This is an optimization exercise on Yosys and OpenROAD, whose aim is small area, not a production implementation.
At most, simulation tests tie the RTL to the original design; equivalence was not proved.
Some runs may be left out. An edit can pass the tests and still lose a function that they never use.
No functional check of the RTL was part of run 3.
The clock cells of runs 7 to 14 come from the design's own scripts or RTL, not from TritonCTS.
The clock input has no modelled driver; a real chip could not lean on it and would need a root buffer or a full tree.

==> flow/design.v <==
`timescale 1ns / 1ps
module bcd(
    input clk,
    input [3:0] num,
    output [6:0] seg
    );
    reg [6:0] sseg; 
    assign seg = sseg;
    always @(posedge clk) begin
        case(num)
        4'b0000: sseg <= 7'b1000_000;         
        4'b0001: sseg <= 7'b1111_001;         
        4'b0010: sseg <= 7'b0100_100;         
        4'b0011: sseg <= 7'b0110_000;         
        4'b0100: sseg <= 7'b0011_001;         
        4'b0101: sseg <= 7'b0010_010;         
        4'b0110: sseg <= 7'b0000_010;         
        4'b0111: sseg <= 7'b1111_000;         
        4'b1000: sseg <= 7'b0000_000;         
        4'b1001: sseg <= 7'b0010_000;         
        4'b1010: sseg <= 7'b1110_111;         
        default: sseg <= 7'b1111111;
        endcase 
    end
endmodule
`timescale 1ns / 1ps
module pulse_generator(
    input CLK,
    input RESET,
    input START, 
    input [1:0]MODE,
    output OUT,
    output [15:0]SECONDS
    );
    reg pulse;
    reg [31:0]counter;
    reg [31:0]second_counter;
    reg [15:0]seconds_passed;
    assign OUT = pulse;
    assign SECONDS = seconds_passed;
    always @(posedge CLK) begin
        if(RESET)begin
            pulse <= 0;
            counter <= 0;
            second_counter <= 0;
            seconds_passed <= 0;
        end
        else begin
            counter <= counter + 1;
            second_counter <= second_counter + 1;
            if(second_counter == 10000)begin
                seconds_passed <= seconds_passed + 1;
                second_counter <= 0;
            end
            if(!START) begin
                pulse <= 0;
                counter <= 0;
                second_counter <= 0;
                seconds_passed <= 0;
            end
            else begin
                case (MODE)
                    2'b00: begin
                            if(counter >= 156) begin  
                                pulse <= pulse ^ 1;
                                counter <= 0;
                            end
                        end
                    2'b01: begin
                            if(counter >= 78) begin  
                                pulse <= pulse ^ 1;
                                counter <= 0;
                            end
                        end
                    2'b10: begin
                            if(counter >= 39) begin  
                                pulse <= pulse ^ 1;
                                counter <= 0;
                            end
                        end
                    2'b11: begin
                            if(seconds_passed < 1)begin
                                if(counter >= 1000) begin  
                                    pulse <= pulse ^ 1;
                                    counter <= 0;
                                end
                            end
                            else if(seconds_passed < 2)begin
                                if(counter >= 606) begin  
                                    pulse <= pulse ^ 1;
                                    counter <= 0;
                                end
                            end
                            else if(seconds_passed < 3)begin
                                if(counter >= 303) begin  
                                    pulse <= pulse ^ 1;
                                    counter <= 0;
                                end
                            end
                            else if(seconds_passed < 4)begin
                                if(counter >= 740) begin  
                                    pulse <= pulse ^ 1;
                                    counter <= 0;
                                end
                            end
                            else if(seconds_passed < 5)begin
                                if(counter >= 285) begin  
                                    pulse <= pulse ^ 1;
                                    counter <= 0;
                                end
                            end
                            else if(seconds_passed < 6)begin
                                if(counter >= 666) begin  
                                    pulse <= pulse ^ 1;
                                    counter <= 0;
                                end
                            end
                            else if(seconds_passed < 7)begin
                                if(counter >= 1052) begin  
                                    pulse <= pulse ^ 1;
                                    counter <= 0;
                                end
                            end
                            else if(seconds_passed < 8)begin
                                if(counter >= 666) begin  
                                    pulse <= pulse ^ 1;
                                    counter <= 0;
                                end
                            end
                            else if(seconds_passed < 9)begin
                                if(counter >= 606) begin  
                                    pulse <= pulse ^ 1;
                                    counter <= 0;
                                end
                            end
                            else if(seconds_passed < 73)begin
                                if(counter >= 289) begin  
                                    pulse <= pulse ^ 1;
                                    counter <= 0;
                                end
                            end
                            else if(seconds_passed < 79)begin
                                if(counter >= 588) begin  
                                    pulse <= pulse ^ 1;
                                    counter <= 0;
                                end
                            end
                            else if(seconds_passed < 144)begin
                                if(counter >= 161) begin  
                                    pulse <= pulse ^ 1;
                                    counter <= 0;
                                end
                            end
                            else begin  
                                pulse <= 0;
                                counter <= 0;
                            end
                        end
                endcase
            end
        end
    end
endmodule
`timescale 1ns / 1ps
module fitbit(
    input CLK,
    input START,
    input RESET,
    input [1:0]MODE,
    output reg SI,
    output reg [31:0]step_count,
    output reg [15:0]distance_covered, 
    output reg [3:0]initial_activity_count,
    output reg [15:0]high_activity_time,
    output [1:0]output_mode
    );
    wire pulse;
    wire [15:0] current_second;
    reg [2:0]output_mode_counter;
    assign output_mode = output_mode_counter[2:1];
    pulse_generator step_input(
        .CLK        (CLK),
        .RESET      (RESET),
        .START      (START),
        .MODE       (MODE),
        .OUT        (pulse),
        .SECONDS    (current_second)
    );
    reg low_received;
    reg [11:0]distance_counter;
    reg [11:0]pulses_second;
    reg [15:0]last_second;
    reg [15:0]current_high_activity_time;
    always @(posedge CLK) begin
        if(RESET)begin
            SI <= 0;
            step_count <= 0;
            distance_covered <= 0;
            initial_activity_count <= 0;
            high_activity_time <= 0;
            low_received <= 1;
            distance_counter <= 0;
            pulses_second <= 0;
            last_second <= 0;
            current_high_activity_time <= 0;
            output_mode_counter <= 0;
        end
        else begin
            if(low_received && pulse)begin
                low_received <= 0;
                step_count <= step_count + 1;
                distance_counter <= distance_counter + 1;
                pulses_second <= pulses_second + 1;
            end
            else if(!low_received && !pulse)begin
                low_received <= 1;
            end
            if(step_count > 9999)begin
                SI <= 1;
            end
            if(distance_counter == 2048)begin
                distance_covered <= distance_covered + 1;
                distance_counter <= 0;
            end
            if(current_second > last_second)begin
                last_second <= current_second;
                pulses_second <= 0;
                output_mode_counter <= output_mode_counter + 1;
                if((pulses_second > 32) && (current_second < 10))begin
                    initial_activity_count <= initial_activity_count + 1;
                end
                if(pulses_second >= 64)begin
                    current_high_activity_time <= current_high_activity_time + 1;
                    if(current_high_activity_time == 60)begin
                        high_activity_time <= high_activity_time + 60;
                    end
                    else if(current_high_activity_time > 60)begin
                        high_activity_time <= high_activity_time + 1;
                    end
                end
                else begin
                    current_high_activity_time <= 0;
                end
            end
        end
    end  
endmodule
`timescale 1ns / 1ps
module sevenseg(
  input clk,
  input reset,
  input SI,
  input [31:0] step_count,
  input [15:0] distance_covered,
  input [3:0] initial_activity_count,
  input [15:0]high_activity_time,
  input [1:0]output_mode,
  output [3:0] an,
  output reg [6:0] seg
); 
wire [6:0] out_steps;
wire [6:0] out_distance;
wire [6:0] out_init_count;
wire [6:0] out_high_activity;
reg [3:0] bcd_steps;  
reg [3:0] bcd_distance;
reg [3:0] bcd_init_count;
reg [3:0] bcd_high_activity;
bcd steps (clk, bcd_steps, out_steps);
bcd distance (clk, bcd_distance, out_distance);
bcd init_count (clk, bcd_init_count, out_init_count);
bcd high_activity (clk, bcd_high_activity, out_high_activity);
reg [2:0] count;
wire slow_tick = (count == 3'd3);
reg [1:0] current;
reg [1:0] next;
always @(posedge clk) begin
    if (reset)
        current <= 2'd0;
    else if (slow_tick)
        current <= current + 2'd1;
end
reg [3:0] an_buf;
assign an = an_buf;
always @(posedge clk) begin
    count <= reset ? 3'd0 : count + 3'd1;
    seg <= (output_mode[1]) ? ((output_mode[0]) ? out_high_activity: out_init_count) : ((output_mode[0]) ? out_distance: out_steps);
    if(reset) begin  
        bcd_steps <= 4'b0000; 
        bcd_distance <= 4'b0000;
        bcd_init_count <= 4'b0000;
        bcd_high_activity <= 4'b0000;
        an_buf <= 4'b1110;
        next <= 0; 
        end
    else begin
        case(current)
        0: begin  
                if(SI)begin
                    bcd_steps <= 9;
                end
                else begin
                    bcd_steps <= ((step_count % 1000) % 100) % 10;
                end
                if(distance_covered[0]) begin
                    bcd_distance <= 5;
                end
                else begin
                    bcd_distance <= 0;
                end
                bcd_init_count <= initial_activity_count;
                bcd_high_activity <= ((high_activity_time % 1000) % 100) % 10;
                an_buf <= 4'b1110; 
                next <= 1;  
            end
        1: begin  
                if(SI)begin
                    bcd_steps <= 9;
                end
                else begin
                    bcd_steps <= ((step_count % 1000) % 100)/10;
                end
                bcd_distance <= 10;       
                bcd_init_count <= 0;
                bcd_high_activity <= ((high_activity_time % 1000) % 100) / 10;
                an_buf <= 4'b1101;
                next <= 2;
            end
        2:begin
                if(SI)begin
                    bcd_steps <= 9;
                end
                else begin
                    bcd_steps <= (step_count % 1000)/100;
                end
                bcd_distance <=  (distance_covered >> 1) % 10;
                bcd_init_count <= 0;
                bcd_high_activity <= (high_activity_time % 1000) / 100;
                an_buf <= 4'b1011;
                next <= 3;
            end
        3:begin
                if(SI)begin
                    bcd_steps <= 9;
                end
                else begin
                    bcd_steps <= (step_count % 10000)/1000;
                end
                bcd_distance <=  ((distance_covered >> 1) % 100) / 10;
                bcd_init_count <= 0;
                bcd_high_activity <= (high_activity_time % 10000) /1000;
                an_buf <= 4'b0111;
                next <= 0;
            end
        default: begin
            bcd_steps <= 4'd0000;
            an_buf <= 4'b1110;
            next <= 1;
            end
        endcase
    end
end
endmodule
`timescale 1ns / 1ps
module top(
    input clk, 
    input [3:0]sw,
    output SI,
    output [3:0] an,
    output [6:0] seg
    );
    wire [31:0]step_count;
    wire [15:0]distance_covered; 
    wire [3:0]initial_activity_count;
    wire [15:0]high_activity_time;
    wire [1:0]output_mode;
    wire start = sw[0];
    wire reset = sw[1];
    wire [1:0]mode = sw[3:2];
    fitbit fitbit1(
        .CLK                    (clk),
        .START                  (start),
        .RESET                  (reset),
        .MODE                   (mode),
        .SI                     (SI),
        .step_count             (step_count),
        .distance_covered       (distance_covered),
        .initial_activity_count (initial_activity_count),
        .high_activity_time     (high_activity_time),
        .output_mode            (output_mode)
    );
    sevenseg ss(
        .clk                    (clk),
        .reset                  (reset),
        .SI                     (SI),
        .step_count             (step_count),
        .distance_covered       (distance_covered),
        .initial_activity_count (initial_activity_count),
        .high_activity_time     (high_activity_time),
        .output_mode            (output_mode),
        .an                     (an), 
        .seg                    (seg)
    ); 
endmodule
==> flow/run.sh <==
#!/bin/bash
# synth_recipe.tcl (not shown) runs the flow's synth.tcl, then flattens the netlist and writes it again
# the make line also repeats each setting of config.mk as NAME=value (left out here)
make -C /OpenROAD-flow-scripts/flow DESIGN_CONFIG=/design/flow/config.mk WORK_HOME=/design/flow/orfs CLKGATE_MAP_FILE= SYNTH_SCRIPT=/design/flow/synth_recipe.tcl finish
==> flow/config.mk <==
export PLATFORM = sky130hd
export DESIGN_NAME = top
export DESIGN_NICKNAME = top
export VERILOG_FILES = /design/flow/design.v
export SDC_FILE = /design/flow/constraint.sdc
export NUM_CORES = 8
export LEC_CHECK = 0
export CAP_MARGIN = 20
export CORE_MARGIN = 2
export CORE_UTILIZATION = 40
export SLEW_MARGIN = 20
==> flow/constraint.sdc <==
create_clock -name core_clock -period 150.0 [get_ports {clk}]
set_input_delay 30.0000 -clock core_clock [delete_from_list [all_inputs] [get_ports {clk}]]
set_output_delay 30.0000 -clock core_clock [all_outputs]
set_load 0.01 [all_outputs]
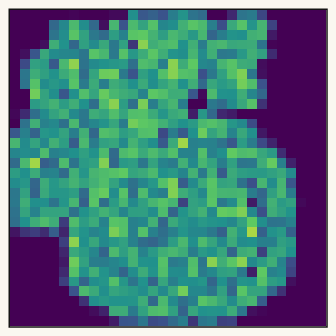
*Cell density map, run 1*
Scale: 1 px per µm. 32 x 32 tiles, from dark purple (low) to yellow (high), 0 to 100% covered.
- mean over tiles: 39%
- nearly empty tiles: 24%
- fullest tile: 87%
- tiles over 75% full: 3.0%

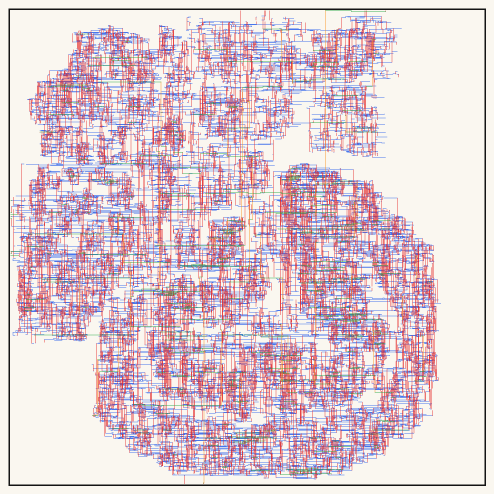
*Routed metal, one color a layer, run 1*
Scale: 1.5 px per µm.
- M3: green (wire length 3770 µm)
- M4: orange (wire length 1430 µm)
- M1: blue (wire length 50.6 mm)
- M2: red (wire length 47.1 mm)

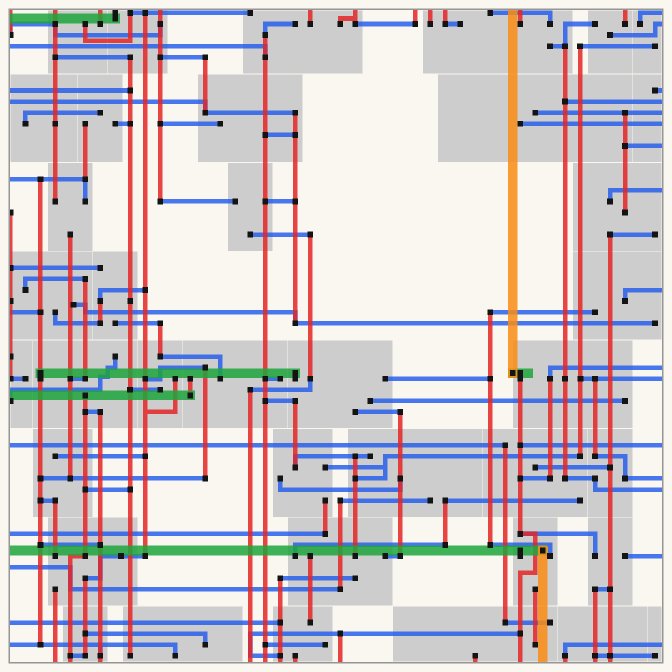
*Close-up of the layout, run 1*
Window x 227 to 247, y 69 to 89 µm. Cells in gray, sequential cells in the stronger gray; small squares are vias.
- M2: red
- M1: blue
- M3: green
- M4: orange
- sequential cells in the window: 0
- most frequent: nand2_1 (6), nor2_1 (5)
- cells with their middle in the window: 34

==> notes.md, run 1 <==
mean area per synthesized cell 7.42 µm²; sequential area share after synthesis 13.9%; DRT iter0 DRCs 2609; RSZ-0062 raised after global routing no; crit path capture type primary output; initial antenna violation count 0; RD Place Congestion 0.880; Async S/R FF share, synth 0%; reg2reg end ss.bcd_steps[0]; CP Buf/Inv Count 1; Worst-path clk slew 0.06 ns; chip width 316 µm; Slew Limit Fails 0; biggest registers after layout fitbit1.step_count: 32 flops, fitbit1.step_input.counter: 32 flops, fitbit1.step_input.second_counter: 32 flops; largest net degree at the start of global routing 73; clock tree buffer depth 3; Initial Utilization 40.3%; Worst-Skew Late Latency 0.57 ns; count of plain and timing-repair buffers 55; mux cell area share after synthesis 3.97%; metal2 WL 47100 µm; # resized after CTS 0; Site Rows 114; Final Util 41.8%; final worst-path setup slack 118.22 ns; Crit path largest cell delay 0.74 ns; Crit. path cell count 1; startpoint types flop; r2r worst-path depth 65; CTS tree yes; Yosys warnings 4; fin crit share 21.2%; final setup vio count 0; HPWL Detailed 76600 µm; Hold Path Sink ss.count[0]; number of global-route vias before repair 34.7k; Sink Count 270; Compound-Gate Fraction of Synth Area 32.6%; Design Area, Final 40400 µm²; dpl cells 6342; Worst-Margin Slew 1.07 ns; Syn Std Cell Area 39000 µm²; Sequential Area 5410 µm²; CP top delay family buffers and inverters; die area 100000 µm²; M2 GR Usage 32.9%; reg2reg start fitbit1.step_count[22]; CP required 120.00 ns; Seq area share 13.4%; # Taps 1276; Port Buffer Count 16; DR vias 38.3k; headroom to the max-slew limit 28.0%; reg2reg setup slack 125.88 ns; clkbuf count 46; Peak Freq 31.5 MHz; hold depth 1; layout cells sized above 1 11.2%; buffer share of cell area 1.12%; Clock buf/inv share 3.08%; multi-input logic portion of the cell area 76.7%; share of the synthesized area in the top cell type 13.9%; Post-route DRC 0; most common cell in the netlist nor2_1; simple-gate share of the synthesized area 27.6%; Highest Signal Layer met4; met1 Use GR 27.8%; #MultiIn Comb 4555; GRT Util Overall 19.7%; CP max-delay cell clkdlybuf4s50_1; crit path to SI; max_cap viols 0; cells after synthesis 5259; invs w/o clock 186; nets 5185; Synth cell types 196; status complete, no violations; Routed WL 103000 µm; Ports 17; worst hold slack 0.420 ns; Tmin final 31.78 ns; WL met3 3770 µm; height of the die 316 µm; number of buffers created by CTS 35; ys flop type dfxtp_1; most common cell after layout, fill and taps aside nor2_1; Synth area leaders dfxtp_1 (14%), xnor2_1 (6.6%), nor2_1 (5.6%); met3 usage 1.73%; first-pass GRT wire length 173000 µm; Hold Path Class reg2reg
==> run 2: a larger rewrite; changed files in full <==
==> flow/design.v <==
`timescale 1ns / 1ps
module bcd(
    input  [3:0] num,
    output reg [6:0] seg
    );
    always @(*) begin
        case (num)
        4'd0:  seg = 7'b1000000;
        4'd1:  seg = 7'b1111001;
        4'd2:  seg = 7'b0100100;
        4'd3:  seg = 7'b0110000;
        4'd4:  seg = 7'b0011001;
        4'd5:  seg = 7'b0010010;
        4'd6:  seg = 7'b0000010;
        4'd7:  seg = 7'b1111000;
        4'd8:  seg = 7'b0000000;
        4'd9:  seg = 7'b0010000;
        4'd10: seg = 7'b1110111;
        default: seg = 7'b1111111;
        endcase
    end
endmodule
`timescale 1ns / 1ps
module top(
    input clk,
    input [3:0] sw,
    output SI,
    output [3:0] an,
    output [6:0] seg
    );
    reg  [3:0] swd;
    wire st = swd[0];
    wire rs = swd[1];
    wire [1:0] md = swd[3:2];
    wire clr = rs | ~st;
    reg        P, PP;
    reg [10:0] C;
    reg [13:0] SC;      
    reg [13:0] SP;      
    reg [13:0] M;       
    reg        SYNC;    
    reg        N;       
    wire sc_end = (SC == 14'd10000);
    wire sp_sat = &SP;
    reg [10:0] thr;
    reg        off;
    always @(*) begin
        off = 1'b0;
        case (md)
        2'd0: thr = 11'd156;
        2'd1: thr = 11'd78;
        2'd2: thr = 11'd39;
        default: begin
            if      (SP < 1)   thr = 11'd1000;
            else if (SP < 2)   thr = 11'd606;
            else if (SP < 3)   thr = 11'd303;
            else if (SP < 4)   thr = 11'd740;
            else if (SP < 5)   thr = 11'd285;
            else if (SP < 6)   thr = 11'd666;
            else if (SP < 7)   thr = 11'd1052;
            else if (SP < 8)   thr = 11'd666;
            else if (SP < 9)   thr = 11'd606;
            else if (SP < 73)  thr = 11'd289;
            else if (SP < 79)  thr = 11'd588;
            else if (SP < 144) thr = 11'd161;
            else begin thr = 11'd0; off = 1'b1; end
        end
        endcase
    end
    wire tog = (C >= thr);
    wire n_next = ~rs & st & sc_end & SYNC;
    always @(posedge clk) begin
        swd <= sw;
        PP  <= P;
        if (clr) begin
            P  <= 1'b0;
            C  <= 11'd0;
            SC <= 14'd0;
            SP <= 14'd0;
        end else begin
            SC <= sc_end ? 14'd0 : SC + 14'd1;
            if (sc_end && !sp_sat) SP <= SP + 14'd1;
            if (off) begin
                P <= 1'b0;
                C <= 11'd0;
            end else if (tog) begin
                P <= ~P;
                C <= 11'd0;
            end else
                C <= C + 11'd1;
        end
        if (!rs && !st && SYNC) M <= SP;
        SYNC <= rs | (st & (SYNC | (SP == M)));
        N <= n_next;
    end
    wire step = P & ~PP;
    reg [3:0] T0, T1, T2, T3;    
    reg [11:0] DC;               
    reg        DH;               
    reg [3:0]  D0, D1;           
    reg [3:0]  IA;               
    reg [11:0] PS;               
    reg [5:0]  CH;               
    reg [3:0]  H0, H1, H2, H3;   
    reg [2:0]  O;                
    reg [4:0]  U;                
    wire t_over = T3[3] & T3[1];
    wire t_b    = t_over & T3[0];
    wire t_a    = t_over & ~T3[0];
    wire ps_hi  = |PS[11:6];
    wire ps_mid = ps_hi | (PS[5] & |PS[4:0]);
    wire ch60   = (CH == 6'd60);
    wire ch61   = (CH == 6'd61);
    wire add60  = N & ps_hi & ch60;
    wire add1   = N & ps_hi & ch61;
    wire [2:0] o_next = (rs ? 3'd0 : O) + {2'b0, n_next};
    always @(posedge clk) begin
        if (rs) begin
            T0 <= 0; T1 <= 0; T2 <= 0; T3 <= 0;
            DC <= 0; DH <= 0; D0 <= 0; D1 <= 0;
            IA <= 0; PS <= 0; CH <= 0;
            H0 <= 0; H1 <= 0; H2 <= 0; H3 <= 0;
            U <= 5'd4;
        end else begin
            U <= U + 5'd1;
            if (t_over)
                T3 <= 4'd11;
            else if (step) begin
                T0 <= (T0 == 9) ? 4'd0 : T0 + 4'd1;
                if (T0 == 9) begin
                    T1 <= (T1 == 9) ? 4'd0 : T1 + 4'd1;
                    if (T1 == 9) begin
                        T2 <= (T2 == 9) ? 4'd0 : T2 + 4'd1;
                        if (T2 == 9) T3 <= T3 + 4'd1;
                    end
                end
            end
            if (DC[11]) begin
                DC <= 12'd0;
                DH <= ~DH;
                if (DH) begin
                    D0 <= (D0 == 9) ? 4'd0 : D0 + 4'd1;
                    if (D0 == 9) D1 <= (D1 == 9) ? 4'd0 : D1 + 4'd1;
                end
            end else if (step)
                DC <= DC + 12'd1;
            if (N) begin
                PS <= 12'd0;
                if (ps_mid && SP < 10) IA <= IA + 4'd1;
                if (ps_hi) begin
                    if (!ch61) CH <= CH + 6'd1;
                end else
                    CH <= 6'd0;
                if (add60) begin
                    if (H1 >= 4) begin
                        H1 <= H1 - 4'd4;
                        H2 <= (H2 == 9) ? 4'd0 : H2 + 4'd1;
                        if (H2 == 9) H3 <= (H3 == 9) ? 4'd0 : H3 + 4'd1;
                    end else
                        H1 <= H1 + 4'd6;
                end else if (add1) begin
                    H0 <= (H0 == 9) ? 4'd0 : H0 + 4'd1;
                    if (H0 == 9) begin
                        H1 <= (H1 == 9) ? 4'd0 : H1 + 4'd1;
                        if (H1 == 9) begin
                            H2 <= (H2 == 9) ? 4'd0 : H2 + 4'd1;
                            if (H2 == 9) H3 <= (H3 == 9) ? 4'd0 : H3 + 4'd1;
                        end
                    end
                end
            end else if (step)
                PS <= PS + 12'd1;
        end
        O <= o_next;
    end
    wire [1:0] cur = U[4:3];
    wire [1:0] om  = sw[1] ? 2'd0 : o_next[2:1];
    reg [3:0] d_steps, d_dist, d_init, d_hat, d_sel;
    always @(*) begin
        case (cur)
        2'd0: begin d_steps = T0; d_dist = DH ? 4'd5 : 4'd0; d_init = IA;   d_hat = H0; end
        2'd1: begin d_steps = T1; d_dist = 4'd10;            d_init = 4'd0; d_hat = H1; end
        2'd2: begin d_steps = T2; d_dist = D0;               d_init = 4'd0; d_hat = H2; end
        default: begin d_steps = t_a ? 4'd0 : T3; d_dist = D1; d_init = 4'd0; d_hat = H3; end
        endcase
        if (t_b) d_steps = 4'd9;
        case (om)
        2'd0: d_sel = d_steps;
        2'd1: d_sel = d_dist;
        2'd2: d_sel = d_init;
        default: d_sel = d_hat;
        endcase
    end
    reg [3:0] dig, dig2;
    always @(posedge clk) begin
        dig  <= rs ? 4'd0 : d_sel;
        dig2 <= dig;
    end
    bcd dec (.num(dig2), .seg(seg));
    assign SI = ~rs & t_over;
    assign an = rs ? 4'b1110 :
                (cur == 2'd0) ? 4'b1110 :
                (cur == 2'd1) ? 4'b1101 :
                (cur == 2'd2) ? 4'b1011 : 4'b0111;
endmodule
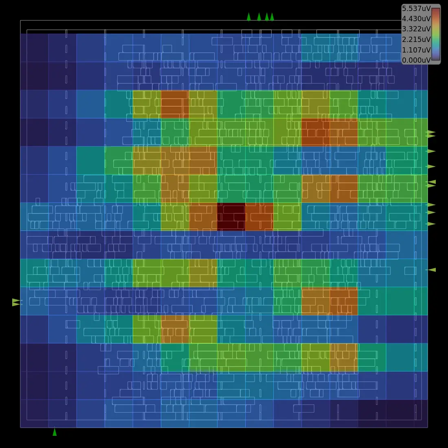
*IR drop over the die, run 2*

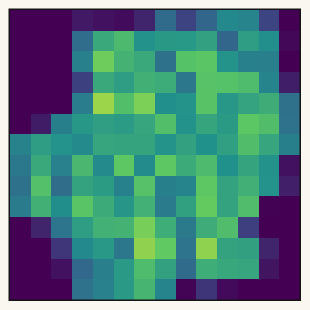
*Cell density map, run 2*
Scale: 2 px per µm. 14 x 14 tiles, from dark purple (low) to yellow (high), 0 to 100% covered.
- fullest tile: 85%
- nearly empty tiles: 18%
- emptiest ninth of the die: top left
Final Util: 45.8%
Initial Utilization: 40.7%
core region area: 19500 µm²

==> notes.md, run 2 <==
status complete, no violations; Syn Std Cell Area 7930 µm²; headroom to the max-slew limit 40.7%; #MultiIn Comb 695; number of global-route vias before repair 5449; Compound-Gate Fraction of Synth Area 12.7%; Sequential Area 3240 µm²; height of the die 145 µm; count of plain and timing-repair buffers 18; final setup vio count 0; GRT Util Overall 15.3%; Synth area leaders dfxtp_1 (36%), ha_1 (6.3%), nor2_1 (6.3%); Crit path largest cell delay 0.89 ns; crit path capture type primary output; reg2reg start swd[1]; DRT iter0 DRCs 491; CP required 120.00 ns; worst hold slack 0.382 ns; final worst-path setup slack 117.71 ns; # resized after CTS 0; Synth cell types 67; metal2 WL 6720 µm; Slew Limit Fails 0; share of the synthesized area in the top cell type 35.6%; Highest Signal Layer met4; most common cell after layout, fill and taps aside dfxtp_1; Hold Path Class reg2reg; biggest registers after layout M: 14 flops, SC: 14 flops, SP: 14 flops; Peak Freq 31.0 MHz; M2 GR Usage 23.2%; most common cell in the netlist dfxtp_1; buffer share of cell area 1.96%; first-pass GRT wire length 26000 µm; startpoint types flop; die area 21000 µm²; CTS tree yes; Clock buf/inv share 6.64%; Routed WL 15200 µm; HPWL Detailed 10500 µm; RSZ-0062 raised after global routing no; invs w/o clock 30; reg2reg end dig[2]; simple-gate share of the synthesized area 24.0%; Sink Count 155; multi-input logic portion of the cell area 50.0%; sequential area share after synthesis 40.9%; max_cap viols 0
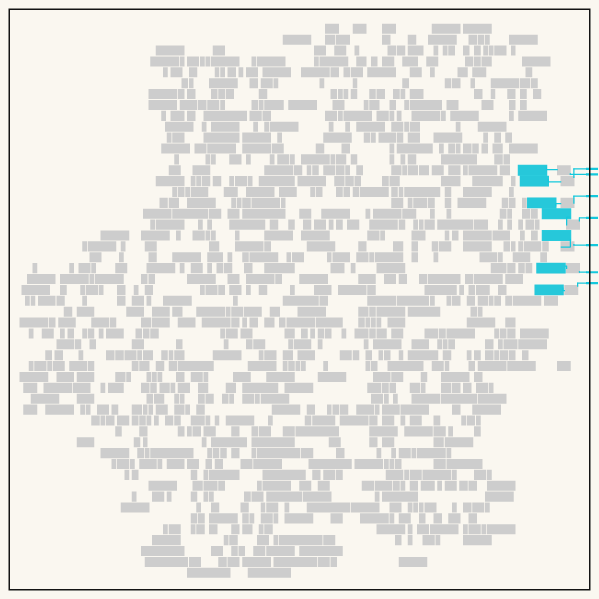
*Port wiring, run 2*
Scale: 4 px per µm.
- seg: cyan (direction output; edge right; end cells 7; buffers 7; wire 43.4 µm)
Ports: 17
Port Buffer Count: 16

--- run 3 (changed files replaced; the others as in run 2) ---
==> flow/design.v <==
`timescale 1ns / 1ps
module bcd(
    input  [3:0] num,
    output reg [6:0] seg
    );
    always @(*) begin
        case (num)
        4'd0:  seg = 7'b1000000;
        4'd1:  seg = 7'b1111001;
        4'd2:  seg = 7'b0100100;
        4'd3:  seg = 7'b0110000;
        4'd4:  seg = 7'b0011001;
        4'd5:  seg = 7'b0010010;
        4'd6:  seg = 7'b0000010;
        4'd7:  seg = 7'b1111000;
        4'd8:  seg = 7'b0000000;
        4'd9:  seg = 7'b0010000;
        4'd10: seg = 7'b1110111;
        default: seg = 7'b1111111;
        endcase
    end
endmodule
`timescale 1ns / 1ps
module top(
    input clk,
    input [3:0] sw,
    output SI,
    output [3:0] an,
    output [6:0] seg
    );
    function [13:0] inc14(input [13:0] q, input e);
        integer i; reg t;
        begin t = e; for (i = 0; i < 14; i = i + 1) begin inc14[i] = q[i] ^ t; t = t & q[i]; end end
    endfunction
    function [11:0] inc12(input [11:0] q, input e);
        integer i; reg t;
        begin t = e; for (i = 0; i < 12; i = i + 1) begin inc12[i] = q[i] ^ t; t = t & q[i]; end end
    endfunction
    function [10:0] inc11(input [10:0] q, input e);
        integer i; reg t;
        begin t = e; for (i = 0; i < 11; i = i + 1) begin inc11[i] = q[i] ^ t; t = t & q[i]; end end
    endfunction
    function [5:0] inc6(input [5:0] q, input e);
        integer i; reg t;
        begin t = e; for (i = 0; i < 6; i = i + 1) begin inc6[i] = q[i] ^ t; t = t & q[i]; end end
    endfunction
    function [4:0] inc5(input [4:0] q, input e);
        integer i; reg t;
        begin t = e; for (i = 0; i < 5; i = i + 1) begin inc5[i] = q[i] ^ t; t = t & q[i]; end end
    endfunction
    function [3:0] inc4(input [3:0] q, input e);
        integer i; reg t;
        begin t = e; for (i = 0; i < 4; i = i + 1) begin inc4[i] = q[i] ^ t; t = t & q[i]; end end
    endfunction
    function [2:0] inc3(input [2:0] q, input e);
        integer i; reg t;
        begin t = e; for (i = 0; i < 3; i = i + 1) begin inc3[i] = q[i] ^ t; t = t & q[i]; end end
    endfunction
    function [3:0] binc(input [3:0] d, input e);
        binc = {d[3] ^ (e & d[0] & ((d[1] & d[2]) | d[3])),
                d[2] ^ (e & d[0] & d[1]),
                d[1] ^ (e & d[0] & ~d[3]),
                d[0] ^ e};
    endfunction
    reg  [3:0] swd;
    wire st = swd[0];
    wire rs = swd[1];
    wire [1:0] md = swd[3:2];
    wire clr = rs | ~st;
    reg        P, PP;
    reg [10:0] C;       
    reg [13:0] SC;      
    reg [13:0] SP;      
    reg [13:0] M;       
    reg        SYNC;    
    reg        N;       
    wire sc_end = (SC == 14'd6219);
    wire sp_sat = &SP;
    wire s_lt9   = (SP < 14'd9);
    wire s_lt73  = (SP < 14'd73);
    wire s_lt79  = (SP < 14'd79);
    wire s_lt144 = (SP < 14'd144);
    reg tog3;
    always @(*) begin
        case (SP[3:0])
        4'd0: tog3 = (C >= 11'd1000);
        4'd1: tog3 = (C >= 11'd606);
        4'd2: tog3 = (C >= 11'd303);
        4'd3: tog3 = (C >= 11'd740);
        4'd4: tog3 = (C >= 11'd285);
        4'd5: tog3 = (C >= 11'd666);
        4'd6: tog3 = (C >= 11'd1052);
        4'd7: tog3 = (C >= 11'd666);
        default: tog3 = (C >= 11'd606);
        endcase
        if (!s_lt9)
            tog3 = s_lt73 ? (C >= 11'd289) : s_lt79 ? (C >= 11'd588) : (C >= 11'd161);
    end
    wire off = (md == 2'd3) & ~s_lt144;
    wire tog = (md == 2'd0) ? (C >= 11'd156) :
               (md == 2'd1) ? (C >= 11'd78) :
               (md == 2'd2) ? (C >= 11'd39) : tog3;
    wire n_next = ~rs & st & sc_end & SYNC;
    always @(posedge clk) begin
        swd <= sw;
        PP  <= P;
        P   <= ~clr & ~off & (P ^ tog);
        C   <= (clr | off | tog) ? 11'd0 : inc11(C, 1'b1);
        SC  <= (clr | sc_end) ? 14'd0 : {SC[12:0], ~(SC[13] ^ SC[12])};
        SP  <= clr ? 14'd0 : inc14(SP, sc_end & ~sp_sat);
        if (!rs && !st && SYNC) M <= SP;
        SYNC <= rs | (st & (SYNC | (SP == M)));
        N <= n_next;
    end
    wire step = P & ~PP;
    reg [3:0] T0, T1, T2, T3;    
    reg [11:0] DC;               
    reg        DH;               
    reg [3:0]  D0, D1;           
    reg [3:0]  IA;               
    reg [11:0] PS;               
    reg [5:0]  CH;               
    reg [3:0]  H0, H1, H2, H3;   
    reg [2:0]  O;                
    reg [4:0]  U;                
    wire t_over = T3[3] & T3[1];
    wire t_b    = t_over & T3[0];
    wire t_a    = t_over & ~T3[0];
    wire tc0 = step & T0[0] & T0[3];
    wire tc1 = tc0 & T1[0] & T1[3];
    wire tc2 = tc1 & T2[0] & T2[3];
    wire dinc = DC[11];
    wire dc0  = dinc & DH;
    wire dc1  = dc0 & D0[0] & D0[3];
    wire ps_hi  = |PS[11:6];
    wire ps_mid = ps_hi | (PS[5] & |PS[4:0]);
    wire ch60   = (CH == 6'd60);
    wire ch61   = (CH == 6'd61);
    wire hi     = N & ps_hi;
    wire add60  = hi & ch60;
    wire add1   = hi & ch61;
    wire hc0    = add1 & H0[0] & H0[3];
    wire h1ge4  = H1[3] | H1[2];
    wire hc1    = (hc0 & H1[0] & H1[3]) | (add60 & h1ge4);
    wire hc2    = hc1 & H2[0] & H2[3];
    wire [3:0] h1p6 = h1ge4 ? {1'b0, H1[2:0] - 3'd4} : {H1[1], H1[2:0] + 3'd6};
    wire ia_inc = N & ps_mid & (SP < 14'd10);
    wire [2:0] o_next = inc3(rs ? 3'd0 : O, n_next);
    always @(posedge clk) begin
        O <= o_next;
        if (rs) begin
            T0 <= 0; T1 <= 0; T2 <= 0; T3 <= 0;
            DC <= 0; DH <= 0; D0 <= 0; D1 <= 0;
            IA <= 0; PS <= 0; CH <= 0;
            H0 <= 0; H1 <= 0; H2 <= 0; H3 <= 0;
            U <= 5'd4;
        end else begin
            U  <= inc5(U, 1'b1);
            T0 <= binc(T0, step);
            T1 <= binc(T1, tc0);
            T2 <= binc(T2, tc1);
            T3 <= t_over ? 4'd11 : inc4(T3, tc2);
            DC <= dinc ? 12'd0 : inc12(DC, step);
            DH <= DH ^ dinc;
            D0 <= binc(D0, dc0);
            D1 <= binc(D1, dc1);
            PS <= N ? 12'd0 : inc12(PS, step);
            IA <= inc4(IA, ia_inc);
            CH <= (N & ~ps_hi) ? 6'd0 : inc6(CH, hi & ~ch61);
            H0 <= binc(H0, add1);
            H1 <= add60 ? h1p6 : binc(H1, hc0);
            H2 <= binc(H2, hc1);
            H3 <= binc(H3, hc2);
        end
    end
    wire [1:0] cur = U[4:3];
    wire [1:0] om  = sw[1] ? 2'd0 : o_next[2:1];
    reg [3:0] d_steps, d_dist, d_init, d_hat, d_sel;
    always @(*) begin
        case (cur)
        2'd0: begin d_steps = T0; d_dist = {1'b0, DH, 1'b0, DH}; d_init = IA;   d_hat = H0; end
        2'd1: begin d_steps = T1; d_dist = 4'd10;                d_init = 4'd0; d_hat = H1; end
        2'd2: begin d_steps = T2; d_dist = D0;                   d_init = 4'd0; d_hat = H2; end
        default: begin d_steps = t_over ? 4'd0 : T3; d_dist = D1; d_init = 4'd0; d_hat = H3; end
        endcase
        if (t_b) d_steps = 4'd9;
        case (om)
        2'd0: d_sel = d_steps;
        2'd1: d_sel = d_dist;
        2'd2: d_sel = d_init;
        default: d_sel = d_hat;
        endcase
    end
    reg [3:0] dig, dig2;
    always @(posedge clk) begin
        dig  <= rs ? 4'd0 : d_sel;
        dig2 <= dig;
    end
    bcd dec (.num(dig2), .seg(seg));
    assign SI = ~rs & t_over;
    assign an = rs ? 4'b1110 :
                (cur == 2'd0) ? 4'b1110 :
                (cur == 2'd1) ? 4'b1101 :
                (cur == 2'd2) ? 4'b1011 : 4'b0111;
endmodule
==> flow/config.mk <==
export PLATFORM = sky130hd
export DESIGN_NAME = top
export DESIGN_NICKNAME = top
export VERILOG_FILES = /design/flow/design.v
export SDC_FILE = /design/flow/constraint.sdc
export NUM_CORES = 8
export LEC_CHECK = 0
export CAP_MARGIN = 20
export CORE_MARGIN = 2
export CORE_UTILIZATION = 40
export CTS_BUF_LIST = sky130_fd_sc_hd__clkbuf_8
export SLEW_MARGIN = 20
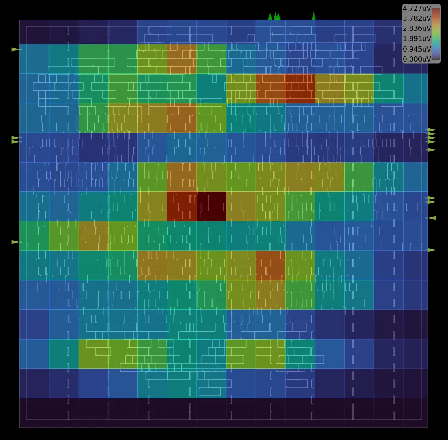
*IR drop over the die, run 3*

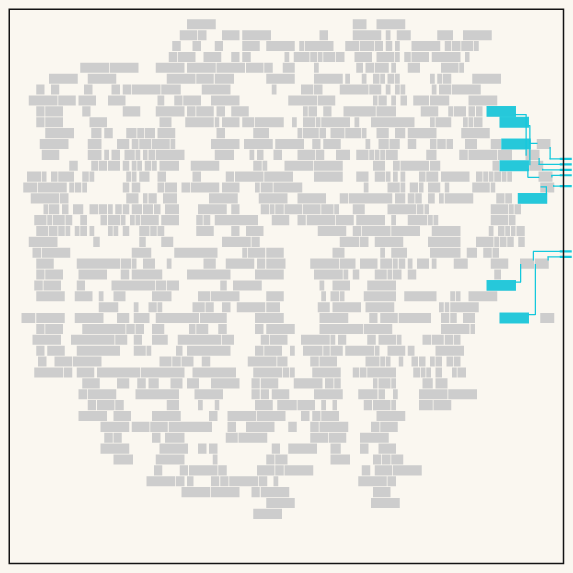
*Port wiring, run 3*
Scale: 4 px per µm.
- seg: cyan (direction output; edge right; end cells 7; buffers 7; wire 88.1 µm)

==> notes.md, run 3 <==
Worst-Skew Late Latency 0.45 ns; r2r worst-path depth 16; die area 19100 µm²; Highest Signal Layer met4; met3 usage 4.05%; headroom to the max-slew limit 47.8%; layout cells sized above 1 7.52%; Site Rows 49; Async S/R FF share, synth 0%; Final Util 44.9%; status complete, no violations; Worst-Margin Slew 0.782 ns; reg2reg end SP[12]; Routed WL 13200 µm; Worst-path clk slew 0.08 ns; Crit. path cell count 3; metal2 WL 6480 µm; simple-gate share of the synthesized area 22.3%; height of the die 138 µm; chip width 138 µm; RD Place Congestion 0.852; number of global-route vias before repair 5048; Synth area leaders dfxtp_1 (39%), ha_1 (14%), and2_1 (6.2%); hold depth 0; buffer share of cell area 2.09%; Port Buffer Count 16; cells after synthesis 725; crit path to an[3]; Post-route DRC 0; sequential area share after synthesis 45.0%; Seq area share 40.5%; Peak Freq 30.8 MHz; mux cell area share after synthesis 3.52%; CP max-delay cell dfxtp_1; final worst-path setup slack 117.54 ns; Ports 17; DRT iter0 DRCs 330; CP required 120.00 ns; CP top delay family flip-flops; crit path capture type primary output; Sequential Area 3240 µm²; Slew Limit Fails 0; Clock buf/inv share 5.50%
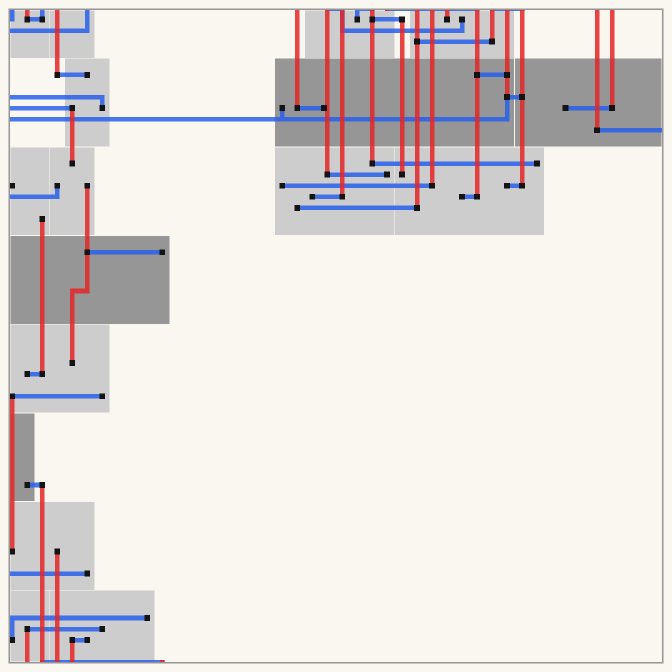
*Close-up of the layout, run 3*
Window x 94 to 114, y 25 to 45 µm. Cells in gray, sequential cells in the stronger gray; small squares are vias.
- M1: blue
- M2: red
- most frequent: dfxtp_1 (3), ha_1 (3), nor2_1 (2)
- sequential cells in the window: 3
- cells with their middle in the window: 14
- netlist names of flops here include: H1 (2), CH (1)

## Run 4: what changed since run 3
--- a/flow/design.v
+++ b/flow/design.v
@@ -1,23 +1,14 @@
 `timescale 1ns / 1ps
 module bcd(
-    input  [3:0] num,
-    output reg [6:0] seg
+    input  [3:0] n,
+    output [6:0] seg
     );
-    always @(*) begin
-        case (num)
-        4'd0:  seg = 7'b1000000;
-        4'd1:  seg = 7'b1111001;
-        4'd2:  seg = 7'b0100100;
-        4'd3:  seg = 7'b0110000;
-        4'd4:  seg = 7'b0011001;
-        4'd5:  seg = 7'b0010010;
-        4'd6:  seg = 7'b0000010;
-        4'd7:  seg = 7'b1111000;
-        4'd8:  seg = 7'b0000000;
-        4'd9:  seg = 7'b0010000;
-        4'd10: seg = 7'b1110111;
-        default: seg = 7'b1111111;
-        endcase
-    end
+    assign seg[0] = (~n[3] & ~n[2] & ~n[1] & n[0]) | (n[3] & n[1]) | (n[2] & ~n[1] & ~n[0]);
+    assign seg[1] = (n[2] & n[1] & ~n[0]) | (n[3] & n[1]) | (n[2] & ~n[1] & n[0]);
+    assign seg[2] = ~n[2] & n[1] & ~n[0];
+    assign seg[3] = (n[2] & ~n[1] & ~n[0]) | (~n[3] & ~n[2] & ~n[1] & n[0]) | (n[2] & n[1] & n[0]);
+    assign seg[4] = (n[2] & ~n[1]) | (n[3] & n[1]) | n[0];
+    assign seg[5] = (~n[2] & n[1]) | (~n[3] & ~n[2] & n[0]) | (n[1] & n[0]);
+    assign seg[6] = (~n[3] & ~n[2] & ~n[1]) | (n[3] & n[1]) | (n[2] & n[1] & n[0]);
 endmodule
 `timescale 1ns / 1ps
@@ -75,6 +66,19 @@
     reg        SYNC;    
     reg        N;       
-    wire sc_end = (SC == 14'd6219);
+    wire sc_end = &{SC[13:7], SC[5], SC[3], SC[1]};
     wire sp_sat = &SP;
+    wire ge39   = |C[10:6] | (C[5] & (C[4] | C[3] | (C[2] & C[1] & C[0])));
+    wire ge78   = |C[10:7] | (C[6] & (C[5] | C[4] | (C[3] & C[2] & C[1])));
+    wire ge156  = |C[10:8] | (C[7] & (C[6] | C[5] | (C[4] & C[3] & C[2])));
+    wire ge161  = C[9] | C[8] | (C[7] & (C[6] | (C[5] & |C[4:0])));           
+    wire ge285  = C[9] | (C[8] & (C[7] | C[6] | C[5] | (C[4] & C[3] & C[2] & (C[1] | C[0]))));  
+    wire ge289  = C[9] | (C[8] & (C[7] | C[6] | (C[5] & |C[4:0])));          
+    wire ge303  = C[9] | (C[8] & (C[7] | C[6] | (C[5] & (C[4] | (C[3] & C[2] & C[1] & C[0])))));  
+    wire ge588  = C[9] & C[6] & C[3] & C[2];                                  
+    wire ge606  = C[9] & (C[8] | C[7] | (C[6] & (C[5] | (C[4] & C[3] & C[2] & C[1]))));  
+    wire ge666  = C[10] | (C[9] & (C[8] | (C[7] & (C[6] | C[5] | (C[4] & C[3] & (C[2] | C[1]))))));  
+    wire ge740  = C[9] & C[7] & C[6] & C[5] & C[2];                           
+    wire ge1000 = C[9] & C[8] & C[7] & C[6] & C[5] & C[3];                    
+    wire ge1052 = C[10] & C[4] & C[3] & C[2];                                 
     wire s_lt9   = (SP < 14'd9);
     wire s_lt73  = (SP < 14'd73);
@@ -84,21 +88,21 @@
     always @(*) begin
         case (SP[3:0])
-        4'd0: tog3 = (C >= 11'd1000);
-        4'd1: tog3 = (C >= 11'd606);
-        4'd2: tog3 = (C >= 11'd303);
-        4'd3: tog3 = (C >= 11'd740);
-        4'd4: tog3 = (C >= 11'd285);
-        4'd5: tog3 = (C >= 11'd666);
-        4'd6: tog3 = (C >= 11'd1052);
-        4'd7: tog3 = (C >= 11'd666);
-        default: tog3 = (C >= 11'd606);
+        4'd0: tog3 = ge1000;
+        4'd1: tog3 = ge606;
+        4'd2: tog3 = ge303;
+        4'd3: tog3 = ge740;
+        4'd4: tog3 = ge285;
+        4'd5: tog3 = ge666;
+        4'd6: tog3 = ge1052;
+        4'd7: tog3 = ge666;
+        default: tog3 = ge606;
         endcase
         if (!s_lt9)
-            tog3 = s_lt73 ? (C >= 11'd289) : s_lt79 ? (C >= 11'd588) : (C >= 11'd161);
+            tog3 = s_lt73 ? ge289 : s_lt79 ? ge588 : ge161;
     end
     wire off = (md == 2'd3) & ~s_lt144;
-    wire tog = (md == 2'd0) ? (C >= 11'd156) :
-               (md == 2'd1) ? (C >= 11'd78) :
-               (md == 2'd2) ? (C >= 11'd39) : tog3;
+    wire tog = (md == 2'd0) ? ge156 :
+               (md == 2'd1) ? ge78 :
+               (md == 2'd2) ? ge39 : tog3;
     wire n_next = ~rs & st & sc_end & SYNC;
     always @(posedge clk) begin
@@ -107,5 +111,5 @@
         P   <= ~clr & ~off & (P ^ tog);
         C   <= (clr | off | tog) ? 11'd0 : inc11(C, 1'b1);
-        SC  <= (clr | sc_end) ? 14'd0 : {SC[12:0], ~(SC[13] ^ SC[12])};
+        SC  <= (clr | sc_end) ? 14'd2430 : {SC[12:0], ~(SC[13] ^ SC[12])};
         SP  <= clr ? 14'd0 : inc14(SP, sc_end & ~sp_sat);
         if (!rs && !st && SYNC) M <= SP;
@@ -197,5 +201,5 @@
         dig2 <= dig;
     end
-    bcd dec (.num(dig2), .seg(seg));
+    bcd dec (.n(dig2), .seg(seg));
     assign SI = ~rs & t_over;
     assign an = rs ? 4'b1110 :
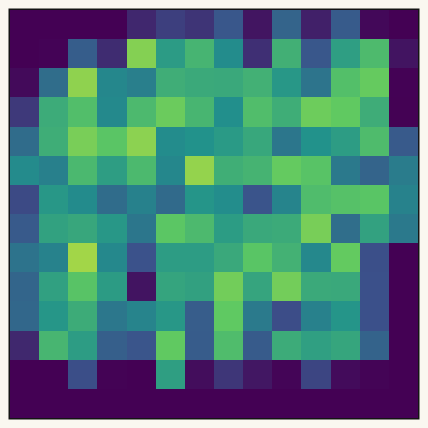
*Cell density map, run 4*
Scale: 3 px per µm. 14 x 14 tiles, from dark purple (low) to yellow (high), 0 to 100% covered.
- emptiest ninth of the die: bottom right
- tiles over 75% full: 8.7%
- nearly empty tiles: 17%
- densest ninth of the die: middle
- mean over tiles: 40%
- fullest tile: 86%
Final Util: 45.0%
core region area: 17200 µm²
Initial Utilization: 40.6%

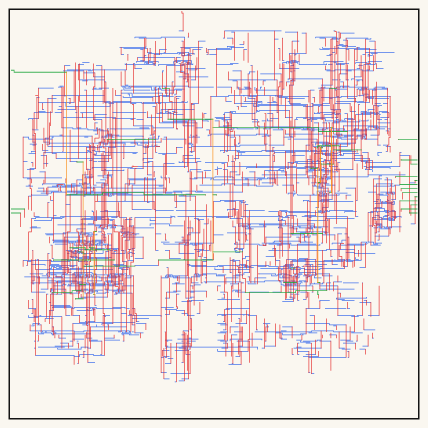
*Routed metal, one color a layer, run 4*
Scale: 3 px per µm.
- M1: blue (wire length 5780 µm)
- M3: green (wire length 386 µm)
- M4: orange (wire length 226 µm)
- M2: red (wire length 6220 µm)

==> notes.md, run 4 <==
CTS tree yes; Worst-Margin Slew 0.933 ns; number of global-route vias before repair 4648; CP max FO 20; height of the die 136 µm; Routed WL 12600 µm; Crit path largest cell delay 0.83 ns; Worst-Skew Late Latency 0.45 ns; final hold vios 0; startpoint types flop; biggest registers after layout M: 14 flops, SC: 14 flops, SP: 14 flops; metal2 WL 6220 µm; r2r worst-path depth 16; Seq area share 41.2%; simple-gate share of the synthesized area 21.3%; DRT iter0 DRCs 262; count of plain and timing-repair buffers 18; Port Buffer Count 16; Slew Limit Fails 0; DR vias 4712; Hold Path Class reg2reg; Post-route DRC 0; CP required 120.00 ns; RD Place Congestion 0.863; RSZ-0062 raised after global routing no; buffer share of cell area 2.26%; M2 GR Usage 25.1%; multi-input logic portion of the cell area 47.1%; mean area per synthesized cell 10.3 µm²; nets 768; most common cell after layout, fill and taps aside dfxtp_1; Peak Freq 30.8 MHz; mux cell area share after synthesis 3.64%; first-pass GRT wire length 21600 µm; sequential area share after synthesis 45.6%; Site Rows 48; reg2reg end SP[12]; initial antenna violation count 0; most common cell in the netlist dfxtp_1; CP Buf/Inv Count 1; met3 usage 3.84%; GRT Util Overall 14.7%; reg2reg start SP[1]; dpl cells 896; ys flop type dfxtp_1; setup bufs post-CTS 0; worst hold slack 0.333 ns; reg2reg setup slack 146.17 ns; Syn Std Cell Area 6970 µm²; Yosys warnings 1; largest net degree at the start of global routing 71; # Taps 225; max_cap viols 0; crit path capture type primary output; Async S/R FF share, synth 0%; fin cells 928; invs w/o clock 12; CP top delay family flip-flops; final setup vio count 0; number of buffers created by CTS 17; Crit. path cell count 3; fin crit share 21.6%; Synth cell types 67; Highest Signal Layer met4; status complete, no violations; Synth area leaders dfxtp_1 (40%), ha_1 (13%), edfxtp_1 (6.0%); Design Area, Final 7730 µm²; share of the synthesized area in the top cell type 39.6%; chip width 136 µm; headroom to the max-slew limit 37.3%; WL met3 385 µm; crit path to an[3]; Sequential Area 3180 µm²; CP max-delay cell dfxtp_1; final worst-path setup slack 117.57 ns; Post-Synth Adder-Cell Area 13.1%; #MultiIn Comb 489; Clock buf/inv share 5.22%; clkbuf count 17; Sink Count 152; hold depth 0; die area 18500 µm²
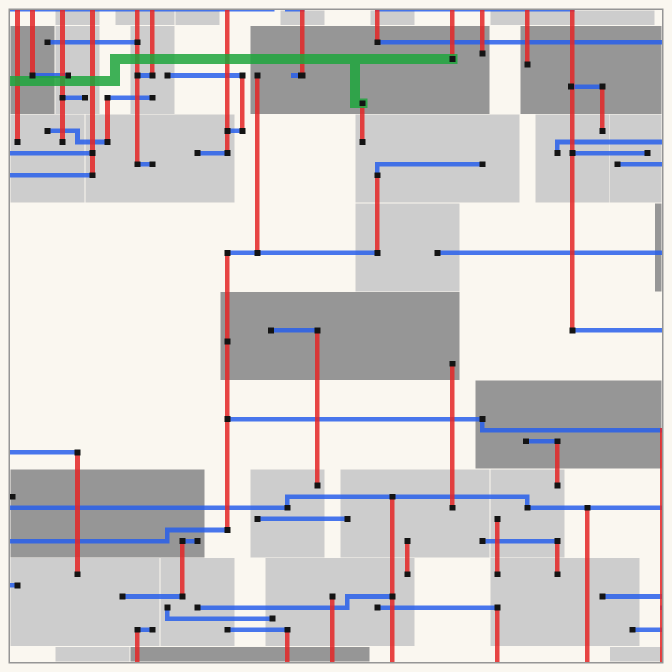
*Close-up of the layout, run 4*
Window x 92 to 112, y 24 to 44 µm. Cells in gray, sequential cells in the stronger gray; small squares are vias.
- M3: green
- M2: red
- M1: blue
- netlist names of flops here include: DC (4), H1 (1)
- most frequent: dfxtp_1 (5), and2_1 (5), ha_1 (5)
- sequential cells in the window: 5
- cells with their middle in the window: 20

## Run 5: what changed since run 4
==> flow/flow/run.sh (new file) <==
#!/bin/bash
# The standard layout (standard.sh), with two changes to what it adds:
# CTS builds its tree from clkbuf_8 without dummy balancing loads, and the
# port buffers are the smallest buffer. The ORFS logs stay under orfs/logs;
# make's own output goes to standard.log.
set -euo pipefail
export CTS_ARGS="-sink_clustering_enable -repair_clock_nets -dont_use_dummy_load -buf_list sky130_fd_sc_hd__clkbuf_8"
export BUFFER_PORTS_ARGS="-buffer_cell sky130_fd_sc_hd__buf_1"
bash standard.sh finish > standard.log 2>&1
==> flow/standard.sh (new file) <==
#!/bin/bash
# synth_recipe.tcl (not shown) runs the flow's synth.tcl, then flattens the netlist and writes it again
# the make line also repeats each setting of config.mk as NAME=value (left out here)
make -C /OpenROAD-flow-scripts/flow DESIGN_CONFIG=/design/flow/config.mk WORK_HOME=/design/flow/orfs CLKGATE_MAP_FILE= SYNTH_SCRIPT=/design/flow/synth_recipe.tcl "${@:-finish}"
--- a/flow/config.mk
+++ b/flow/config.mk
@@ -9,4 +9,3 @@
 export CORE_MARGIN = 2
 export CORE_UTILIZATION = 40
-export CTS_BUF_LIST = sky130_fd_sc_hd__clkbuf_8
 export SLEW_MARGIN = 20
removed: flow/run.sh
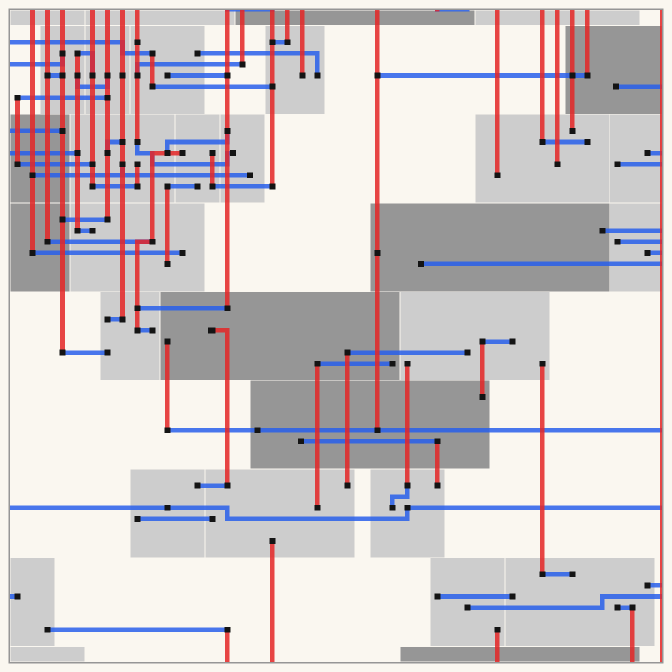
*Close-up of the layout, run 5*
Window x 92 to 112, y 24 to 44 µm. Cells in gray, sequential cells in the stronger gray; small squares are vias.
- M1: blue
- M2: red
- netlist names of flops here include: DC (3)
- sequential cells in the window: 3
- cells with their middle in the window: 21
- most frequent: and2_1 (5), dfxtp_1 (3), ha_1 (3)

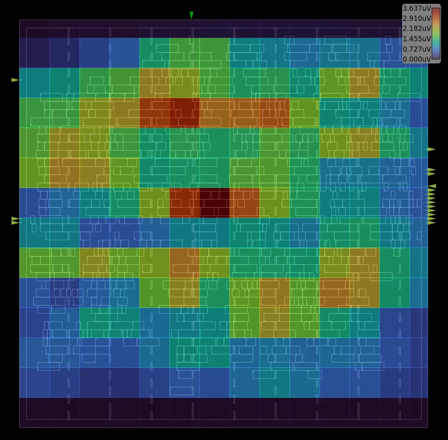
*IR drop over the die, run 5*

==> notes.md, run 5 <==
status complete, no violations; Worst-path clk slew 0.07 ns; Sink Count 152; Hold Path Class reg2reg; #MultiIn Comb 489; dpl ws 118.38 ns; Tmin final 32.06 ns; Post-Synth Adder-Cell Area 13.1%; initial antenna violation count 0; metal2 WL 6200 µm; core region area 17200 µm²; Synth area leaders dfxtp_1 (40%), ha_1 (13%), edfxtp_1 (6.0%); number of global-route vias before repair 4685; Post-route DRC 0; Syn Std Cell Area 6970 µm²; crit path to an[3]; r2r worst-path depth 16; Top class by area multi-input combinational cells; Compound-Gate Fraction of Synth Area 9.22%; met3 usage 4.21%; buffer share of cell area 1.01%; Seq area share 42.7%; count of plain and timing-repair buffers 18; biggest registers after layout M: 14 flops, SC: 14 flops, SP: 14 flops; Worst-Skew Late Latency 0.45 ns; WL met3 444 µm; final setup vio count 0; number of buffers created by CTS 17; reg2reg setup slack 146.23 ns; CP top delay family flip-flops; largest net degree at the start of global routing 71; # resized after CTS 0; first-pass GRT wire length 21600 µm; Crit. path cell count 3; met1 Use GR 17.6%; chip width 136 µm; Port Buffer Count 16; most common cell in the netlist dfxtp_1; ys flop type dfxtp_1; cells after synthesis 680; Highest Signal Layer met4; height of the die 136 µm; worst hold slack 0.330 ns; dpl cells 896; DRT iter0 DRCs 221; sequential area share after synthesis 45.6%; Async S/R FF share, synth 0%; most common cell after layout, fill and taps aside dfxtp_1; max_cap viols 0; final hold vios 0; startpoint types flop; CP Buf/Inv Count 1; RD Place Congestion 0.850; CP max FO 20; final worst-path setup slack 117.94 ns; # Taps 225; fin crit share 21.4%; Routed WL 12500 µm; headroom to the max-slew limit 40.7%; nets 768; Sequential Area 3180 µm²; fin cells 913; CTS tree yes; gr busiest metal met2; die area 18500 µm²; Hold Path Sink dig2[3]; reg2reg end SP[12]; RSZ-0062 raised after global routing no; Ports 17; reg2reg start SP[1]; hold depth 0; Initial Utilization 40.6%; layout cells sized above 1 7.70%; Slew Limit Fails 0; mux cell area share after synthesis 3.64%; Clock buf/inv share 3.13%
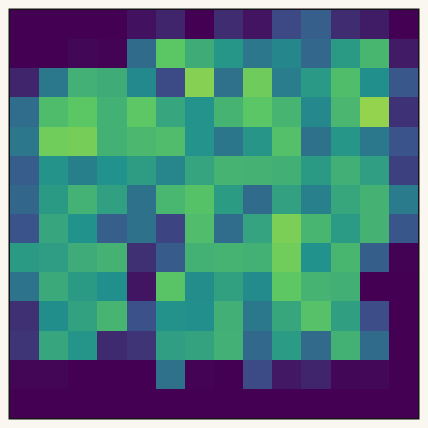
*Cell density map, run 5*
Scale: 3 px per µm. 14 x 14 tiles, from dark purple (low) to yellow (high), 0 to 100% covered.
- tiles over 75% full: 3.6%
- nearly empty tiles: 19%
- densest ninth of the die: middle
- mean over tiles: 39%
- fullest tile: 83%

## Run 6: what changed since run 5
==> flow/flow/run.sh (replaced) <==
#!/bin/bash
# The standard layout (standard.sh) with these changes:
#  - synthesis maps with an area-oriented ABC script (flow/synth.tcl);
#  - CTS builds its tree from clkbuf_8 without dummy balancing loads;
#  - the port buffers are the smallest buffer.
# The ORFS logs stay under orfs/logs; make's own output goes to standard.log.
set -euo pipefail
export CTS_ARGS="-sink_clustering_enable -repair_clock_nets -dont_use_dummy_load -buf_list sky130_fd_sc_hd__clkbuf_8"
export BUFFER_PORTS_ARGS="-buffer_cell sky130_fd_sc_hd__buf_1"
bash standard.sh SYNTH_SCRIPT="$PWD/flow/synth.tcl" finish > standard.log 2>&1
==> flow/flow/area.abc (new file) <==
&get -n
&st
&deepsyn -T 30 -S 1
&dch
&nf -a -p
&put
topo
==> flow/flow/synth.tcl (new file) <==
# Synthesis: the standard script (synth_recipe.tcl, which runs ORFS's
# synth.tcl), with two changes that only touch combinational logic:
# Yosys's full/half-adder extraction is skipped, and ABC maps with the
# area-oriented script area.abc instead of ORFS's speed script.
set flow_dir [file dirname [file normalize [info script]]]
set ::area_abc [file join $flow_dir area.abc]
proc abc {args} {
  set i [lsearch -exact $args -script]
  if {$i >= 0} { set args [lreplace $args [expr {$i + 1}] [expr {$i + 1}] $::area_abc] }
  yosys abc {*}$args
}
proc extract_fa {args} { puts "extract_fa skipped" }
source [file join [file dirname $flow_dir] synth_recipe.tcl]
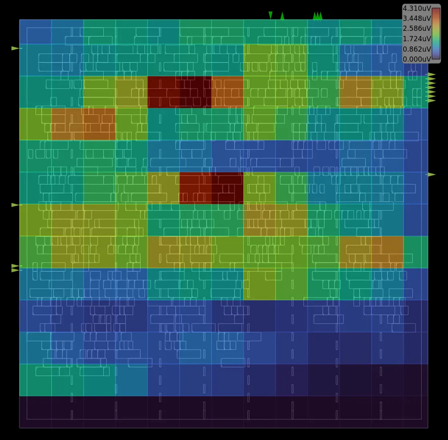
*IR drop over the die, run 6*

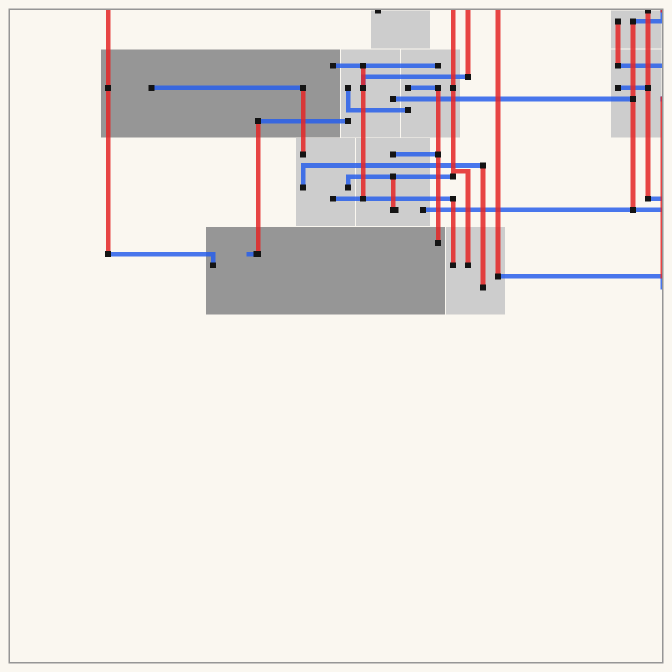
*Close-up of the layout, run 6*
Window x 86 to 106, y 22 to 42 µm. Cells in gray, sequential cells in the stronger gray; small squares are vias.
- M2: red
- M1: blue
- cells with their middle in the window: 8
- most frequent: dfxtp_1 (2), o21ai_0 (2), a21oi_1 (2)
- netlist names of flops here include: DC (2)
- sequential cells in the window: 2

==> notes.md, run 6 <==
status complete, no violations; layout cells sized above 1 2.82%; Crit. path cell count 3; initial antenna violation count 0; Final Util 44.1%; WL met3 408 µm; Yosys warnings 1; CTS tree yes; most common cell in the netlist dfxtp_1; Hold Path Class reg2reg; Post-route DRC 0; clkbuf count 17; mux cell area share after synthesis 0%; Worst-Margin Slew 0.783 ns; reg2reg setup slack 146.66 ns; dpl cells 880; reg2reg end SP[12]; Hold Path Sink dig2[1]; CP max FO 11; most common cell after layout, fill and taps aside dfxtp_1; DR vias 5049; ys flop type dfxtp_1; RD Place Congestion 0.864; Initial Utilization 40.5%; count of plain and timing-repair buffers 18; Worst-Skew Late Latency 0.44 ns; #MultiIn Comb 500; fin cells 897; nets 716; Peak Freq 31.3 MHz; first-pass GRT wire length 22100 µm; Compound-Gate Fraction of Synth Area 19.1%; Tmin final 31.90 ns; reg2reg start SC[8]; Sequential Area 3180 µm²; DRT iter0 DRCs 215; Routed WL 12900 µm; Ports 17; M2 GR Usage 26.7%; CP top delay family simple AND/OR/NAND/NOR gates; CP required 120.00 ns; largest net degree at the start of global routing 57; hold depth 0; Synth area leaders dfxtp_1 (45%), edfxtp_1 (6.9%), a21oi_1 (6.1%); final setup vio count 0; number of global-route vias before repair 4701; chip width 128 µm; sequential area share after synthesis 52.1%; Crit path largest cell delay 0.67 ns; die area 16300 µm²; biggest registers after layout M: 14 flops, SC: 14 flops, SP: 14 flops; height of the die 128 µm; startpoint types flop; Top class by area registers; Clock buf/inv share 3.52%; GRT Util Overall 16.6%; CP max-delay cell nor2b_1; share of the synthesized area in the top cell type 45.2%; headroom to the max-slew limit 47.3%; HPWL Detailed 9150 µm; multi-input logic portion of the cell area 42.8%; buffer share of cell area 1.09%; crit path capture type primary output; number of buffers created by CTS 17; final worst-path setup slack 118.10 ns; met1 Use GR 21.8%; dpl ws 118.59 ns; Async S/R FF share, synth 0%; Worst-path clk slew 0.06 ns; gr busiest metal met2; core region area 15100 µm²; max_cap viols 0; crit path to an[2]; CP Buf/Inv Count 1; # Taps 188; Highest Signal Layer met4; worst hold slack 0.330 ns; # resized after CTS 0; final hold vios 0; setup bufs post-CTS 0
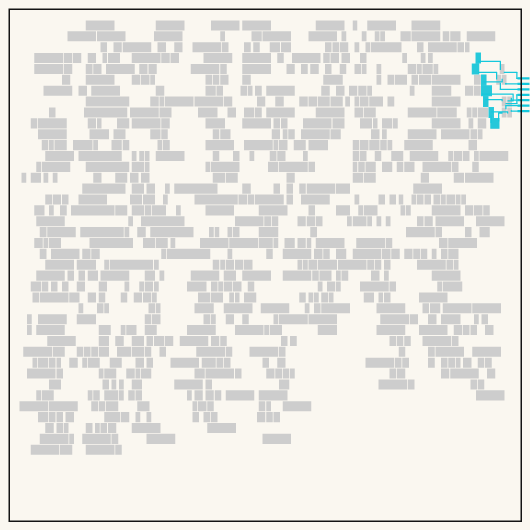
*Port wiring, run 6*
Scale: 4 px per µm.
- seg: cyan (direction output; edge right; end cells 7; buffers 7; wire 73.9 µm)

## Run 7: what changed since run 6
==> flow/flow/run.sh (replaced) <==
#!/bin/bash
# The standard layout (standard.sh) with these changes:
#  - synthesis maps with an area-oriented ABC script (flow/synth.tcl);
#  - the port buffers are the smallest buffer;
#  - the clock tree is built by flow/cts.tcl (one root buffer, ten leaf
#    buffers over k-means clusters of the flip-flops) in place of TritonCTS.
# Each tool's output goes to a log here: make's to standard_*.log (ORFS's
# own step logs stay under orfs/logs), the clock tree step's to cts.log.
set -euo pipefail
export BUFFER_PORTS_ARGS="-buffer_cell sky130_fd_sc_hd__buf_1"
SYN="SYNTH_SCRIPT=$PWD/flow/synth.tcl"
bash standard.sh "$SYN" place > standard_place.log 2>&1
export RES=$PWD/orfs/results/sky130hd/top/base
export NLEAF=${NLEAF_OVERRIDE:-8} LEAF_BUF=sky130_fd_sc_hd__clkbuf_8 ROOT_BUF=sky130_fd_sc_hd__clkbuf_4
openroad -no_init -exit flow/cts.tcl > cts.log 2>&1
cp "$RES/4_1_cts.odb" "$RES/4_cts.odb"
touch "$RES/4_cts.sdc"
bash standard.sh "$SYN" finish > standard_finish.log 2>&1
==> flow/flow/cts.tcl (new file) <==
# Clock tree in place of ORFS's TritonCTS step (4_1_cts): the clock sinks
# are split into NLEAF groups by k-means on their placed locations; each
# group gets one LEAF buffer at its centre, and one ROOT buffer, driven by
# the clock port, drives the leaf buffers. Then the placement is legalised
# and the result is written where ORFS's CTS step would write it.
set res $::env(RES)
set platform_dir $::env(FLOW_HOME)/platforms/sky130hd
read_liberty $platform_dir/lib/sky130_fd_sc_hd__tt_025C_1v80.lib
read_db $res/3_place.odb
read_sdc $res/3_place.sdc
source $platform_dir/setRC.tcl

proc build_clock_tree {nleaf leaf_master root_master} {
  set db [ord::get_db]
  set block [ord::get_db_block]
  set clknet [$block findNet clk]
  set sinks {}
  foreach it [$clknet getITerms] {
    set loc [[$it getInst] getLocation]
    lappend sinks [list $it [lindex $loc 0] [lindex $loc 1]]
  }
  set n [llength $sinks]
  # k-means, started from sinks evenly spaced in x order
  set sorted [lsort -integer -index 1 $sinks]
  set centers {}
  for {set k 0} {$k < $nleaf} {incr k} {
    set s [lindex $sorted [expr {int(($k + 0.5) * $n / $nleaf)}]]
    lappend centers [list [lindex $s 1] [lindex $s 2]]
  }
  for {set iter 0} {$iter < 100} {incr iter} {
    set groups [lrepeat $nleaf {}]
    foreach s $sinks {
      set best 0
      set bd 1e30
      for {set k 0} {$k < $nleaf} {incr k} {
        set c [lindex $centers $k]
        set d [expr {abs([lindex $s 1] - [lindex $c 0]) + abs([lindex $s 2] - [lindex $c 1])}]
        if {$d < $bd} { set bd $d; set best $k }
      }
      lset groups $best [concat [lindex $groups $best] [list $s]]
    }
    set newc {}
    for {set k 0} {$k < $nleaf} {incr k} {
      set g [lindex $groups $k]
      if {[llength $g] == 0} { lappend newc [lindex $centers $k]; continue }
      set sx 0
      set sy 0
      foreach s $g { set sx [expr {$sx + [lindex $s 1]}]; set sy [expr {$sy + [lindex $s 2]}] }
      lappend newc [list [expr {$sx / [llength $g]}] [expr {$sy / [llength $g]}]]
    }
    if {$newc == $centers} break
    set centers $newc
  }
  # root buffer at the centre of the leaf buffers
  set rinst [odb::dbInst_create $block [$db findMaster $root_master] clkbuf_root]
  set rnet [odb::dbNet_create $block clknet_root]
  $rnet setSigType CLOCK
  [$rinst findITerm A] connect $clknet
  [$rinst findITerm X] connect $rnet
  set sx 0
  set sy 0
  foreach c $centers { set sx [expr {$sx + [lindex $c 0]}]; set sy [expr {$sy + [lindex $c 1]}] }
  $rinst setLocation [expr {$sx / $nleaf}] [expr {$sy / $nleaf}]
  $rinst setPlacementStatus PLACED
  for {set k 0} {$k < $nleaf} {incr k} {
    set g [lindex $groups $k]
    if {[llength $g] == 0} continue
    set inst [odb::dbInst_create $block [$db findMaster $leaf_master] clkbuf_leaf_$k]
    set net [odb::dbNet_create $block clknet_leaf_$k]
    $net setSigType CLOCK
    [$inst findITerm A] connect $rnet
    [$inst findITerm X] connect $net
    foreach s $g {
      set it [lindex $s 0]
      $it disconnect
      $it connect $net
    }
    set c [lindex $centers $k]
    $inst setLocation [lindex $c 0] [lindex $c 1]
    $inst setPlacementStatus PLACED
    puts "clock leaf $k: [llength $g] sinks"
  }
}

build_clock_tree $::env(NLEAF) $::env(LEAF_BUF) $::env(ROOT_BUF)
detailed_placement
check_placement -verbose
set_propagated_clock [all_clocks]
estimate_parasitics -placement
report_clock_skew
set worst 0
foreach pin [get_pins -of_objects [get_cells *] -filter "name == CLK"] {
  set s [expr {max([get_property $pin slew_max_rise], [get_property $pin slew_max_fall])}]
  if {$s > $worst} { set worst $s }
}
puts "worst estimated clock pin slew: $worst"
unset_propagated_clock [all_clocks]
write_db $res/4_1_cts.odb
write_sdc -no_timestamp $res/4_cts.sdc
--- a/flow/config.mk
+++ b/flow/config.mk
@@ -8,4 +8,5 @@
 export CAP_MARGIN = 20
 export CORE_MARGIN = 2
-export CORE_UTILIZATION = 40
+export CORE_UTILIZATION = 60
+export PLACE_DENSITY = 0.7
 export SLEW_MARGIN = 20
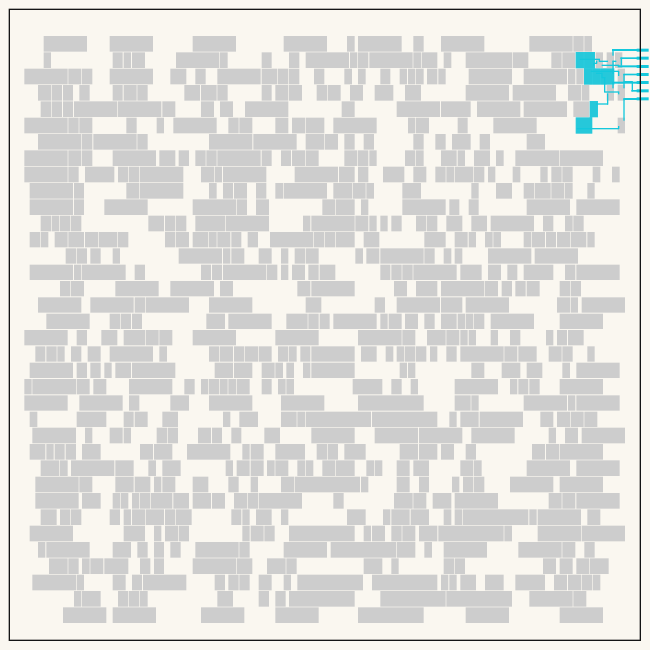
*Port wiring, run 7*
Scale: 6 px per µm.
- seg: cyan (direction output; edge right; end cells 7; buffers 7; wire 64.4 µm)

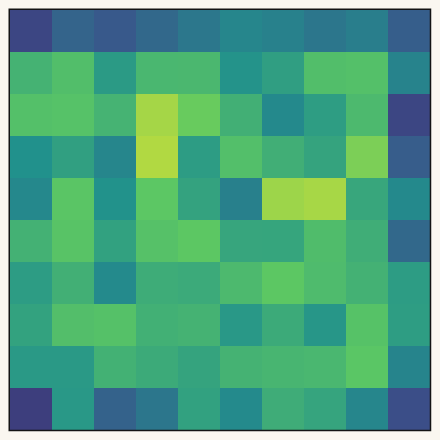
*Cell density map, run 7*
Scale: 4 px per µm. 10 x 10 tiles, from dark purple (low) to yellow (high), 0 to 100% covered.
- mean over tiles: 57%
- tiles over 75% full: 6.0%
- fullest tile: 88%

==> notes.md, run 7 <==
most common cell in the netlist dfxtp_1; invs w/o clock 22; GRT Util Overall 21.8%; reg2reg start SC[10]; CP required 120.00 ns; core region area 9820 µm²; Syn Std Cell Area 6110 µm²; multi-input logic portion of the cell area 44.0%; CP Buf/Inv Count 3; CP max-delay cell clkinv_1; crit path capture type primary output; Worst-Skew Late Latency 0.51 ns; CP top delay family buffers and inverters; Synth cell types 50; sequential area share after synthesis 52.1%; Routed WL 12100 µm; Design Area, Final 6460 µm²; height of the die 105 µm; met1 Use GR 32.4%; dpl cells 824; Post-Synth Adder-Cell Area 0%; ys flop type dfxtp_1; Synth area leaders dfxtp_1 (45%), edfxtp_1 (6.9%), a21oi_1 (6.1%); die area 11000 µm²; first-pass GRT wire length 20800 µm; Peak Freq 30.9 MHz; fin crit share 21.5%; Initial Utilization 62.2%; final worst-path setup slack 117.68 ns; Slew Limit Fails 0; Tmin final 32.32 ns; worst hold slack 0.336 ns; biggest registers after layout M: 14 flops, SC: 14 flops, SP: 14 flops; cells after synthesis 674; #MultiIn Comb 500; CP max FO 57; met3 usage 1.81%; nets 707; Post-route DRC 0; Sequential Area 3180 µm²; dpl ws 118.19 ns; RSZ-0062 raised after global routing no; gr busiest metal met2; Compound-Gate Fraction of Synth Area 19.1%; status complete, no violations
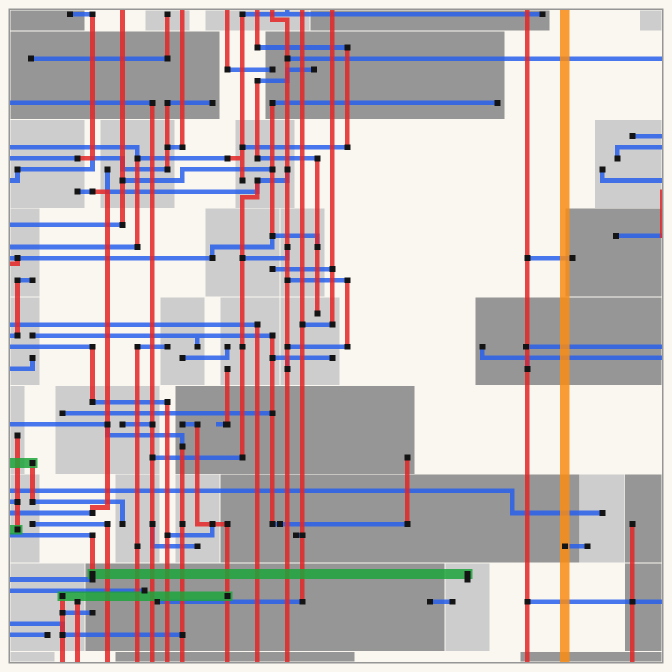
*Close-up of the layout, run 7*
Window x 69 to 89, y 16 to 36 µm. Cells in gray, sequential cells in the stronger gray; small squares are vias.
- M2: red
- M3: green
- M1: blue
- M4: orange
- sequential cells in the window: 6
- most frequent: dfxtp_1 (4), nor3_1 (3), nor2_1 (3)
- netlist names of flops here include: SP (3), M (2)
- cells with their middle in the window: 22

## Run 8: what changed since run 7
--- a/flow/config.mk
+++ b/flow/config.mk
@@ -8,5 +8,5 @@
 export CAP_MARGIN = 20
 export CORE_MARGIN = 2
-export CORE_UTILIZATION = 60
-export PLACE_DENSITY = 0.7
+export CORE_UTILIZATION = 75
+export PLACE_DENSITY = 0.85
 export SLEW_MARGIN = 20
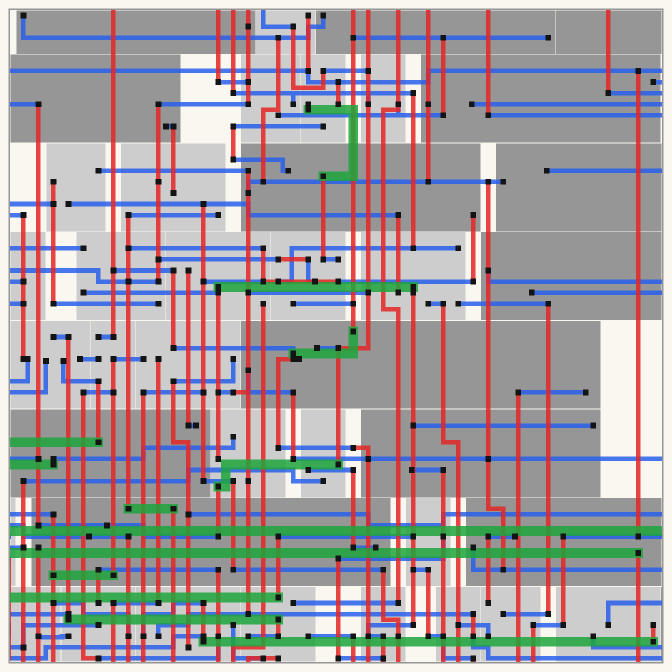
*Close-up of the layout, run 8*
Window x 61 to 81, y 14 to 34 µm. Cells in gray, sequential cells in the stronger gray; small squares are vias.
- M3: green
- M2: red
- M1: blue
- most frequent: dfxtp_1 (6), nor2_1 (4)
- sequential cells in the window: 9
- cells with their middle in the window: 32
- netlist names of flops here include: M (3), SC (3), SP (3)

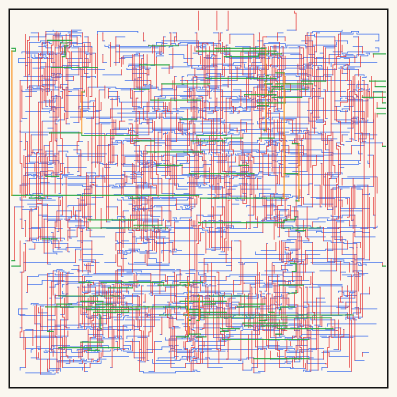
*Routed metal, one color a layer, run 8*
Scale: 4 px per µm.
- M4: orange (wire length 130 µm)
- M3: green (wire length 863 µm)
- M1: blue (wire length 5800 µm)
- M2: red (wire length 6220 µm)
GRT Util Overall: 29.6%
Routed WL: 13000 µm
DR vias: 5204

==> notes.md, run 8 <==
biggest registers after layout M: 14 flops, SC: 14 flops, SP: 14 flops; invs w/o clock 22; mux cell area share after synthesis 0%; height of the die 94.3 µm; layout cells sized above 1 1.57%; met1 Use GR 41.2%; fin crit share 21.5%; WL met3 862 µm; Compound-Gate Fraction of Synth Area 19.1%; Crit path largest cell delay 0.58 ns; Seq area share 49.6%; largest net degree at the start of global routing 58; #MultiIn Comb 500; Ports 17; CP max FO 57; most common cell in the netlist dfxtp_1; simple-gate share of the synthesized area 25.3%; Initial Utilization 78.3%; Worst-Margin Slew 0.876 ns; Tmin final 32.23 ns; CP required 120.00 ns; Slew Limit Fails 0; dpl ws 118.33 ns; multi-input logic portion of the cell area 44.3%; startpoint types flop; final worst-path setup slack 117.77 ns; worst hold slack 0.345 ns; RSZ-0062 raised after global routing no; r2r worst-path depth 9; status complete, no violations; Peak Freq 31.0 MHz; share of the synthesized area in the top cell type 45.2%; dpl cells 793; core region area 7810 µm²; number of global-route vias before repair 4846; first-pass GRT wire length 22000 µm; Async S/R FF share, synth 0%; Hold Path Class reg2reg; DRT iter0 DRCs 536; chip width 94.3 µm; Crit. path cell count 4; die area 8890 µm²; HPWL Detailed 8980 µm; Final Util 82.3%; final hold vios 0
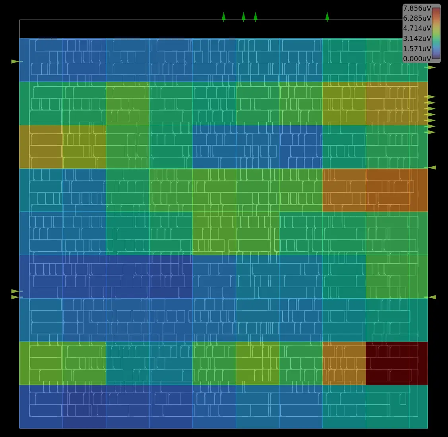
*IR drop over the die, run 8*

## Run 9: what changed since run 8
--- a/flow/flow/run.sh
+++ b/flow/flow/run.sh
@@ -12,5 +12,5 @@
 bash standard.sh "$SYN" place > standard_place.log 2>&1
 export RES=$PWD/orfs/results/sky130hd/top/base
-export NLEAF=${NLEAF_OVERRIDE:-8} LEAF_BUF=sky130_fd_sc_hd__clkbuf_8 ROOT_BUF=sky130_fd_sc_hd__clkbuf_4
+export NLEAF=10 LEAF_BUF=sky130_fd_sc_hd__clkbuf_8 ROOT_BUF=sky130_fd_sc_hd__clkbuf_4
 openroad -no_init -exit flow/cts.tcl > cts.log 2>&1
 cp "$RES/4_1_cts.odb" "$RES/4_cts.odb"
--- a/flow/config.mk
+++ b/flow/config.mk
@@ -8,5 +8,4 @@
 export CAP_MARGIN = 20
 export CORE_MARGIN = 2
-export CORE_UTILIZATION = 75
-export PLACE_DENSITY = 0.85
+export CORE_UTILIZATION = 40
 export SLEW_MARGIN = 20
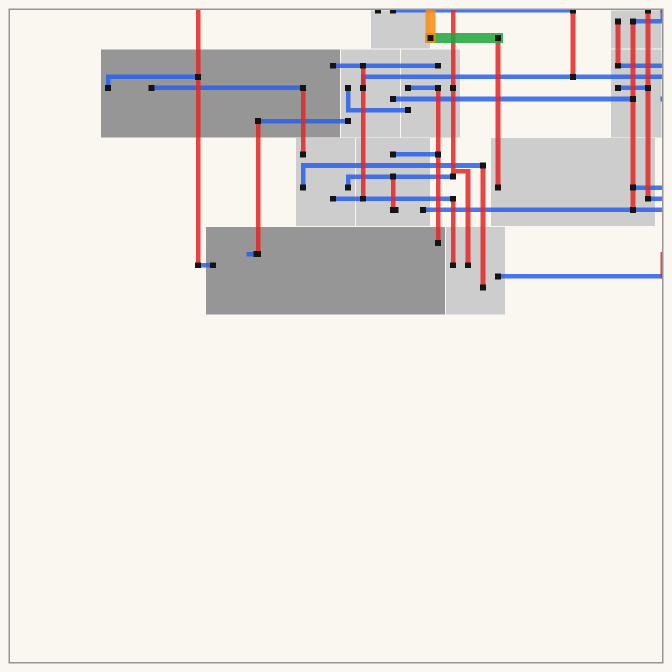
*Close-up of the layout, run 9*
Window x 86 to 106, y 22 to 42 µm. Cells in gray, sequential cells in the stronger gray; small squares are vias.
- M1: blue
- M3: green
- M2: red
- M4: orange
- most frequent: dfxtp_1 (2), o21ai_0 (2), a21oi_1 (2)
- netlist names of flops here include: DC (2)
- cells with their middle in the window: 9
- sequential cells in the window: 2

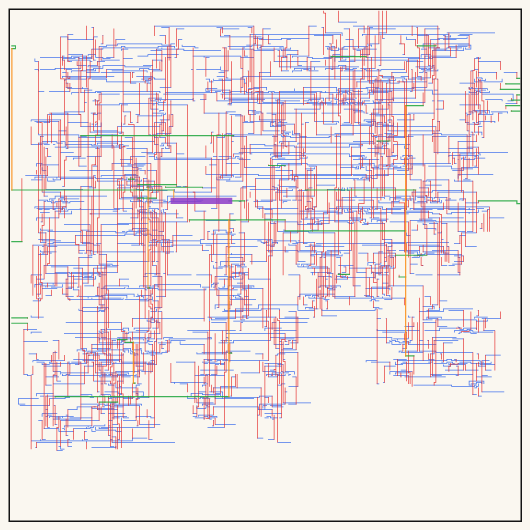
*Routed metal, one color a layer, run 9*
Scale: 4 px per µm.
- M5: purple (wire length 13.8 µm)
- M3: green (wire length 323 µm)
- M2: red (wire length 5920 µm)
- M4: orange (wire length 180 µm)
- M1: blue (wire length 6420 µm)
DR vias: 4978
average routed wire per standard cell: 14.4 µm
GRT Util Overall: 15.5%
Routed WL: 12900 µm

==> notes.md, run 9 <==
gr busiest metal met2; critical path type reg2out; Compound-Gate Fraction of Synth Area 19.1%; hold depth 0; core region area 15100 µm²; met3 usage 1.55%; final worst-path setup slack 118.01 ns; die area 16300 µm²; initial antenna violation count 1; Post-Synth Adder-Cell Area 0%; multi-input logic portion of the cell area 43.3%; CP Buf/Inv Count 1; layout cells sized above 1 1.99%; number of global-route vias before repair 4669; fin crit share 21.3%; Sequential Area 3180 µm²; most common cell in the netlist dfxtp_1; share of the synthesized area in the top cell type 45.2%; Synth area leaders dfxtp_1 (45%), edfxtp_1 (6.9%), a21oi_1 (6.1%); first-pass GRT wire length 21900 µm; worst hold slack 0.339 ns; fin cells 891; cells after synthesis 674; Worst EP arrival 1.99 ns; met1 Use GR 21.7%; chip width 128 µm; CP top delay family simple AND/OR/NAND/NOR gates; Synth cell types 50; simple-gate share of the synthesized area 25.3%; final sequential cell count 152; Ant. Diodes 0; Hold Path Sink dig2[3]; Crit path largest cell delay 0.67 ns; most common cell after layout, fill and taps aside dfxtp_1; WL met3 323 µm; CP required 120.00 ns; mean area per synthesized cell 9.07 µm²; headroom to the max-slew limit 47.1%; HPWL Detailed 9150 µm; Highest Signal Layer met5; dpl ws 118.59 ns; crit path capture type primary output; reg2reg end SP[12]; area delta synth->final 7.43%; Hold Path Class reg2reg; reg2reg setup slack 146.66 ns; startpoint types flop; max_cap viols 0; Initial Utilization 40.5%; reg2reg start SC[8]; CP max-delay cell nor2b_1; Port Buffer Count 16; height of the die 128 µm; final hold vios 0; ys flop type dfxtp_1; Worst-Skew Late Latency 0.54 ns; crit path to an[2]; RSZ-0062 raised after global routing no; Async S/R FF share, synth 0%; mux cell area share after synthesis 0%; Worst-path clk slew 0.10 ns; Worst-Margin Slew 0.786 ns; drt first pass iters 6; status complete, no violations; Yosys warnings 1; # Taps 188; Design Area, Final 6570 µm²; biggest registers after layout M: 14 flops, SC: 14 flops, SP: 14 flops; final setup vio count 0; Crit. path cell count 3; metal2 WL 5920 µm; Slew Limit Fails 0; #MultiIn Comb 500; r2r worst-path depth 8; invs w/o clock 22; sequential area share after synthesis 52.1%; DRT iter0 DRCs 192; M2 GR Usage 26.5%; CP max FO 11; Top class by area registers; cell taking the most area after synthesis dfxtp_1; Syn Std Cell Area 6110 µm²; largest net degree at the start of global routing 57; Peak Freq 31.3 MHz; dpl cells 880; Final Util 43.5%; Post-route DRC 0; Seq area share 48.5%; largest family of logic cells by synthesized area simple AND/OR/NAND/NOR gates; Tmin final 31.99 ns; Ports 17; Site Rows 45; Hold Path Origin dig[3]; RD Place Congestion 0.864; nets 710
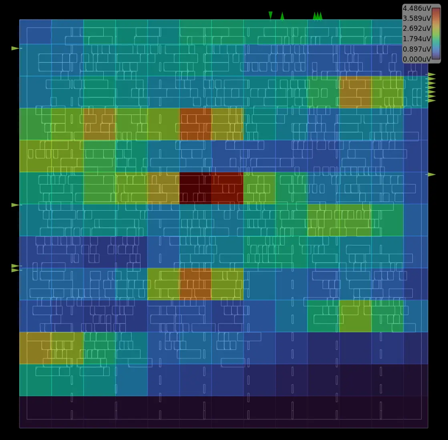
*IR drop over the die, run 9*

## Run 10: what changed since run 9
==> flow/flow/area.abc (replaced) <==
&get -n
&st
&deepsyn -T 30 -S 1
&dch
&nf -a -p -F 8 -A 4
&put
topo
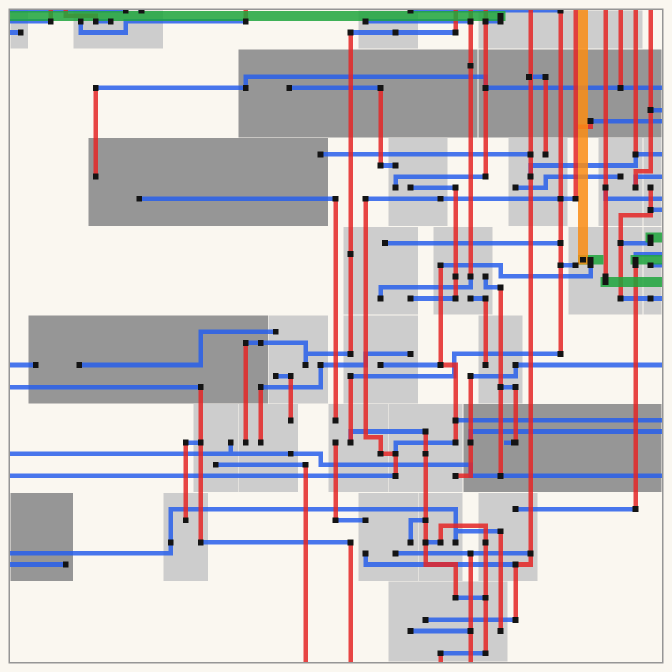
*Close-up of the layout, run 10*
Window x 85 to 105, y 22 to 42 µm. Cells in gray, sequential cells in the stronger gray; small squares are vias.
- M1: blue
- M2: red
- M4: orange
- M3: green
- netlist names of flops here include: H0 (4), H2 (1)
- cells with their middle in the window: 23
- most frequent: dfxtp_1 (5), nor3_1 (4), nor2_1 (3)
- sequential cells in the window: 5

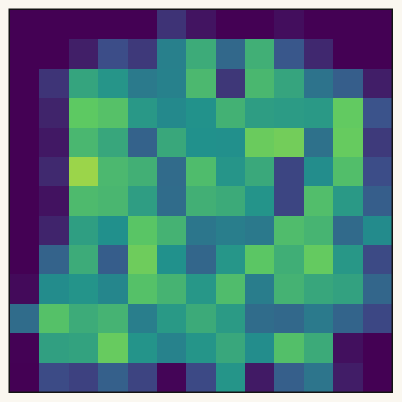
*Cell density map, run 10*
Scale: 3 px per µm. 13 x 13 tiles, from dark purple (low) to yellow (high), 0 to 100% covered.
- nearly empty tiles: 15%
- fullest tile: 85%
- emptiest ninth of the die: top left
- tiles over 75% full: 4.7%

==> notes.md, run 10 <==
ys flop type dfxtp_1; Peak Freq 30.9 MHz; startpoint types flop; status complete, no violations; worst hold slack 0.347 ns; Final Util 43.4%; Site Rows 45; fin crit share 21.6%; Top class by area registers; fin cells 890; Async S/R FF share, synth 0%; critical path type reg2out; height of the die 127 µm; Initial Utilization 40.4%; Worst-path clk slew 0.12 ns; crit path capture type primary output; CP max FO 53; share of the synthesized area in the top cell type 45.5%; simple-gate share of the synthesized area 24.1%; Post-route DRC 0; final sequential cell count 152; hold depth 0; reg2reg start swd[1]; largest net degree at the start of global routing 54; final worst-path setup slack 117.62 ns; Hold Path Class reg2reg; biggest registers after layout M: 14 flops, SC: 14 flops, SP: 14 flops; CP top delay family buffers and inverters; # Taps 188; chip width 127 µm; Hold Path Sink dig2[3]; Ports 17; Routed WL 12800 µm; CP Buf/Inv Count 3; cells after synthesis 672; Yosys warnings 1; Worst EP arrival 2.38 ns; HPWL Detailed 8940 µm; metal2 WL 6110 µm; core region area 15000 µm²; average routed wire per standard cell 14.3 µm; Synth area leaders dfxtp_1 (46%), a21oi_1 (7.1%), edfxtp_1 (6.9%); final hold vios 0; die area 16200 µm²; Crit path largest cell delay 0.64 ns; met1 Use GR 20.1%; Slew Limit Fails 0; cell taking the most area after synthesis dfxtp_1; WL met3 446 µm; first-pass GRT wire length 21600 µm; Sequential Area 3180 µm²; Synth cell types 49; Hold Path Origin dig[3]; multi-input logic portion of the cell area 42.8%; M2 GR Usage 27.3%; dpl cells 878; DRT iter0 DRCs 271; max_cap viols 0; Ant. Diodes 1; #MultiIn Comb 495; number of global-route vias before repair 4638; met3 usage 1.63%; sequential area share after synthesis 52.4%; r2r worst-path depth 10; Crit. path cell count 4; most common cell in the netlist dfxtp_1; CP required 120.00 ns; Post-Synth Adder-Cell Area 0%; invs w/o clock 25; Worst-Margin Slew 0.973 ns; RSZ-0062 raised after global routing no; crit path to an[3]; Tmin final 32.38 ns; Worst-Skew Late Latency 0.55 ns; RD Place Congestion 0.843; headroom to the max-slew limit 35.1%; mux cell area share after synthesis 0%; gr busiest metal met2
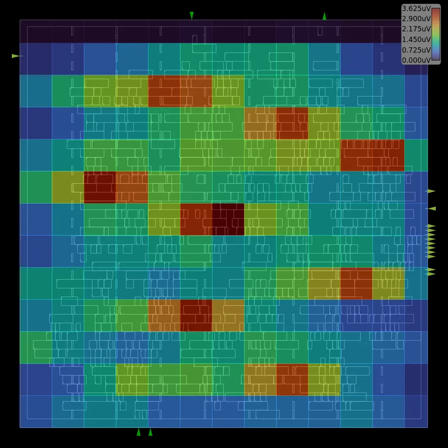
*IR drop over the die, run 10*

## Run 11: what changed since run 10
==> flow/flow/run.sh (replaced) <==
#!/bin/bash
# The standard layout (standard.sh) with these changes:
#  - synthesis maps with an area-oriented ABC script (flow/synth.tcl);
#  - the port buffers are the smallest buffer;
#  - the clock tree is built by flow/cts.tcl in place of TritonCTS: one
#    root buffer and clkbuf_8 leaf buffers over even k-means clusters of the
#    flip-flops, with the fewest leaves (from 9) whose estimated clock-pin
#    slew is at most 112 ps.
# Each tool's output goes to a log here: make's to standard_*.log (ORFS's
# own step logs stay under orfs/logs), each clock tree try's to cts_N.log.
set -euo pipefail
export BUFFER_PORTS_ARGS="-buffer_cell sky130_fd_sc_hd__buf_1"
SYN="SYNTH_SCRIPT=$PWD/flow/synth.tcl"
bash standard.sh "$SYN" place > standard_place.log 2>&1
export RES=$PWD/orfs/results/sky130hd/top/base
export LEAF_BUF=sky130_fd_sc_hd__clkbuf_8 ROOT_BUF=sky130_fd_sc_hd__clkbuf_4 MAX_SLEW=0.112
done_cts=0
for n in 9 10 11 12 13 14 16 18 20 24; do
  if NLEAF=$n openroad -no_init -exit flow/cts.tcl > cts_$n.log 2>&1; then
    done_cts=1
    break
  fi
done
[ "$done_cts" = 1 ]
cp "$RES/4_1_cts.odb" "$RES/4_cts.odb"
touch "$RES/4_cts.sdc"
bash standard.sh "$SYN" finish > standard_finish.log 2>&1
--- a/flow/flow/cts.tcl
+++ b/flow/flow/cts.tcl
@@ -1,7 +1,10 @@
 # Clock tree in place of ORFS's TritonCTS step (4_1_cts): the clock sinks
-# are split into NLEAF groups by k-means on their placed locations; each
-# group gets one LEAF buffer at its centre, and one ROOT buffer, driven by
-# the clock port, drives the leaf buffers. Then the placement is legalised
-# and the result is written where ORFS's CTS step would write it.
+# are split into NLEAF groups by k-means on their placed locations, evened
+# out so that no group has more than its share; each group gets one LEAF
+# buffer at its centre, and one ROOT buffer, driven by the clock port,
+# drives the leaf buffers. The placement is then legalised, and the result
+# is written where ORFS's CTS step would write it, but only if the largest
+# estimated clock-pin slew is at most MAX_SLEW (ns); run.sh then tries more
+# leaves.
 set res $::env(RES)
 set platform_dir $::env(FLOW_HOME)/platforms/sky130hd
@@ -52,4 +55,39 @@
     set centers $newc
   }
+  # rebalance: while some cluster is over the cap, move its sink farthest
+  # from its centre to the nearest cluster with room
+  set cap [expr {($n + $nleaf - 1) / $nleaf}]
+  set moved 1
+  while {$moved} {
+    set moved 0
+    for {set k 0} {$k < $nleaf} {incr k} {
+      set g [lindex $groups $k]
+      if {[llength $g] <= $cap} continue
+      set c [lindex $centers $k]
+      set far -1; set fd -1
+      for {set i 0} {$i < [llength $g]} {incr i} {
+        set s [lindex $g $i]
+        set d [expr {abs([lindex $s 1] - [lindex $c 0]) + abs([lindex $s 2] - [lindex $c 1])}]
+        if {$d > $fd} { set fd $d; set far $i }
+      }
+      set s [lindex $g $far]
+      set best -1; set bd 1e30
+      for {set j 0} {$j < $nleaf} {incr j} {
+        if {$j == $k || [llength [lindex $groups $j]] >= $cap} continue
+        set cj [lindex $centers $j]
+        set d [expr {abs([lindex $s 1] - [lindex $cj 0]) + abs([lindex $s 2] - [lindex $cj 1])}]
+        if {$d < $bd} { set bd $d; set best $j }
+      }
+      lset groups $k [lreplace $g $far $far]
+      lset groups $best [concat [lindex $groups $best] [list $s]]
+      set moved 1
+    }
+  }
+  set centers {}
+  foreach g $groups {
+    set sx 0; set sy 0
+    foreach s $g { set sx [expr {$sx + [lindex $s 1]}]; set sy [expr {$sy + [lindex $s 2]}] }
+    lappend centers [list [expr {$sx / [llength $g]}] [expr {$sy / [llength $g]}]]
+  }
   # root buffer at the centre of the leaf buffers
   set rinst [odb::dbInst_create $block [$db findMaster $root_master] clkbuf_root]
@@ -95,4 +133,8 @@
 }
 puts "worst estimated clock pin slew: $worst"
+if {$worst > $::env(MAX_SLEW)} {
+  puts "clock tree rejected"
+  exit 1
+}
 unset_propagated_clock [all_clocks]
 write_db $res/4_1_cts.odb
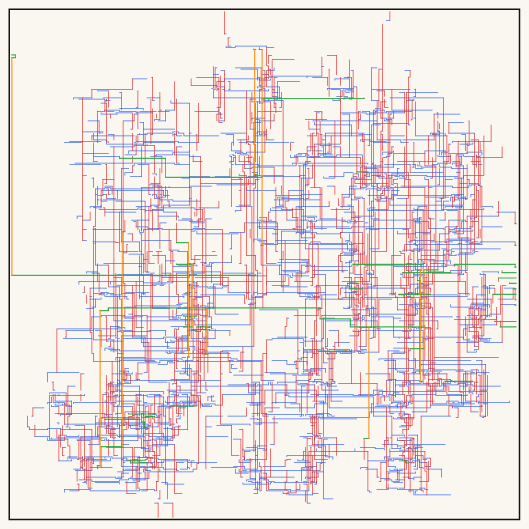
*Routed metal, one color a layer, run 11*
Scale: 4 px per µm.
- M1: blue (wire length 5950 µm)
- M2: red (wire length 6130 µm)
- M3: green (wire length 393 µm)
- M4: orange (wire length 358 µm)

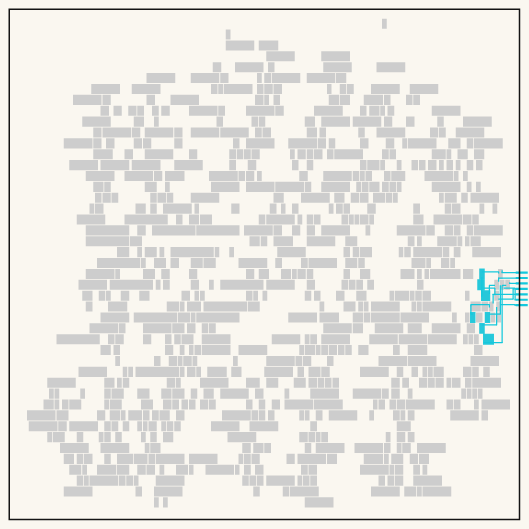
*Port wiring, run 11*
Scale: 4 px per µm.
- seg: cyan (direction output; edge right; end cells 7; buffers 7; wire 98.8 µm)

==> notes.md, run 11 <==
status complete, no violations; Crit. path cell count 4; core region area 15000 µm²; reg2reg end dig[3]; max_cap viols 0; mean area per synthesized cell 9.03 µm²; share of the synthesized area in the top cell type 45.5%; Sequential Area 3180 µm²; Compound-Gate Fraction of Synth Area 20.1%; gr busiest metal met2; CP max FO 53; cell taking the most area after synthesis dfxtp_1; height of the die 127 µm; startpoint types flop; RD Place Congestion 0.843; Slew Limit Fails 0; dpl cells 878; Seq area share 48.6%; reg2reg start swd[1]; reg2reg setup slack 145.87 ns; largest family of logic cells by synthesized area simple AND/OR/NAND/NOR gates; # Taps 188; area delta synth->final 8.02%; r2r worst-path depth 10; Ports 17; DRT iter0 DRCs 326; average routed wire per standard cell 14.4 µm; Peak Freq 30.9 MHz; metal2 WL 6130 µm; Worst-Skew Late Latency 0.56 ns; Routed WL 12800 µm; RSZ-0062 raised after global routing no; Highest Signal Layer met4; chip width 127 µm; met3 usage 1.34%; Design Area, Final 6560 µm²; #MultiIn Comb 495; Post-route DRC 0; drt first pass iters 4; Hold Path Origin dig[3]; Hold Path Sink dig2[3]; crit path to an[3]; fin crit share 21.6%; initial antenna violation count 1; sequential area share after synthesis 52.4%; final hold vios 0; Hold Path Class reg2reg; Crit path largest cell delay 0.64 ns; final setup vio count 0; hold depth 0; Async S/R FF share, synth 0%; Site Rows 45; final sequential cell count 152; GRT Util Overall 15.5%; HPWL Detailed 8940 µm; CP top delay family buffers and inverters; final worst-path setup slack 117.64 ns; Worst-Margin Slew 0.968 ns; Initial Utilization 40.4%; crit path capture type primary output
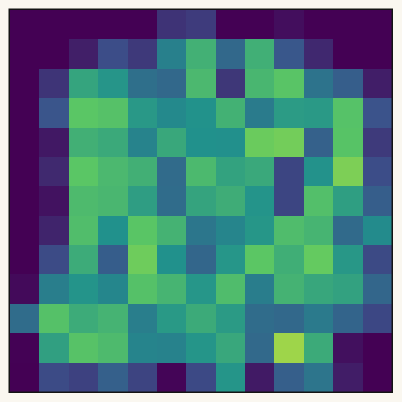
*Cell density map, run 11*
Scale: 3 px per µm. 13 x 13 tiles, from dark purple (low) to yellow (high), 0 to 100% covered.
- nearly empty tiles: 15%
- fullest tile: 85%
- mean over tiles: 39%
- emptiest ninth of the die: top left
- tiles over 75% full: 3.6%
- densest ninth of the die: middle

## Run 12: what changed since run 11
==> flow/flow/run.sh (replaced) <==
#!/bin/bash
# The standard layout (standard.sh) with these changes:
#  - synthesis maps with an area-oriented ABC script (flow/synth.tcl);
#  - the port buffers are the smallest buffer;
set -euo pipefail
export BUFFER_PORTS_ARGS="-buffer_cell sky130_fd_sc_hd__buf_1"
SYN="SYNTH_SCRIPT=$PWD/flow/synth.tcl"
bash standard.sh "$SYN" place > standard_place.log 2>&1
export RES=$PWD/orfs/results/sky130hd/top/base
export LEAF_BUF=sky130_fd_sc_hd__clkbuf_8 ROOT_BUF=sky130_fd_sc_hd__clkbuf_4
export NMIN=8 NMAX=24 MAX_SLEW=0.121
openroad -no_init -exit flow/cts.tcl > cts.log 2>&1
cp "$RES/4_1_cts.odb" "$RES/4_cts.odb"
touch "$RES/4_cts.sdc"
bash standard.sh "$SYN" finish > standard_finish.log 2>&1
==> flow/flow/cts.tcl (replaced) <==
set res $::env(RES)
set platform_dir $::env(FLOW_HOME)/platforms/sky130hd
read_liberty $platform_dir/lib/sky130_fd_sc_hd__tt_025C_1v80.lib
read_db $res/3_place.odb
read_sdc $res/3_place.sdc
source $platform_dir/setRC.tcl

set db [ord::get_db]
set block [ord::get_db_block]
set clknet [$block findNet clk]
set sinks {}
foreach it [$clknet getITerms] {
  set loc [[$it getInst] getLocation]
  lappend sinks [list $it [lindex $loc 0] [lindex $loc 1]]
}

proc dist {s c} {
  expr {abs([lindex $s 1] - [lindex $c 0]) + abs([lindex $s 2] - [lindex $c 1])}
}

proc centre {g} {
  set sx 0
  set sy 0
  foreach s $g { set sx [expr {$sx + [lindex $s 1]}]; set sy [expr {$sy + [lindex $s 2]}] }
  list [expr {$sx / [llength $g]}] [expr {$sy / [llength $g]}]
}

# k-means into k groups, started from sinks evenly spaced in the order of
# the key (x, y, x+y or x-y), then evened out so that no group has more than
# slack sinks over its share. Returns the groups.
proc cluster {k key slack} {
  set n [llength $::sinks]
  set keyed {}
  foreach s $::sinks {
    set x [lindex $s 1]
    set y [lindex $s 2]
    switch $key {
      x { set v $x }
      y { set v $y }
      s { set v [expr {$x + $y}] }
      d { set v [expr {$x - $y}] }
    }
    lappend keyed [list $v $s]
  }
  set sorted {}
  foreach e [lsort -integer -index 0 $keyed] { lappend sorted [lindex $e 1] }
  set centers {}
  for {set i 0} {$i < $k} {incr i} {
    set s [lindex $sorted [expr {int(($i + 0.5) * $n / $k)}]]
    lappend centers [list [lindex $s 1] [lindex $s 2]]
  }
  for {set iter 0} {$iter < 100} {incr iter} {
    set groups [lrepeat $k {}]
    foreach s $::sinks {
      set best 0
      set bd 1e30
      for {set i 0} {$i < $k} {incr i} {
        set d [dist $s [lindex $centers $i]]
        if {$d < $bd} { set bd $d; set best $i }
      }
      lset groups $best [concat [lindex $groups $best] [list $s]]
    }
    set newc {}
    for {set i 0} {$i < $k} {incr i} {
      set g [lindex $groups $i]
      if {[llength $g] == 0} { lappend newc [lindex $centers $i] } else { lappend newc [centre $g] }
    }
    if {$newc == $centers} break
    set centers $newc
  }
  set cap [expr {($n + $k - 1) / $k + $slack}]
  set moved 1
  while {$moved} {
    set moved 0
    for {set i 0} {$i < $k} {incr i} {
      set g [lindex $groups $i]
      if {[llength $g] <= $cap} continue
      set c [lindex $centers $i]
      set far -1
      set fd -1
      for {set j 0} {$j < [llength $g]} {incr j} {
        set d [dist [lindex $g $j] $c]
        if {$d > $fd} { set fd $d; set far $j }
      }
      set s [lindex $g $far]
      set best -1
      set bd 1e30
      for {set j 0} {$j < $k} {incr j} {
        if {$j == $i || [llength [lindex $groups $j]] >= $cap} continue
        set d [dist $s [lindex $centers $j]]
        if {$d < $bd} { set bd $d; set best $j }
      }
      lset groups $i [lreplace $g $far $far]
      lset groups $best [concat [lindex $groups $best] [list $s]]
      set moved 1
    }
  }
  set out {}
  foreach g $groups { if {[llength $g] > 0} { lappend out $g } }
  return $out
}

proc build {groups} {
  set rinst [odb::dbInst_create $::block [$::db findMaster $::env(ROOT_BUF)] clkbuf_root]
  set rnet [odb::dbNet_create $::block clknet_root]
  $rnet setSigType CLOCK
  [$rinst findITerm A] connect $::clknet
  [$rinst findITerm X] connect $rnet
  set centers {}
  set i 0
  foreach g $groups {
    set inst [odb::dbInst_create $::block [$::db findMaster $::env(LEAF_BUF)] clkbuf_leaf_$i]
    set net [odb::dbNet_create $::block clknet_leaf_$i]
    $net setSigType CLOCK
    [$inst findITerm A] connect $rnet
    [$inst findITerm X] connect $net
    foreach s $g {
      set it [lindex $s 0]
      $it disconnect
      $it connect $net
    }
    set c [centre $g]
    lappend centers $c
    $inst setLocation [lindex $c 0] [lindex $c 1]
    $inst setPlacementStatus PLACED
    incr i
  }
  set c [centre [lmap c $centers {list {} [lindex $c 0] [lindex $c 1]}]]
  $rinst setLocation [lindex $c 0] [lindex $c 1]
  $rinst setPlacementStatus PLACED
}

proc unbuild {ngroups} {
  for {set i 0} {$i < $ngroups} {incr i} {
    set net [$::block findNet clknet_leaf_$i]
    foreach it [$net getITerms] {
      if {[[$it getInst] getName] eq "clkbuf_leaf_$i"} continue
      $it disconnect
      $it connect $::clknet
    }
    odb::dbInst_destroy [$::block findInst clkbuf_leaf_$i]
    odb::dbNet_destroy $net
  }
  odb::dbInst_destroy [$::block findInst clkbuf_root]
  odb::dbNet_destroy [$::block findNet clknet_root]
}

# largest estimated clock-pin slew in each group of the tree as built
proc group_slews {ngroups} {
  set_propagated_clock [all_clocks]
  estimate_parasitics -placement
  set out {}
  for {set i 0} {$i < $ngroups} {incr i} {
    set worst 0
    foreach it [[$::block findNet clknet_leaf_$i] getITerms] {
      if {[$it getMTerm] == "NULL" || [[$it getMTerm] getName] ne "CLK"} continue
      set pin [get_pins [[$it getInst] getName]/CLK]
      set s [expr {max([get_property $pin slew_max_rise], [get_property $pin slew_max_fall])}]
      if {$s > $worst} { set worst $s }
    }
    lappend out $worst
  }
  unset_propagated_clock [all_clocks]
  return $out
}

proc max_of {l} {
  set m 0
  foreach v $l { if {$v > $m} { set m $v } }
  return $m
}

# Greedy repair of a grouping: move a sink of the group with the largest
# slew (one of the three farthest from its centre) to the group whose centre
# is nearest to it, as long as that lowers the largest slew.
proc refine {groups} {
  build $groups
  set sl [group_slews [llength $groups]]
  unbuild [llength $groups]
  for {set step 0} {$step < 200} {incr step} {
    set w [max_of $sl]
    set i [lsearch -exact $sl $w]
    set g [lindex $groups $i]
    set c [centre $g]
    set order {}
    for {set j 0} {$j < [llength $g]} {incr j} { lappend order [list [dist [lindex $g $j] $c] $j] }
    set order [lsort -integer -decreasing -index 0 $order]
    set improved 0
    foreach cand [lrange $order 0 2] {
      set j [lindex $cand 1]
      set s [lindex $g $j]
      set bt -1
      set bd 1e30
      for {set t 0} {$t < [llength $groups]} {incr t} {
        if {$t == $i} continue
        set d [dist $s [centre [lindex $groups $t]]]
        if {$d < $bd} { set bd $d; set bt $t }
      }
      set trial $groups
      lset trial $i [lreplace $g $j $j]
      lset trial $bt [concat [lindex $trial $bt] [list $s]]
      build $trial
      set tsl [group_slews [llength $trial]]
      unbuild [llength $trial]
      if {[max_of $tsl] < $w} {
        set groups $trial
        set sl $tsl
        set improved 1
        break
      }
    }
    if {!$improved} break
  }
  return [list [max_of $sl] $groups]
}

proc worst_slew {} {
  set_propagated_clock [all_clocks]
  estimate_parasitics -placement
  set worst 0
  foreach pin [get_pins -of_objects [get_cells *] -filter "name == CLK"] {
    set s [expr {max([get_property $pin slew_max_rise], [get_property $pin slew_max_fall])}]
    if {$s > $worst} { set worst $s }
  }
  unset_propagated_clock [all_clocks]
  return $worst
}

set chosen {}
for {set k $::env(NMIN)} {$k <= $::env(NMAX) && $chosen == {}} {incr k} {
  set best_w 1e30
  set best_g {}
  foreach key {x y s d} {
    foreach slack {1000 6 3 0} {
      set groups [cluster $k $key $slack]
      build $groups
      set w [worst_slew]
      unbuild [llength $groups]
      puts [format "groups %d start %s slack %d: worst estimated clock-pin slew %.4f" $k $key $slack $w]
      if {$w < $best_w} { set best_w $w; set best_g $groups }
    }
  }
  if {$best_w <= $::env(MAX_SLEW) + 0.02} {
    lassign [refine $best_g] best_w best_g
    puts [format "groups %d refined: worst estimated clock-pin slew %.4f" $k $best_w]
  }
  if {$best_w <= $::env(MAX_SLEW)} { set chosen $best_g }
}
if {$chosen == {}} {
  puts "no clock tree within the slew limit"
  exit 1
}
build $chosen
set i 0
foreach g $chosen { puts "clock leaf $i: [llength $g] sinks"; incr i }
detailed_placement
check_placement -verbose
puts [format "built: worst estimated clock-pin slew %.4f" [worst_slew]]
set_propagated_clock [all_clocks]
estimate_parasitics -placement
report_clock_skew
unset_propagated_clock [all_clocks]
write_db $res/4_1_cts.odb
write_sdc -no_timestamp $res/4_cts.sdc
--- a/flow/config.mk
+++ b/flow/config.mk
@@ -6,6 +6,6 @@
 export NUM_CORES = 8
 export LEC_CHECK = 0
-export CAP_MARGIN = 20
+export CAP_MARGIN = 0
 export CORE_MARGIN = 2
 export CORE_UTILIZATION = 40
-export SLEW_MARGIN = 20
+export SLEW_MARGIN = 0
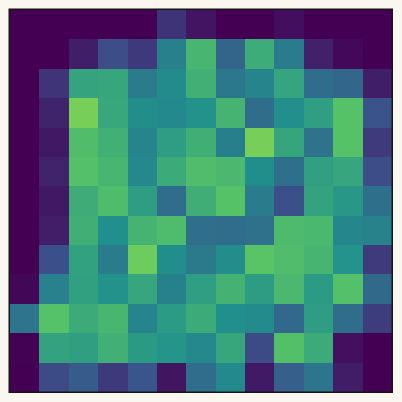
*Cell density map, run 12*
Scale: 3 px per µm. 13 x 13 tiles, from dark purple (low) to yellow (high), 0 to 100% covered.
- densest ninth of the die: middle
- nearly empty tiles: 15%
- fullest tile: 79%
- mean over tiles: 39%
- emptiest ninth of the die: top left
- tiles over 75% full: 1.8%

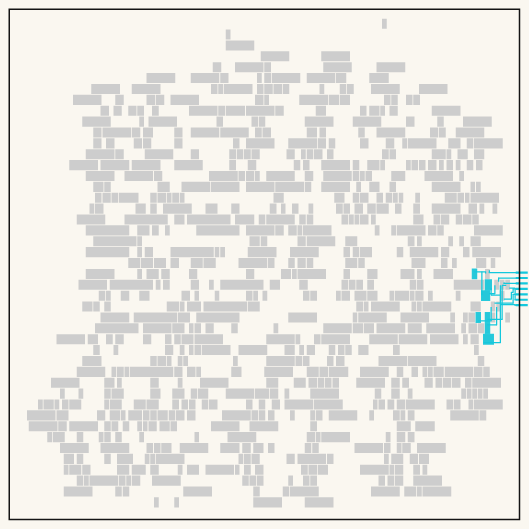
*Port wiring, run 12*
Scale: 4 px per µm.
- seg: cyan (direction output; edge right; end cells 7; buffers 7; wire 98.3 µm)

==> notes.md, run 12 <==
reg2reg setup slack 145.91 ns; Crit. path cell count 4; final hold vios 0; Final Util 43.3%; nets 707; M2 GR Usage 27.7%; max_cap viols 0; invs w/o clock 25; Synth area leaders dfxtp_1 (46%), a21oi_1 (7.1%), edfxtp_1 (6.9%); Top class by area registers; share of the synthesized area in the top cell type 45.5%; #MultiIn Comb 495; first-pass GRT wire length 21500 µm; chip width 127 µm; Ports 17; r2r worst-path depth 10; layout cells sized above 1 1.86%; WL met3 412 µm; reg2reg end dig[3]; Tmin final 32.35 ns; Hold Path Origin dig[3]; Port Buffer Count 16; Peak Freq 30.9 MHz; mean area per synthesized cell 9.03 µm²; Design Area, Final 6520 µm²; startpoint types flop; crit path capture type primary output; gr busiest metal met2; Hold Path Class reg2reg; CP Buf/Inv Count 3; core region area 15000 µm²; dpl cells 878; Worst-Skew Late Latency 0.53 ns; # Taps 188; cell taking the most area after synthesis dfxtp_1; Yosys warnings 1; Seq area share 48.9%; initial antenna violation count 1; Syn Std Cell Area 6070 µm²; status complete, no violations; die area 16200 µm²; Worst EP arrival 2.35 ns; Hold Path Sink dig2[3]; cells after synthesis 672; CP top delay family buffers and inverters; fin cells 889; Worst-Margin Slew 0.980 ns; biggest registers after layout M: 14 flops, SC: 14 flops, SP: 14 flops; largest family of logic cells by synthesized area simple AND/OR/NAND/NOR gates; most common cell in the netlist dfxtp_1; Crit path largest cell delay 0.65 ns; met3 usage 1.47%; simple-gate share of the synthesized area 24.1%; number of global-route vias before repair 4647; Synth cell types 49; fin crit share 21.6%; Async S/R FF share, synth 0%; Sequential Area 3180 µm²; multi-input logic portion of the cell area 42.9%; dpl ws 118.20 ns; Compound-Gate Fraction of Synth Area 20.1%; Post-route DRC 0; mux cell area share after synthesis 0%; most common cell after layout, fill and taps aside dfxtp_1; height of the die 127 µm; final worst-path setup slack 117.65 ns; Ant. Diodes 1; final sequential cell count 152; sequential area share after synthesis 52.4%; Worst-path clk slew 0.11 ns; worst hold slack 0.352 ns; RSZ-0062 raised after global routing no; Initial Utilization 40.4%; DRT iter0 DRCs 319; Highest Signal Layer met4; crit path to an[3]; area delta synth->final 7.34%; reg2reg start swd[1]; final setup vio count 0; HPWL Detailed 9030 µm; met1 Use GR 20.1%; headroom to the max-slew limit 34.6%; CP max FO 53; metal2 WL 6150 µm; hold depth 0; DR vias 5076; CP required 120.00 ns; largest net degree at the start of global routing 54; RD Place Congestion 0.843
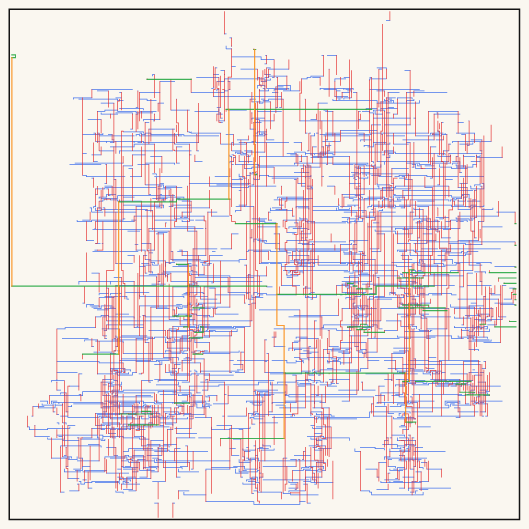
*Routed metal, one color a layer, run 12*
Scale: 4 px per µm.
- M1: blue (wire length 6060 µm)
- M4: orange (wire length 260 µm)
- M3: green (wire length 413 µm)
- M2: red (wire length 6150 µm)
Routed WL: 12900 µm
GRT Util Overall: 15.4%
average routed wire per standard cell: 14.5 µm

## Run 13: what changed since run 12
--- a/flow/config.mk
+++ b/flow/config.mk
@@ -6,6 +6,6 @@
 export NUM_CORES = 8
 export LEC_CHECK = 0
-export CAP_MARGIN = 0
+export CAP_MARGIN = 20
 export CORE_MARGIN = 2
 export CORE_UTILIZATION = 40
-export SLEW_MARGIN = 0
+export SLEW_MARGIN = 20
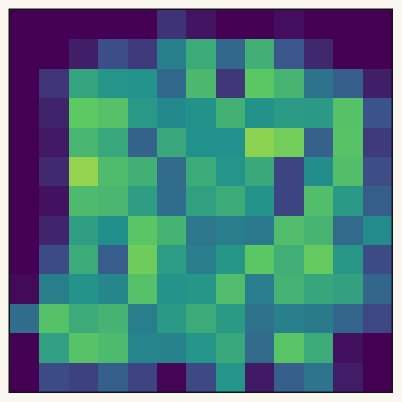
*Cell density map, run 13*
Scale: 3 px per µm. 13 x 13 tiles, from dark purple (low) to yellow (high), 0 to 100% covered.
- mean over tiles: 39%
- nearly empty tiles: 15%
- fullest tile: 83%
- tiles over 75% full: 3.0%
- densest ninth of the die: middle
- emptiest ninth of the die: top left
Final Util: 43.2%
core region area: 15000 µm²
Initial Utilization: 40.4%

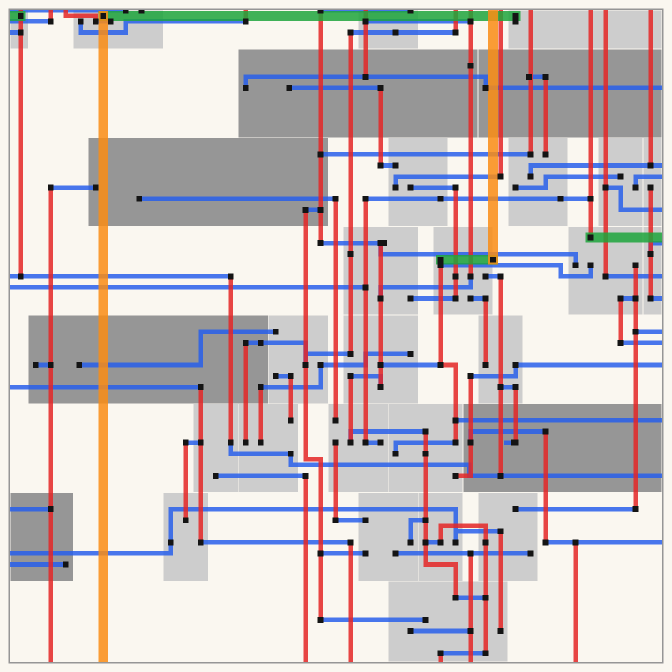
*Close-up of the layout, run 13*
Window x 85 to 105, y 22 to 42 µm. Cells in gray, sequential cells in the stronger gray; small squares are vias.
- M2: red
- M1: blue
- M3: green
- M4: orange
- netlist names of flops here include: H0 (4), H2 (1)
- sequential cells in the window: 5
- cells with their middle in the window: 23
- most frequent: dfxtp_1 (5), nor3_1 (4), nor2_1 (3)

==> notes.md, run 13 <==
dpl ws 118.20 ns; Crit path largest cell delay 0.64 ns; max_cap viols 0; dpl cells 878; DRT iter0 DRCs 306; critical path type reg2out; final sequential cell count 152; Slew Limit Fails 0; largest net degree at the start of global routing 54; most common cell in the netlist dfxtp_1; reg2reg end dig[3]; Crit. path cell count 4; Worst EP arrival 2.34 ns; Site Rows 45; multi-input logic portion of the cell area 43.0%; Async S/R FF share, synth 0%; Post-Synth Adder-Cell Area 0%; area delta synth->final 7.11%; initial antenna violation count 1; CP top delay family buffers and inverters; Hold Path Class reg2reg; CP Buf/Inv Count 3; DR vias 4986; ys flop type dfxtp_1; CP max-delay cell clkinv_1; status complete, no violations; Synth area leaders dfxtp_1 (46%), a21oi_1 (7.1%), edfxtp_1 (6.9%); cells after synthesis 672; Hold Path Origin dig[3]; hold depth 0; sequential area share after synthesis 52.4%; Routed WL 12700 µm; Worst-Skew Late Latency 0.51 ns; height of the die 127 µm; invs w/o clock 25; Compound-Gate Fraction of Synth Area 20.1%; Seq area share 49.0%; die area 16200 µm²; mux cell area share after synthesis 0%; crit path capture type primary output; # Taps 188; final worst-path setup slack 117.66 ns; Post-route DRC 0; r2r worst-path depth 10; startpoint types flop; fin cells 888; Sequential Area 3180 µm²; gr busiest metal met2; biggest registers after layout M: 14 flops, SC: 14 flops, SP: 14 flops; RD Place Congestion 0.843; Port Buffer Count 16; average routed wire per standard cell 14.3 µm; most common cell after layout, fill and taps aside dfxtp_1; Hold Path Sink dig2[3]; reg2reg setup slack 145.89 ns; final hold vios 0; cell taking the most area after synthesis dfxtp_1; worst hold slack 0.347 ns; met1 Use GR 20.4%; reg2reg start swd[1]; layout cells sized above 1 1.72%; Top class by area registers; Ant. Diodes 1; final setup vio count 0; HPWL Detailed 8940 µm; headroom to the max-slew limit 35.0%; Worst-path clk slew 0.12 ns; chip width 127 µm; share of the synthesized area in the top cell type 45.5%; Yosys warnings 1; GRT Util Overall 15.3%; drt first pass iters 4; CP required 120.00 ns; largest family of logic cells by synthesized area simple AND/OR/NAND/NOR gates; number of global-route vias before repair 4657; nets 706; #MultiIn Comb 495
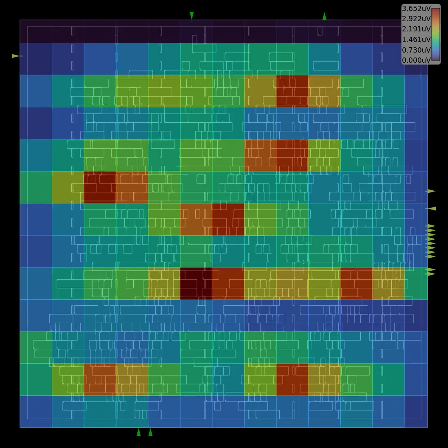
*IR drop over the die, run 13*

## Run 14: what changed since run 13
--- a/flow/flow/run.sh
+++ b/flow/flow/run.sh
@@ -1,4 +1,5 @@
 #!/bin/bash
-# The standard layout (standard.sh) with these changes:
+# The standard layout (standard.sh), at the core utilisation and
+# placement density in config.mk, with these changes:
 #  - synthesis maps with an area-oriented ABC script (flow/synth.tcl);
 #  - the port buffers are the smallest buffer;
@@ -9,5 +10,5 @@
 export RES=$PWD/orfs/results/sky130hd/top/base
 export LEAF_BUF=sky130_fd_sc_hd__clkbuf_8 ROOT_BUF=sky130_fd_sc_hd__clkbuf_4
-export NMIN=8 NMAX=24 MAX_SLEW=0.121
+export NMIN=7 NMAX=24 MAX_SLEW=0.118
 openroad -no_init -exit flow/cts.tcl > cts.log 2>&1
 cp "$RES/4_1_cts.odb" "$RES/4_cts.odb"
--- a/flow/config.mk
+++ b/flow/config.mk
@@ -8,4 +8,5 @@
 export CAP_MARGIN = 20
 export CORE_MARGIN = 2
-export CORE_UTILIZATION = 40
+export CORE_UTILIZATION = 70
+export PLACE_DENSITY = 0.8
 export SLEW_MARGIN = 20
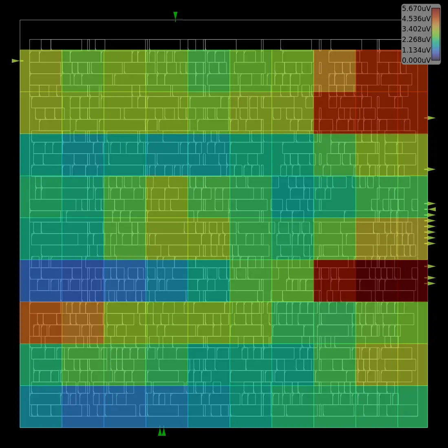
*IR drop over the die, run 14*

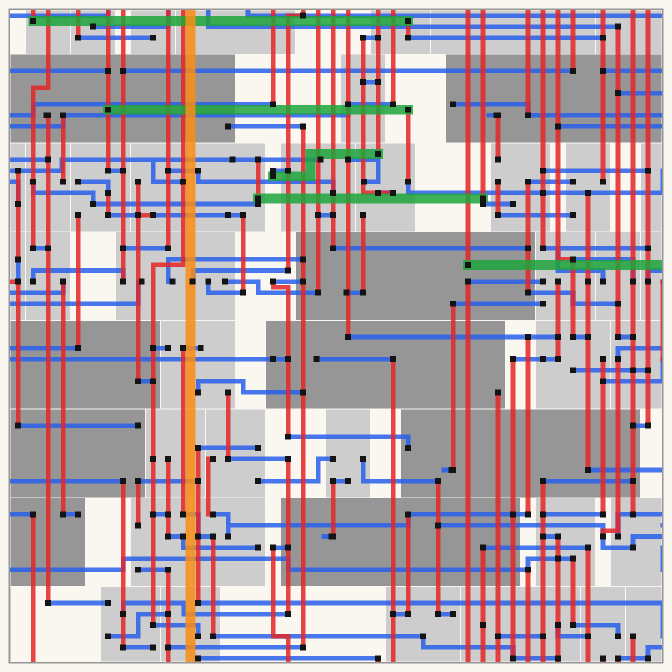
*Close-up of the layout, run 14*
Window x 63 to 83, y 14 to 34 µm. Cells in gray, sequential cells in the stronger gray; small squares are vias.
- M2: red
- M4: orange
- M1: blue
- M3: green
- sequential cells in the window: 8
- cells with their middle in the window: 37
- netlist names of flops here include: H2 (4), H0 (3)
- most frequent: dfxtp_1 (8), nor3_1 (6), nor2_1 (5)

==> notes.md, run 14 <==
metal2 WL 6010 µm; headroom to the max-slew limit 41.5%; Highest Signal Layer met4; crit path to an[1]; Synth cell types 49; CP Buf/Inv Count 2; Crit path largest cell delay 0.52 ns; HPWL Detailed 8730 µm; die area 9430 µm²; #MultiIn Comb 495; final sequential cell count 152; status complete, no violations; cell taking the most area after synthesis dfxtp_1; cells after synthesis 672; area delta synth->final 5.71%; Crit. path cell count 4; first-pass GRT wire length 21400 µm; Worst-Margin Slew 0.877 ns; fin cells 806; Async S/R FF share, synth 0%; dpl cells 796; Worst-path clk slew 0.10 ns; Top class by area registers; GRT Util Overall 26.0%; invs w/o clock 25; mux cell area share after synthesis 0%; Hold Path Sink dig2[1]; height of the die 97.1 µm; Sequential Area 3180 µm²; final hold vios 0; Post-Synth Adder-Cell Area 0%; Design Area, Final 6420 µm²; # Taps 105; most frequent cells in the layout dfxtp_1 (137), a21oi_1 (86), nor2_1 (59); sequential area share after synthesis 52.4%; reg2reg end dig[3]; Peak Freq 31.3 MHz; met1 Use GR 34.6%; number of global-route vias before repair 4766; RD Place Congestion 0.906; crit path capture type primary output; final worst-path setup slack 118.06 ns; r2r worst-path depth 9; WL met3 466 µm; Hold Path Class reg2reg; largest family of logic cells by synthesized area simple AND/OR/NAND/NOR gates; gr busiest metal met2; multi-input logic portion of the cell area 43.5%; Synth Area in XOR/XNOR 1.73%; worst hold slack 0.334 ns; worst path cell trace clkinv_1, nor2_1, nand2_1, buf_1; dpl ws 118.62 ns; biggest registers after layout M: 14 flops, SC: 14 flops, SP: 14 flops; Final Util 77.3%; Initial Utilization 73.1%; via density per instance 6.21; Port Buffer Count 16; ys flop type dfxtp_1; simple-gate share of the synthesized area 24.1%; final setup vio count 0; Slew Limit Fails 0; mean area per synthesized cell 9.03 µm²; largest net degree at the start of global routing 53; CP max-delay cell nor2_1; layout cells sized above 1 2.00%; RSZ-0062 raised after global routing no; Syn Std Cell Area 6070 µm²; critical path type reg2out; reg2reg setup slack 146.63 ns; met3 usage 1.80%; share of the synthesized area in the top cell type 45.5%; most common cell in the netlist dfxtp_1; Worst-Skew Late Latency 0.50 ns; reg2reg start swd[1]; Tmin final 31.94 ns; max_cap viols 0; most common cell after layout, fill and taps aside dfxtp_1; Compound-Gate Fraction of Synth Area 20.1%; initial antenna violation count 0; Seq area share 49.6%; Synth area leaders dfxtp_1 (46%), a21oi_1 (7.1%), edfxtp_1 (6.9%); Yosys warnings 1; CP max FO 8; Hold Path Origin dig[1]; Ports 17; Post-route DRC 0; DRT iter0 DRCs 293; CP required 120.00 ns; nets 708; fin crit share 21.3%; core region area 8300 µm²; drt first pass iters 4; CP top delay family simple AND/OR/NAND/NOR gates; M2 GR Usage 46.8%; Worst EP arrival 1.94 ns; chip width 97.1 µm; Ant. Diodes 0; startpoint types flop; hold depth 0
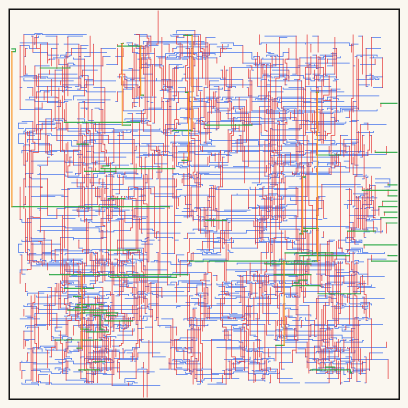
*Routed metal, one color a layer, run 14*
Scale: 4 px per µm.
- M3: green (wire length 466 µm)
- M1: blue (wire length 5710 µm)
- M4: orange (wire length 208 µm)
- M2: red (wire length 6010 µm)
Routed WL: 12400 µm
average routed wire per standard cell: 15.4 µm
DR vias: 5008

## re-timing with driven ports
In the flow no input, the clock included, has a driving cell. The finished layouts below were timed again as built, in two steps. Step 1 assumes that a clkbuf_16 drives the clock port and a buf_2 every other input. Step 2 adds t to the input delays and takes it off the output delays; t is the mean of the earliest and latest rising clock arrival at the registers after step 1. Input paths then give back, and output paths get back, about the clock's delay inside the block. a / b / c = ideal / step 1 / step 2; a / b = the first two.
| run | shift t [ns] | setup WS [ns] | clock arrival spread, ns | worst slew at a driven data input, ns | pins driven straight from the clock port |
|---|---|---|---|---|---|
| run 1 | 0.614 | 118.223 / 118.161 / 117.949 | 0.035 / 0.036 | 0.03 | 1 |
| run 2 | 0.462 | 117.713 / 117.673 / 118.135 | 0.010 / 0.010 | 0.05 | 1 |
| run 3 | 0.485 | 117.543 / 117.506 / 117.991 | 0.010 / 0.010 | 0.04 | 1 |
| run 4 | 0.477 | 117.573 / 117.537 / 118.014 | 0.013 / 0.013 | 0.03 | 1 |
| run 5 | 0.472 | 117.940 / 117.905 / 118.377 | 0.025 / 0.025 | 0.03 | 1 |
| run 6 | 0.466 | 118.100 / 118.066 / 118.531 | 0.017 / 0.017 | 0.03 | 1 |
| run 7 | 0.526 | 117.680 / 117.652 / 118.177 | 0.027 / 0.027 | 0.03 | 1 |
| run 8 | 0.530 | 117.769 / 117.739 / 118.269 | 0.021 / 0.021 | 0.03 | 1 |
| run 9 | 0.555 | 118.009 / 117.978 / 118.533 | 0.032 / 0.032 | 0.03 | 1 |
| run 10 | 0.558 | 117.621 / 117.588 / 118.147 | 0.058 / 0.057 | 0.03 | 1 |
| run 11 | 0.585 | 117.635 / 117.601 / 118.187 | 0.019 / 0.019 | 0.03 | 1 |
| run 12 | 0.553 | 117.649 / 117.615 / 118.168 | 0.029 / 0.028 | 0.03 | 1 |
| run 13 | 0.533 | 117.662 / 117.629 / 118.162 | 0.012 / 0.012 | 0.03 | 1 |
| run 14 | 0.518 | 118.058 / 118.031 / 118.549 | 0.018 / 0.019 | 0.03 | 1 |
After both steps setup and hold are still met in every run listed. For run 1, which loses most, drivers alone change the setup slack by -0.062 ns; drivers and shift together by -0.274 ns.
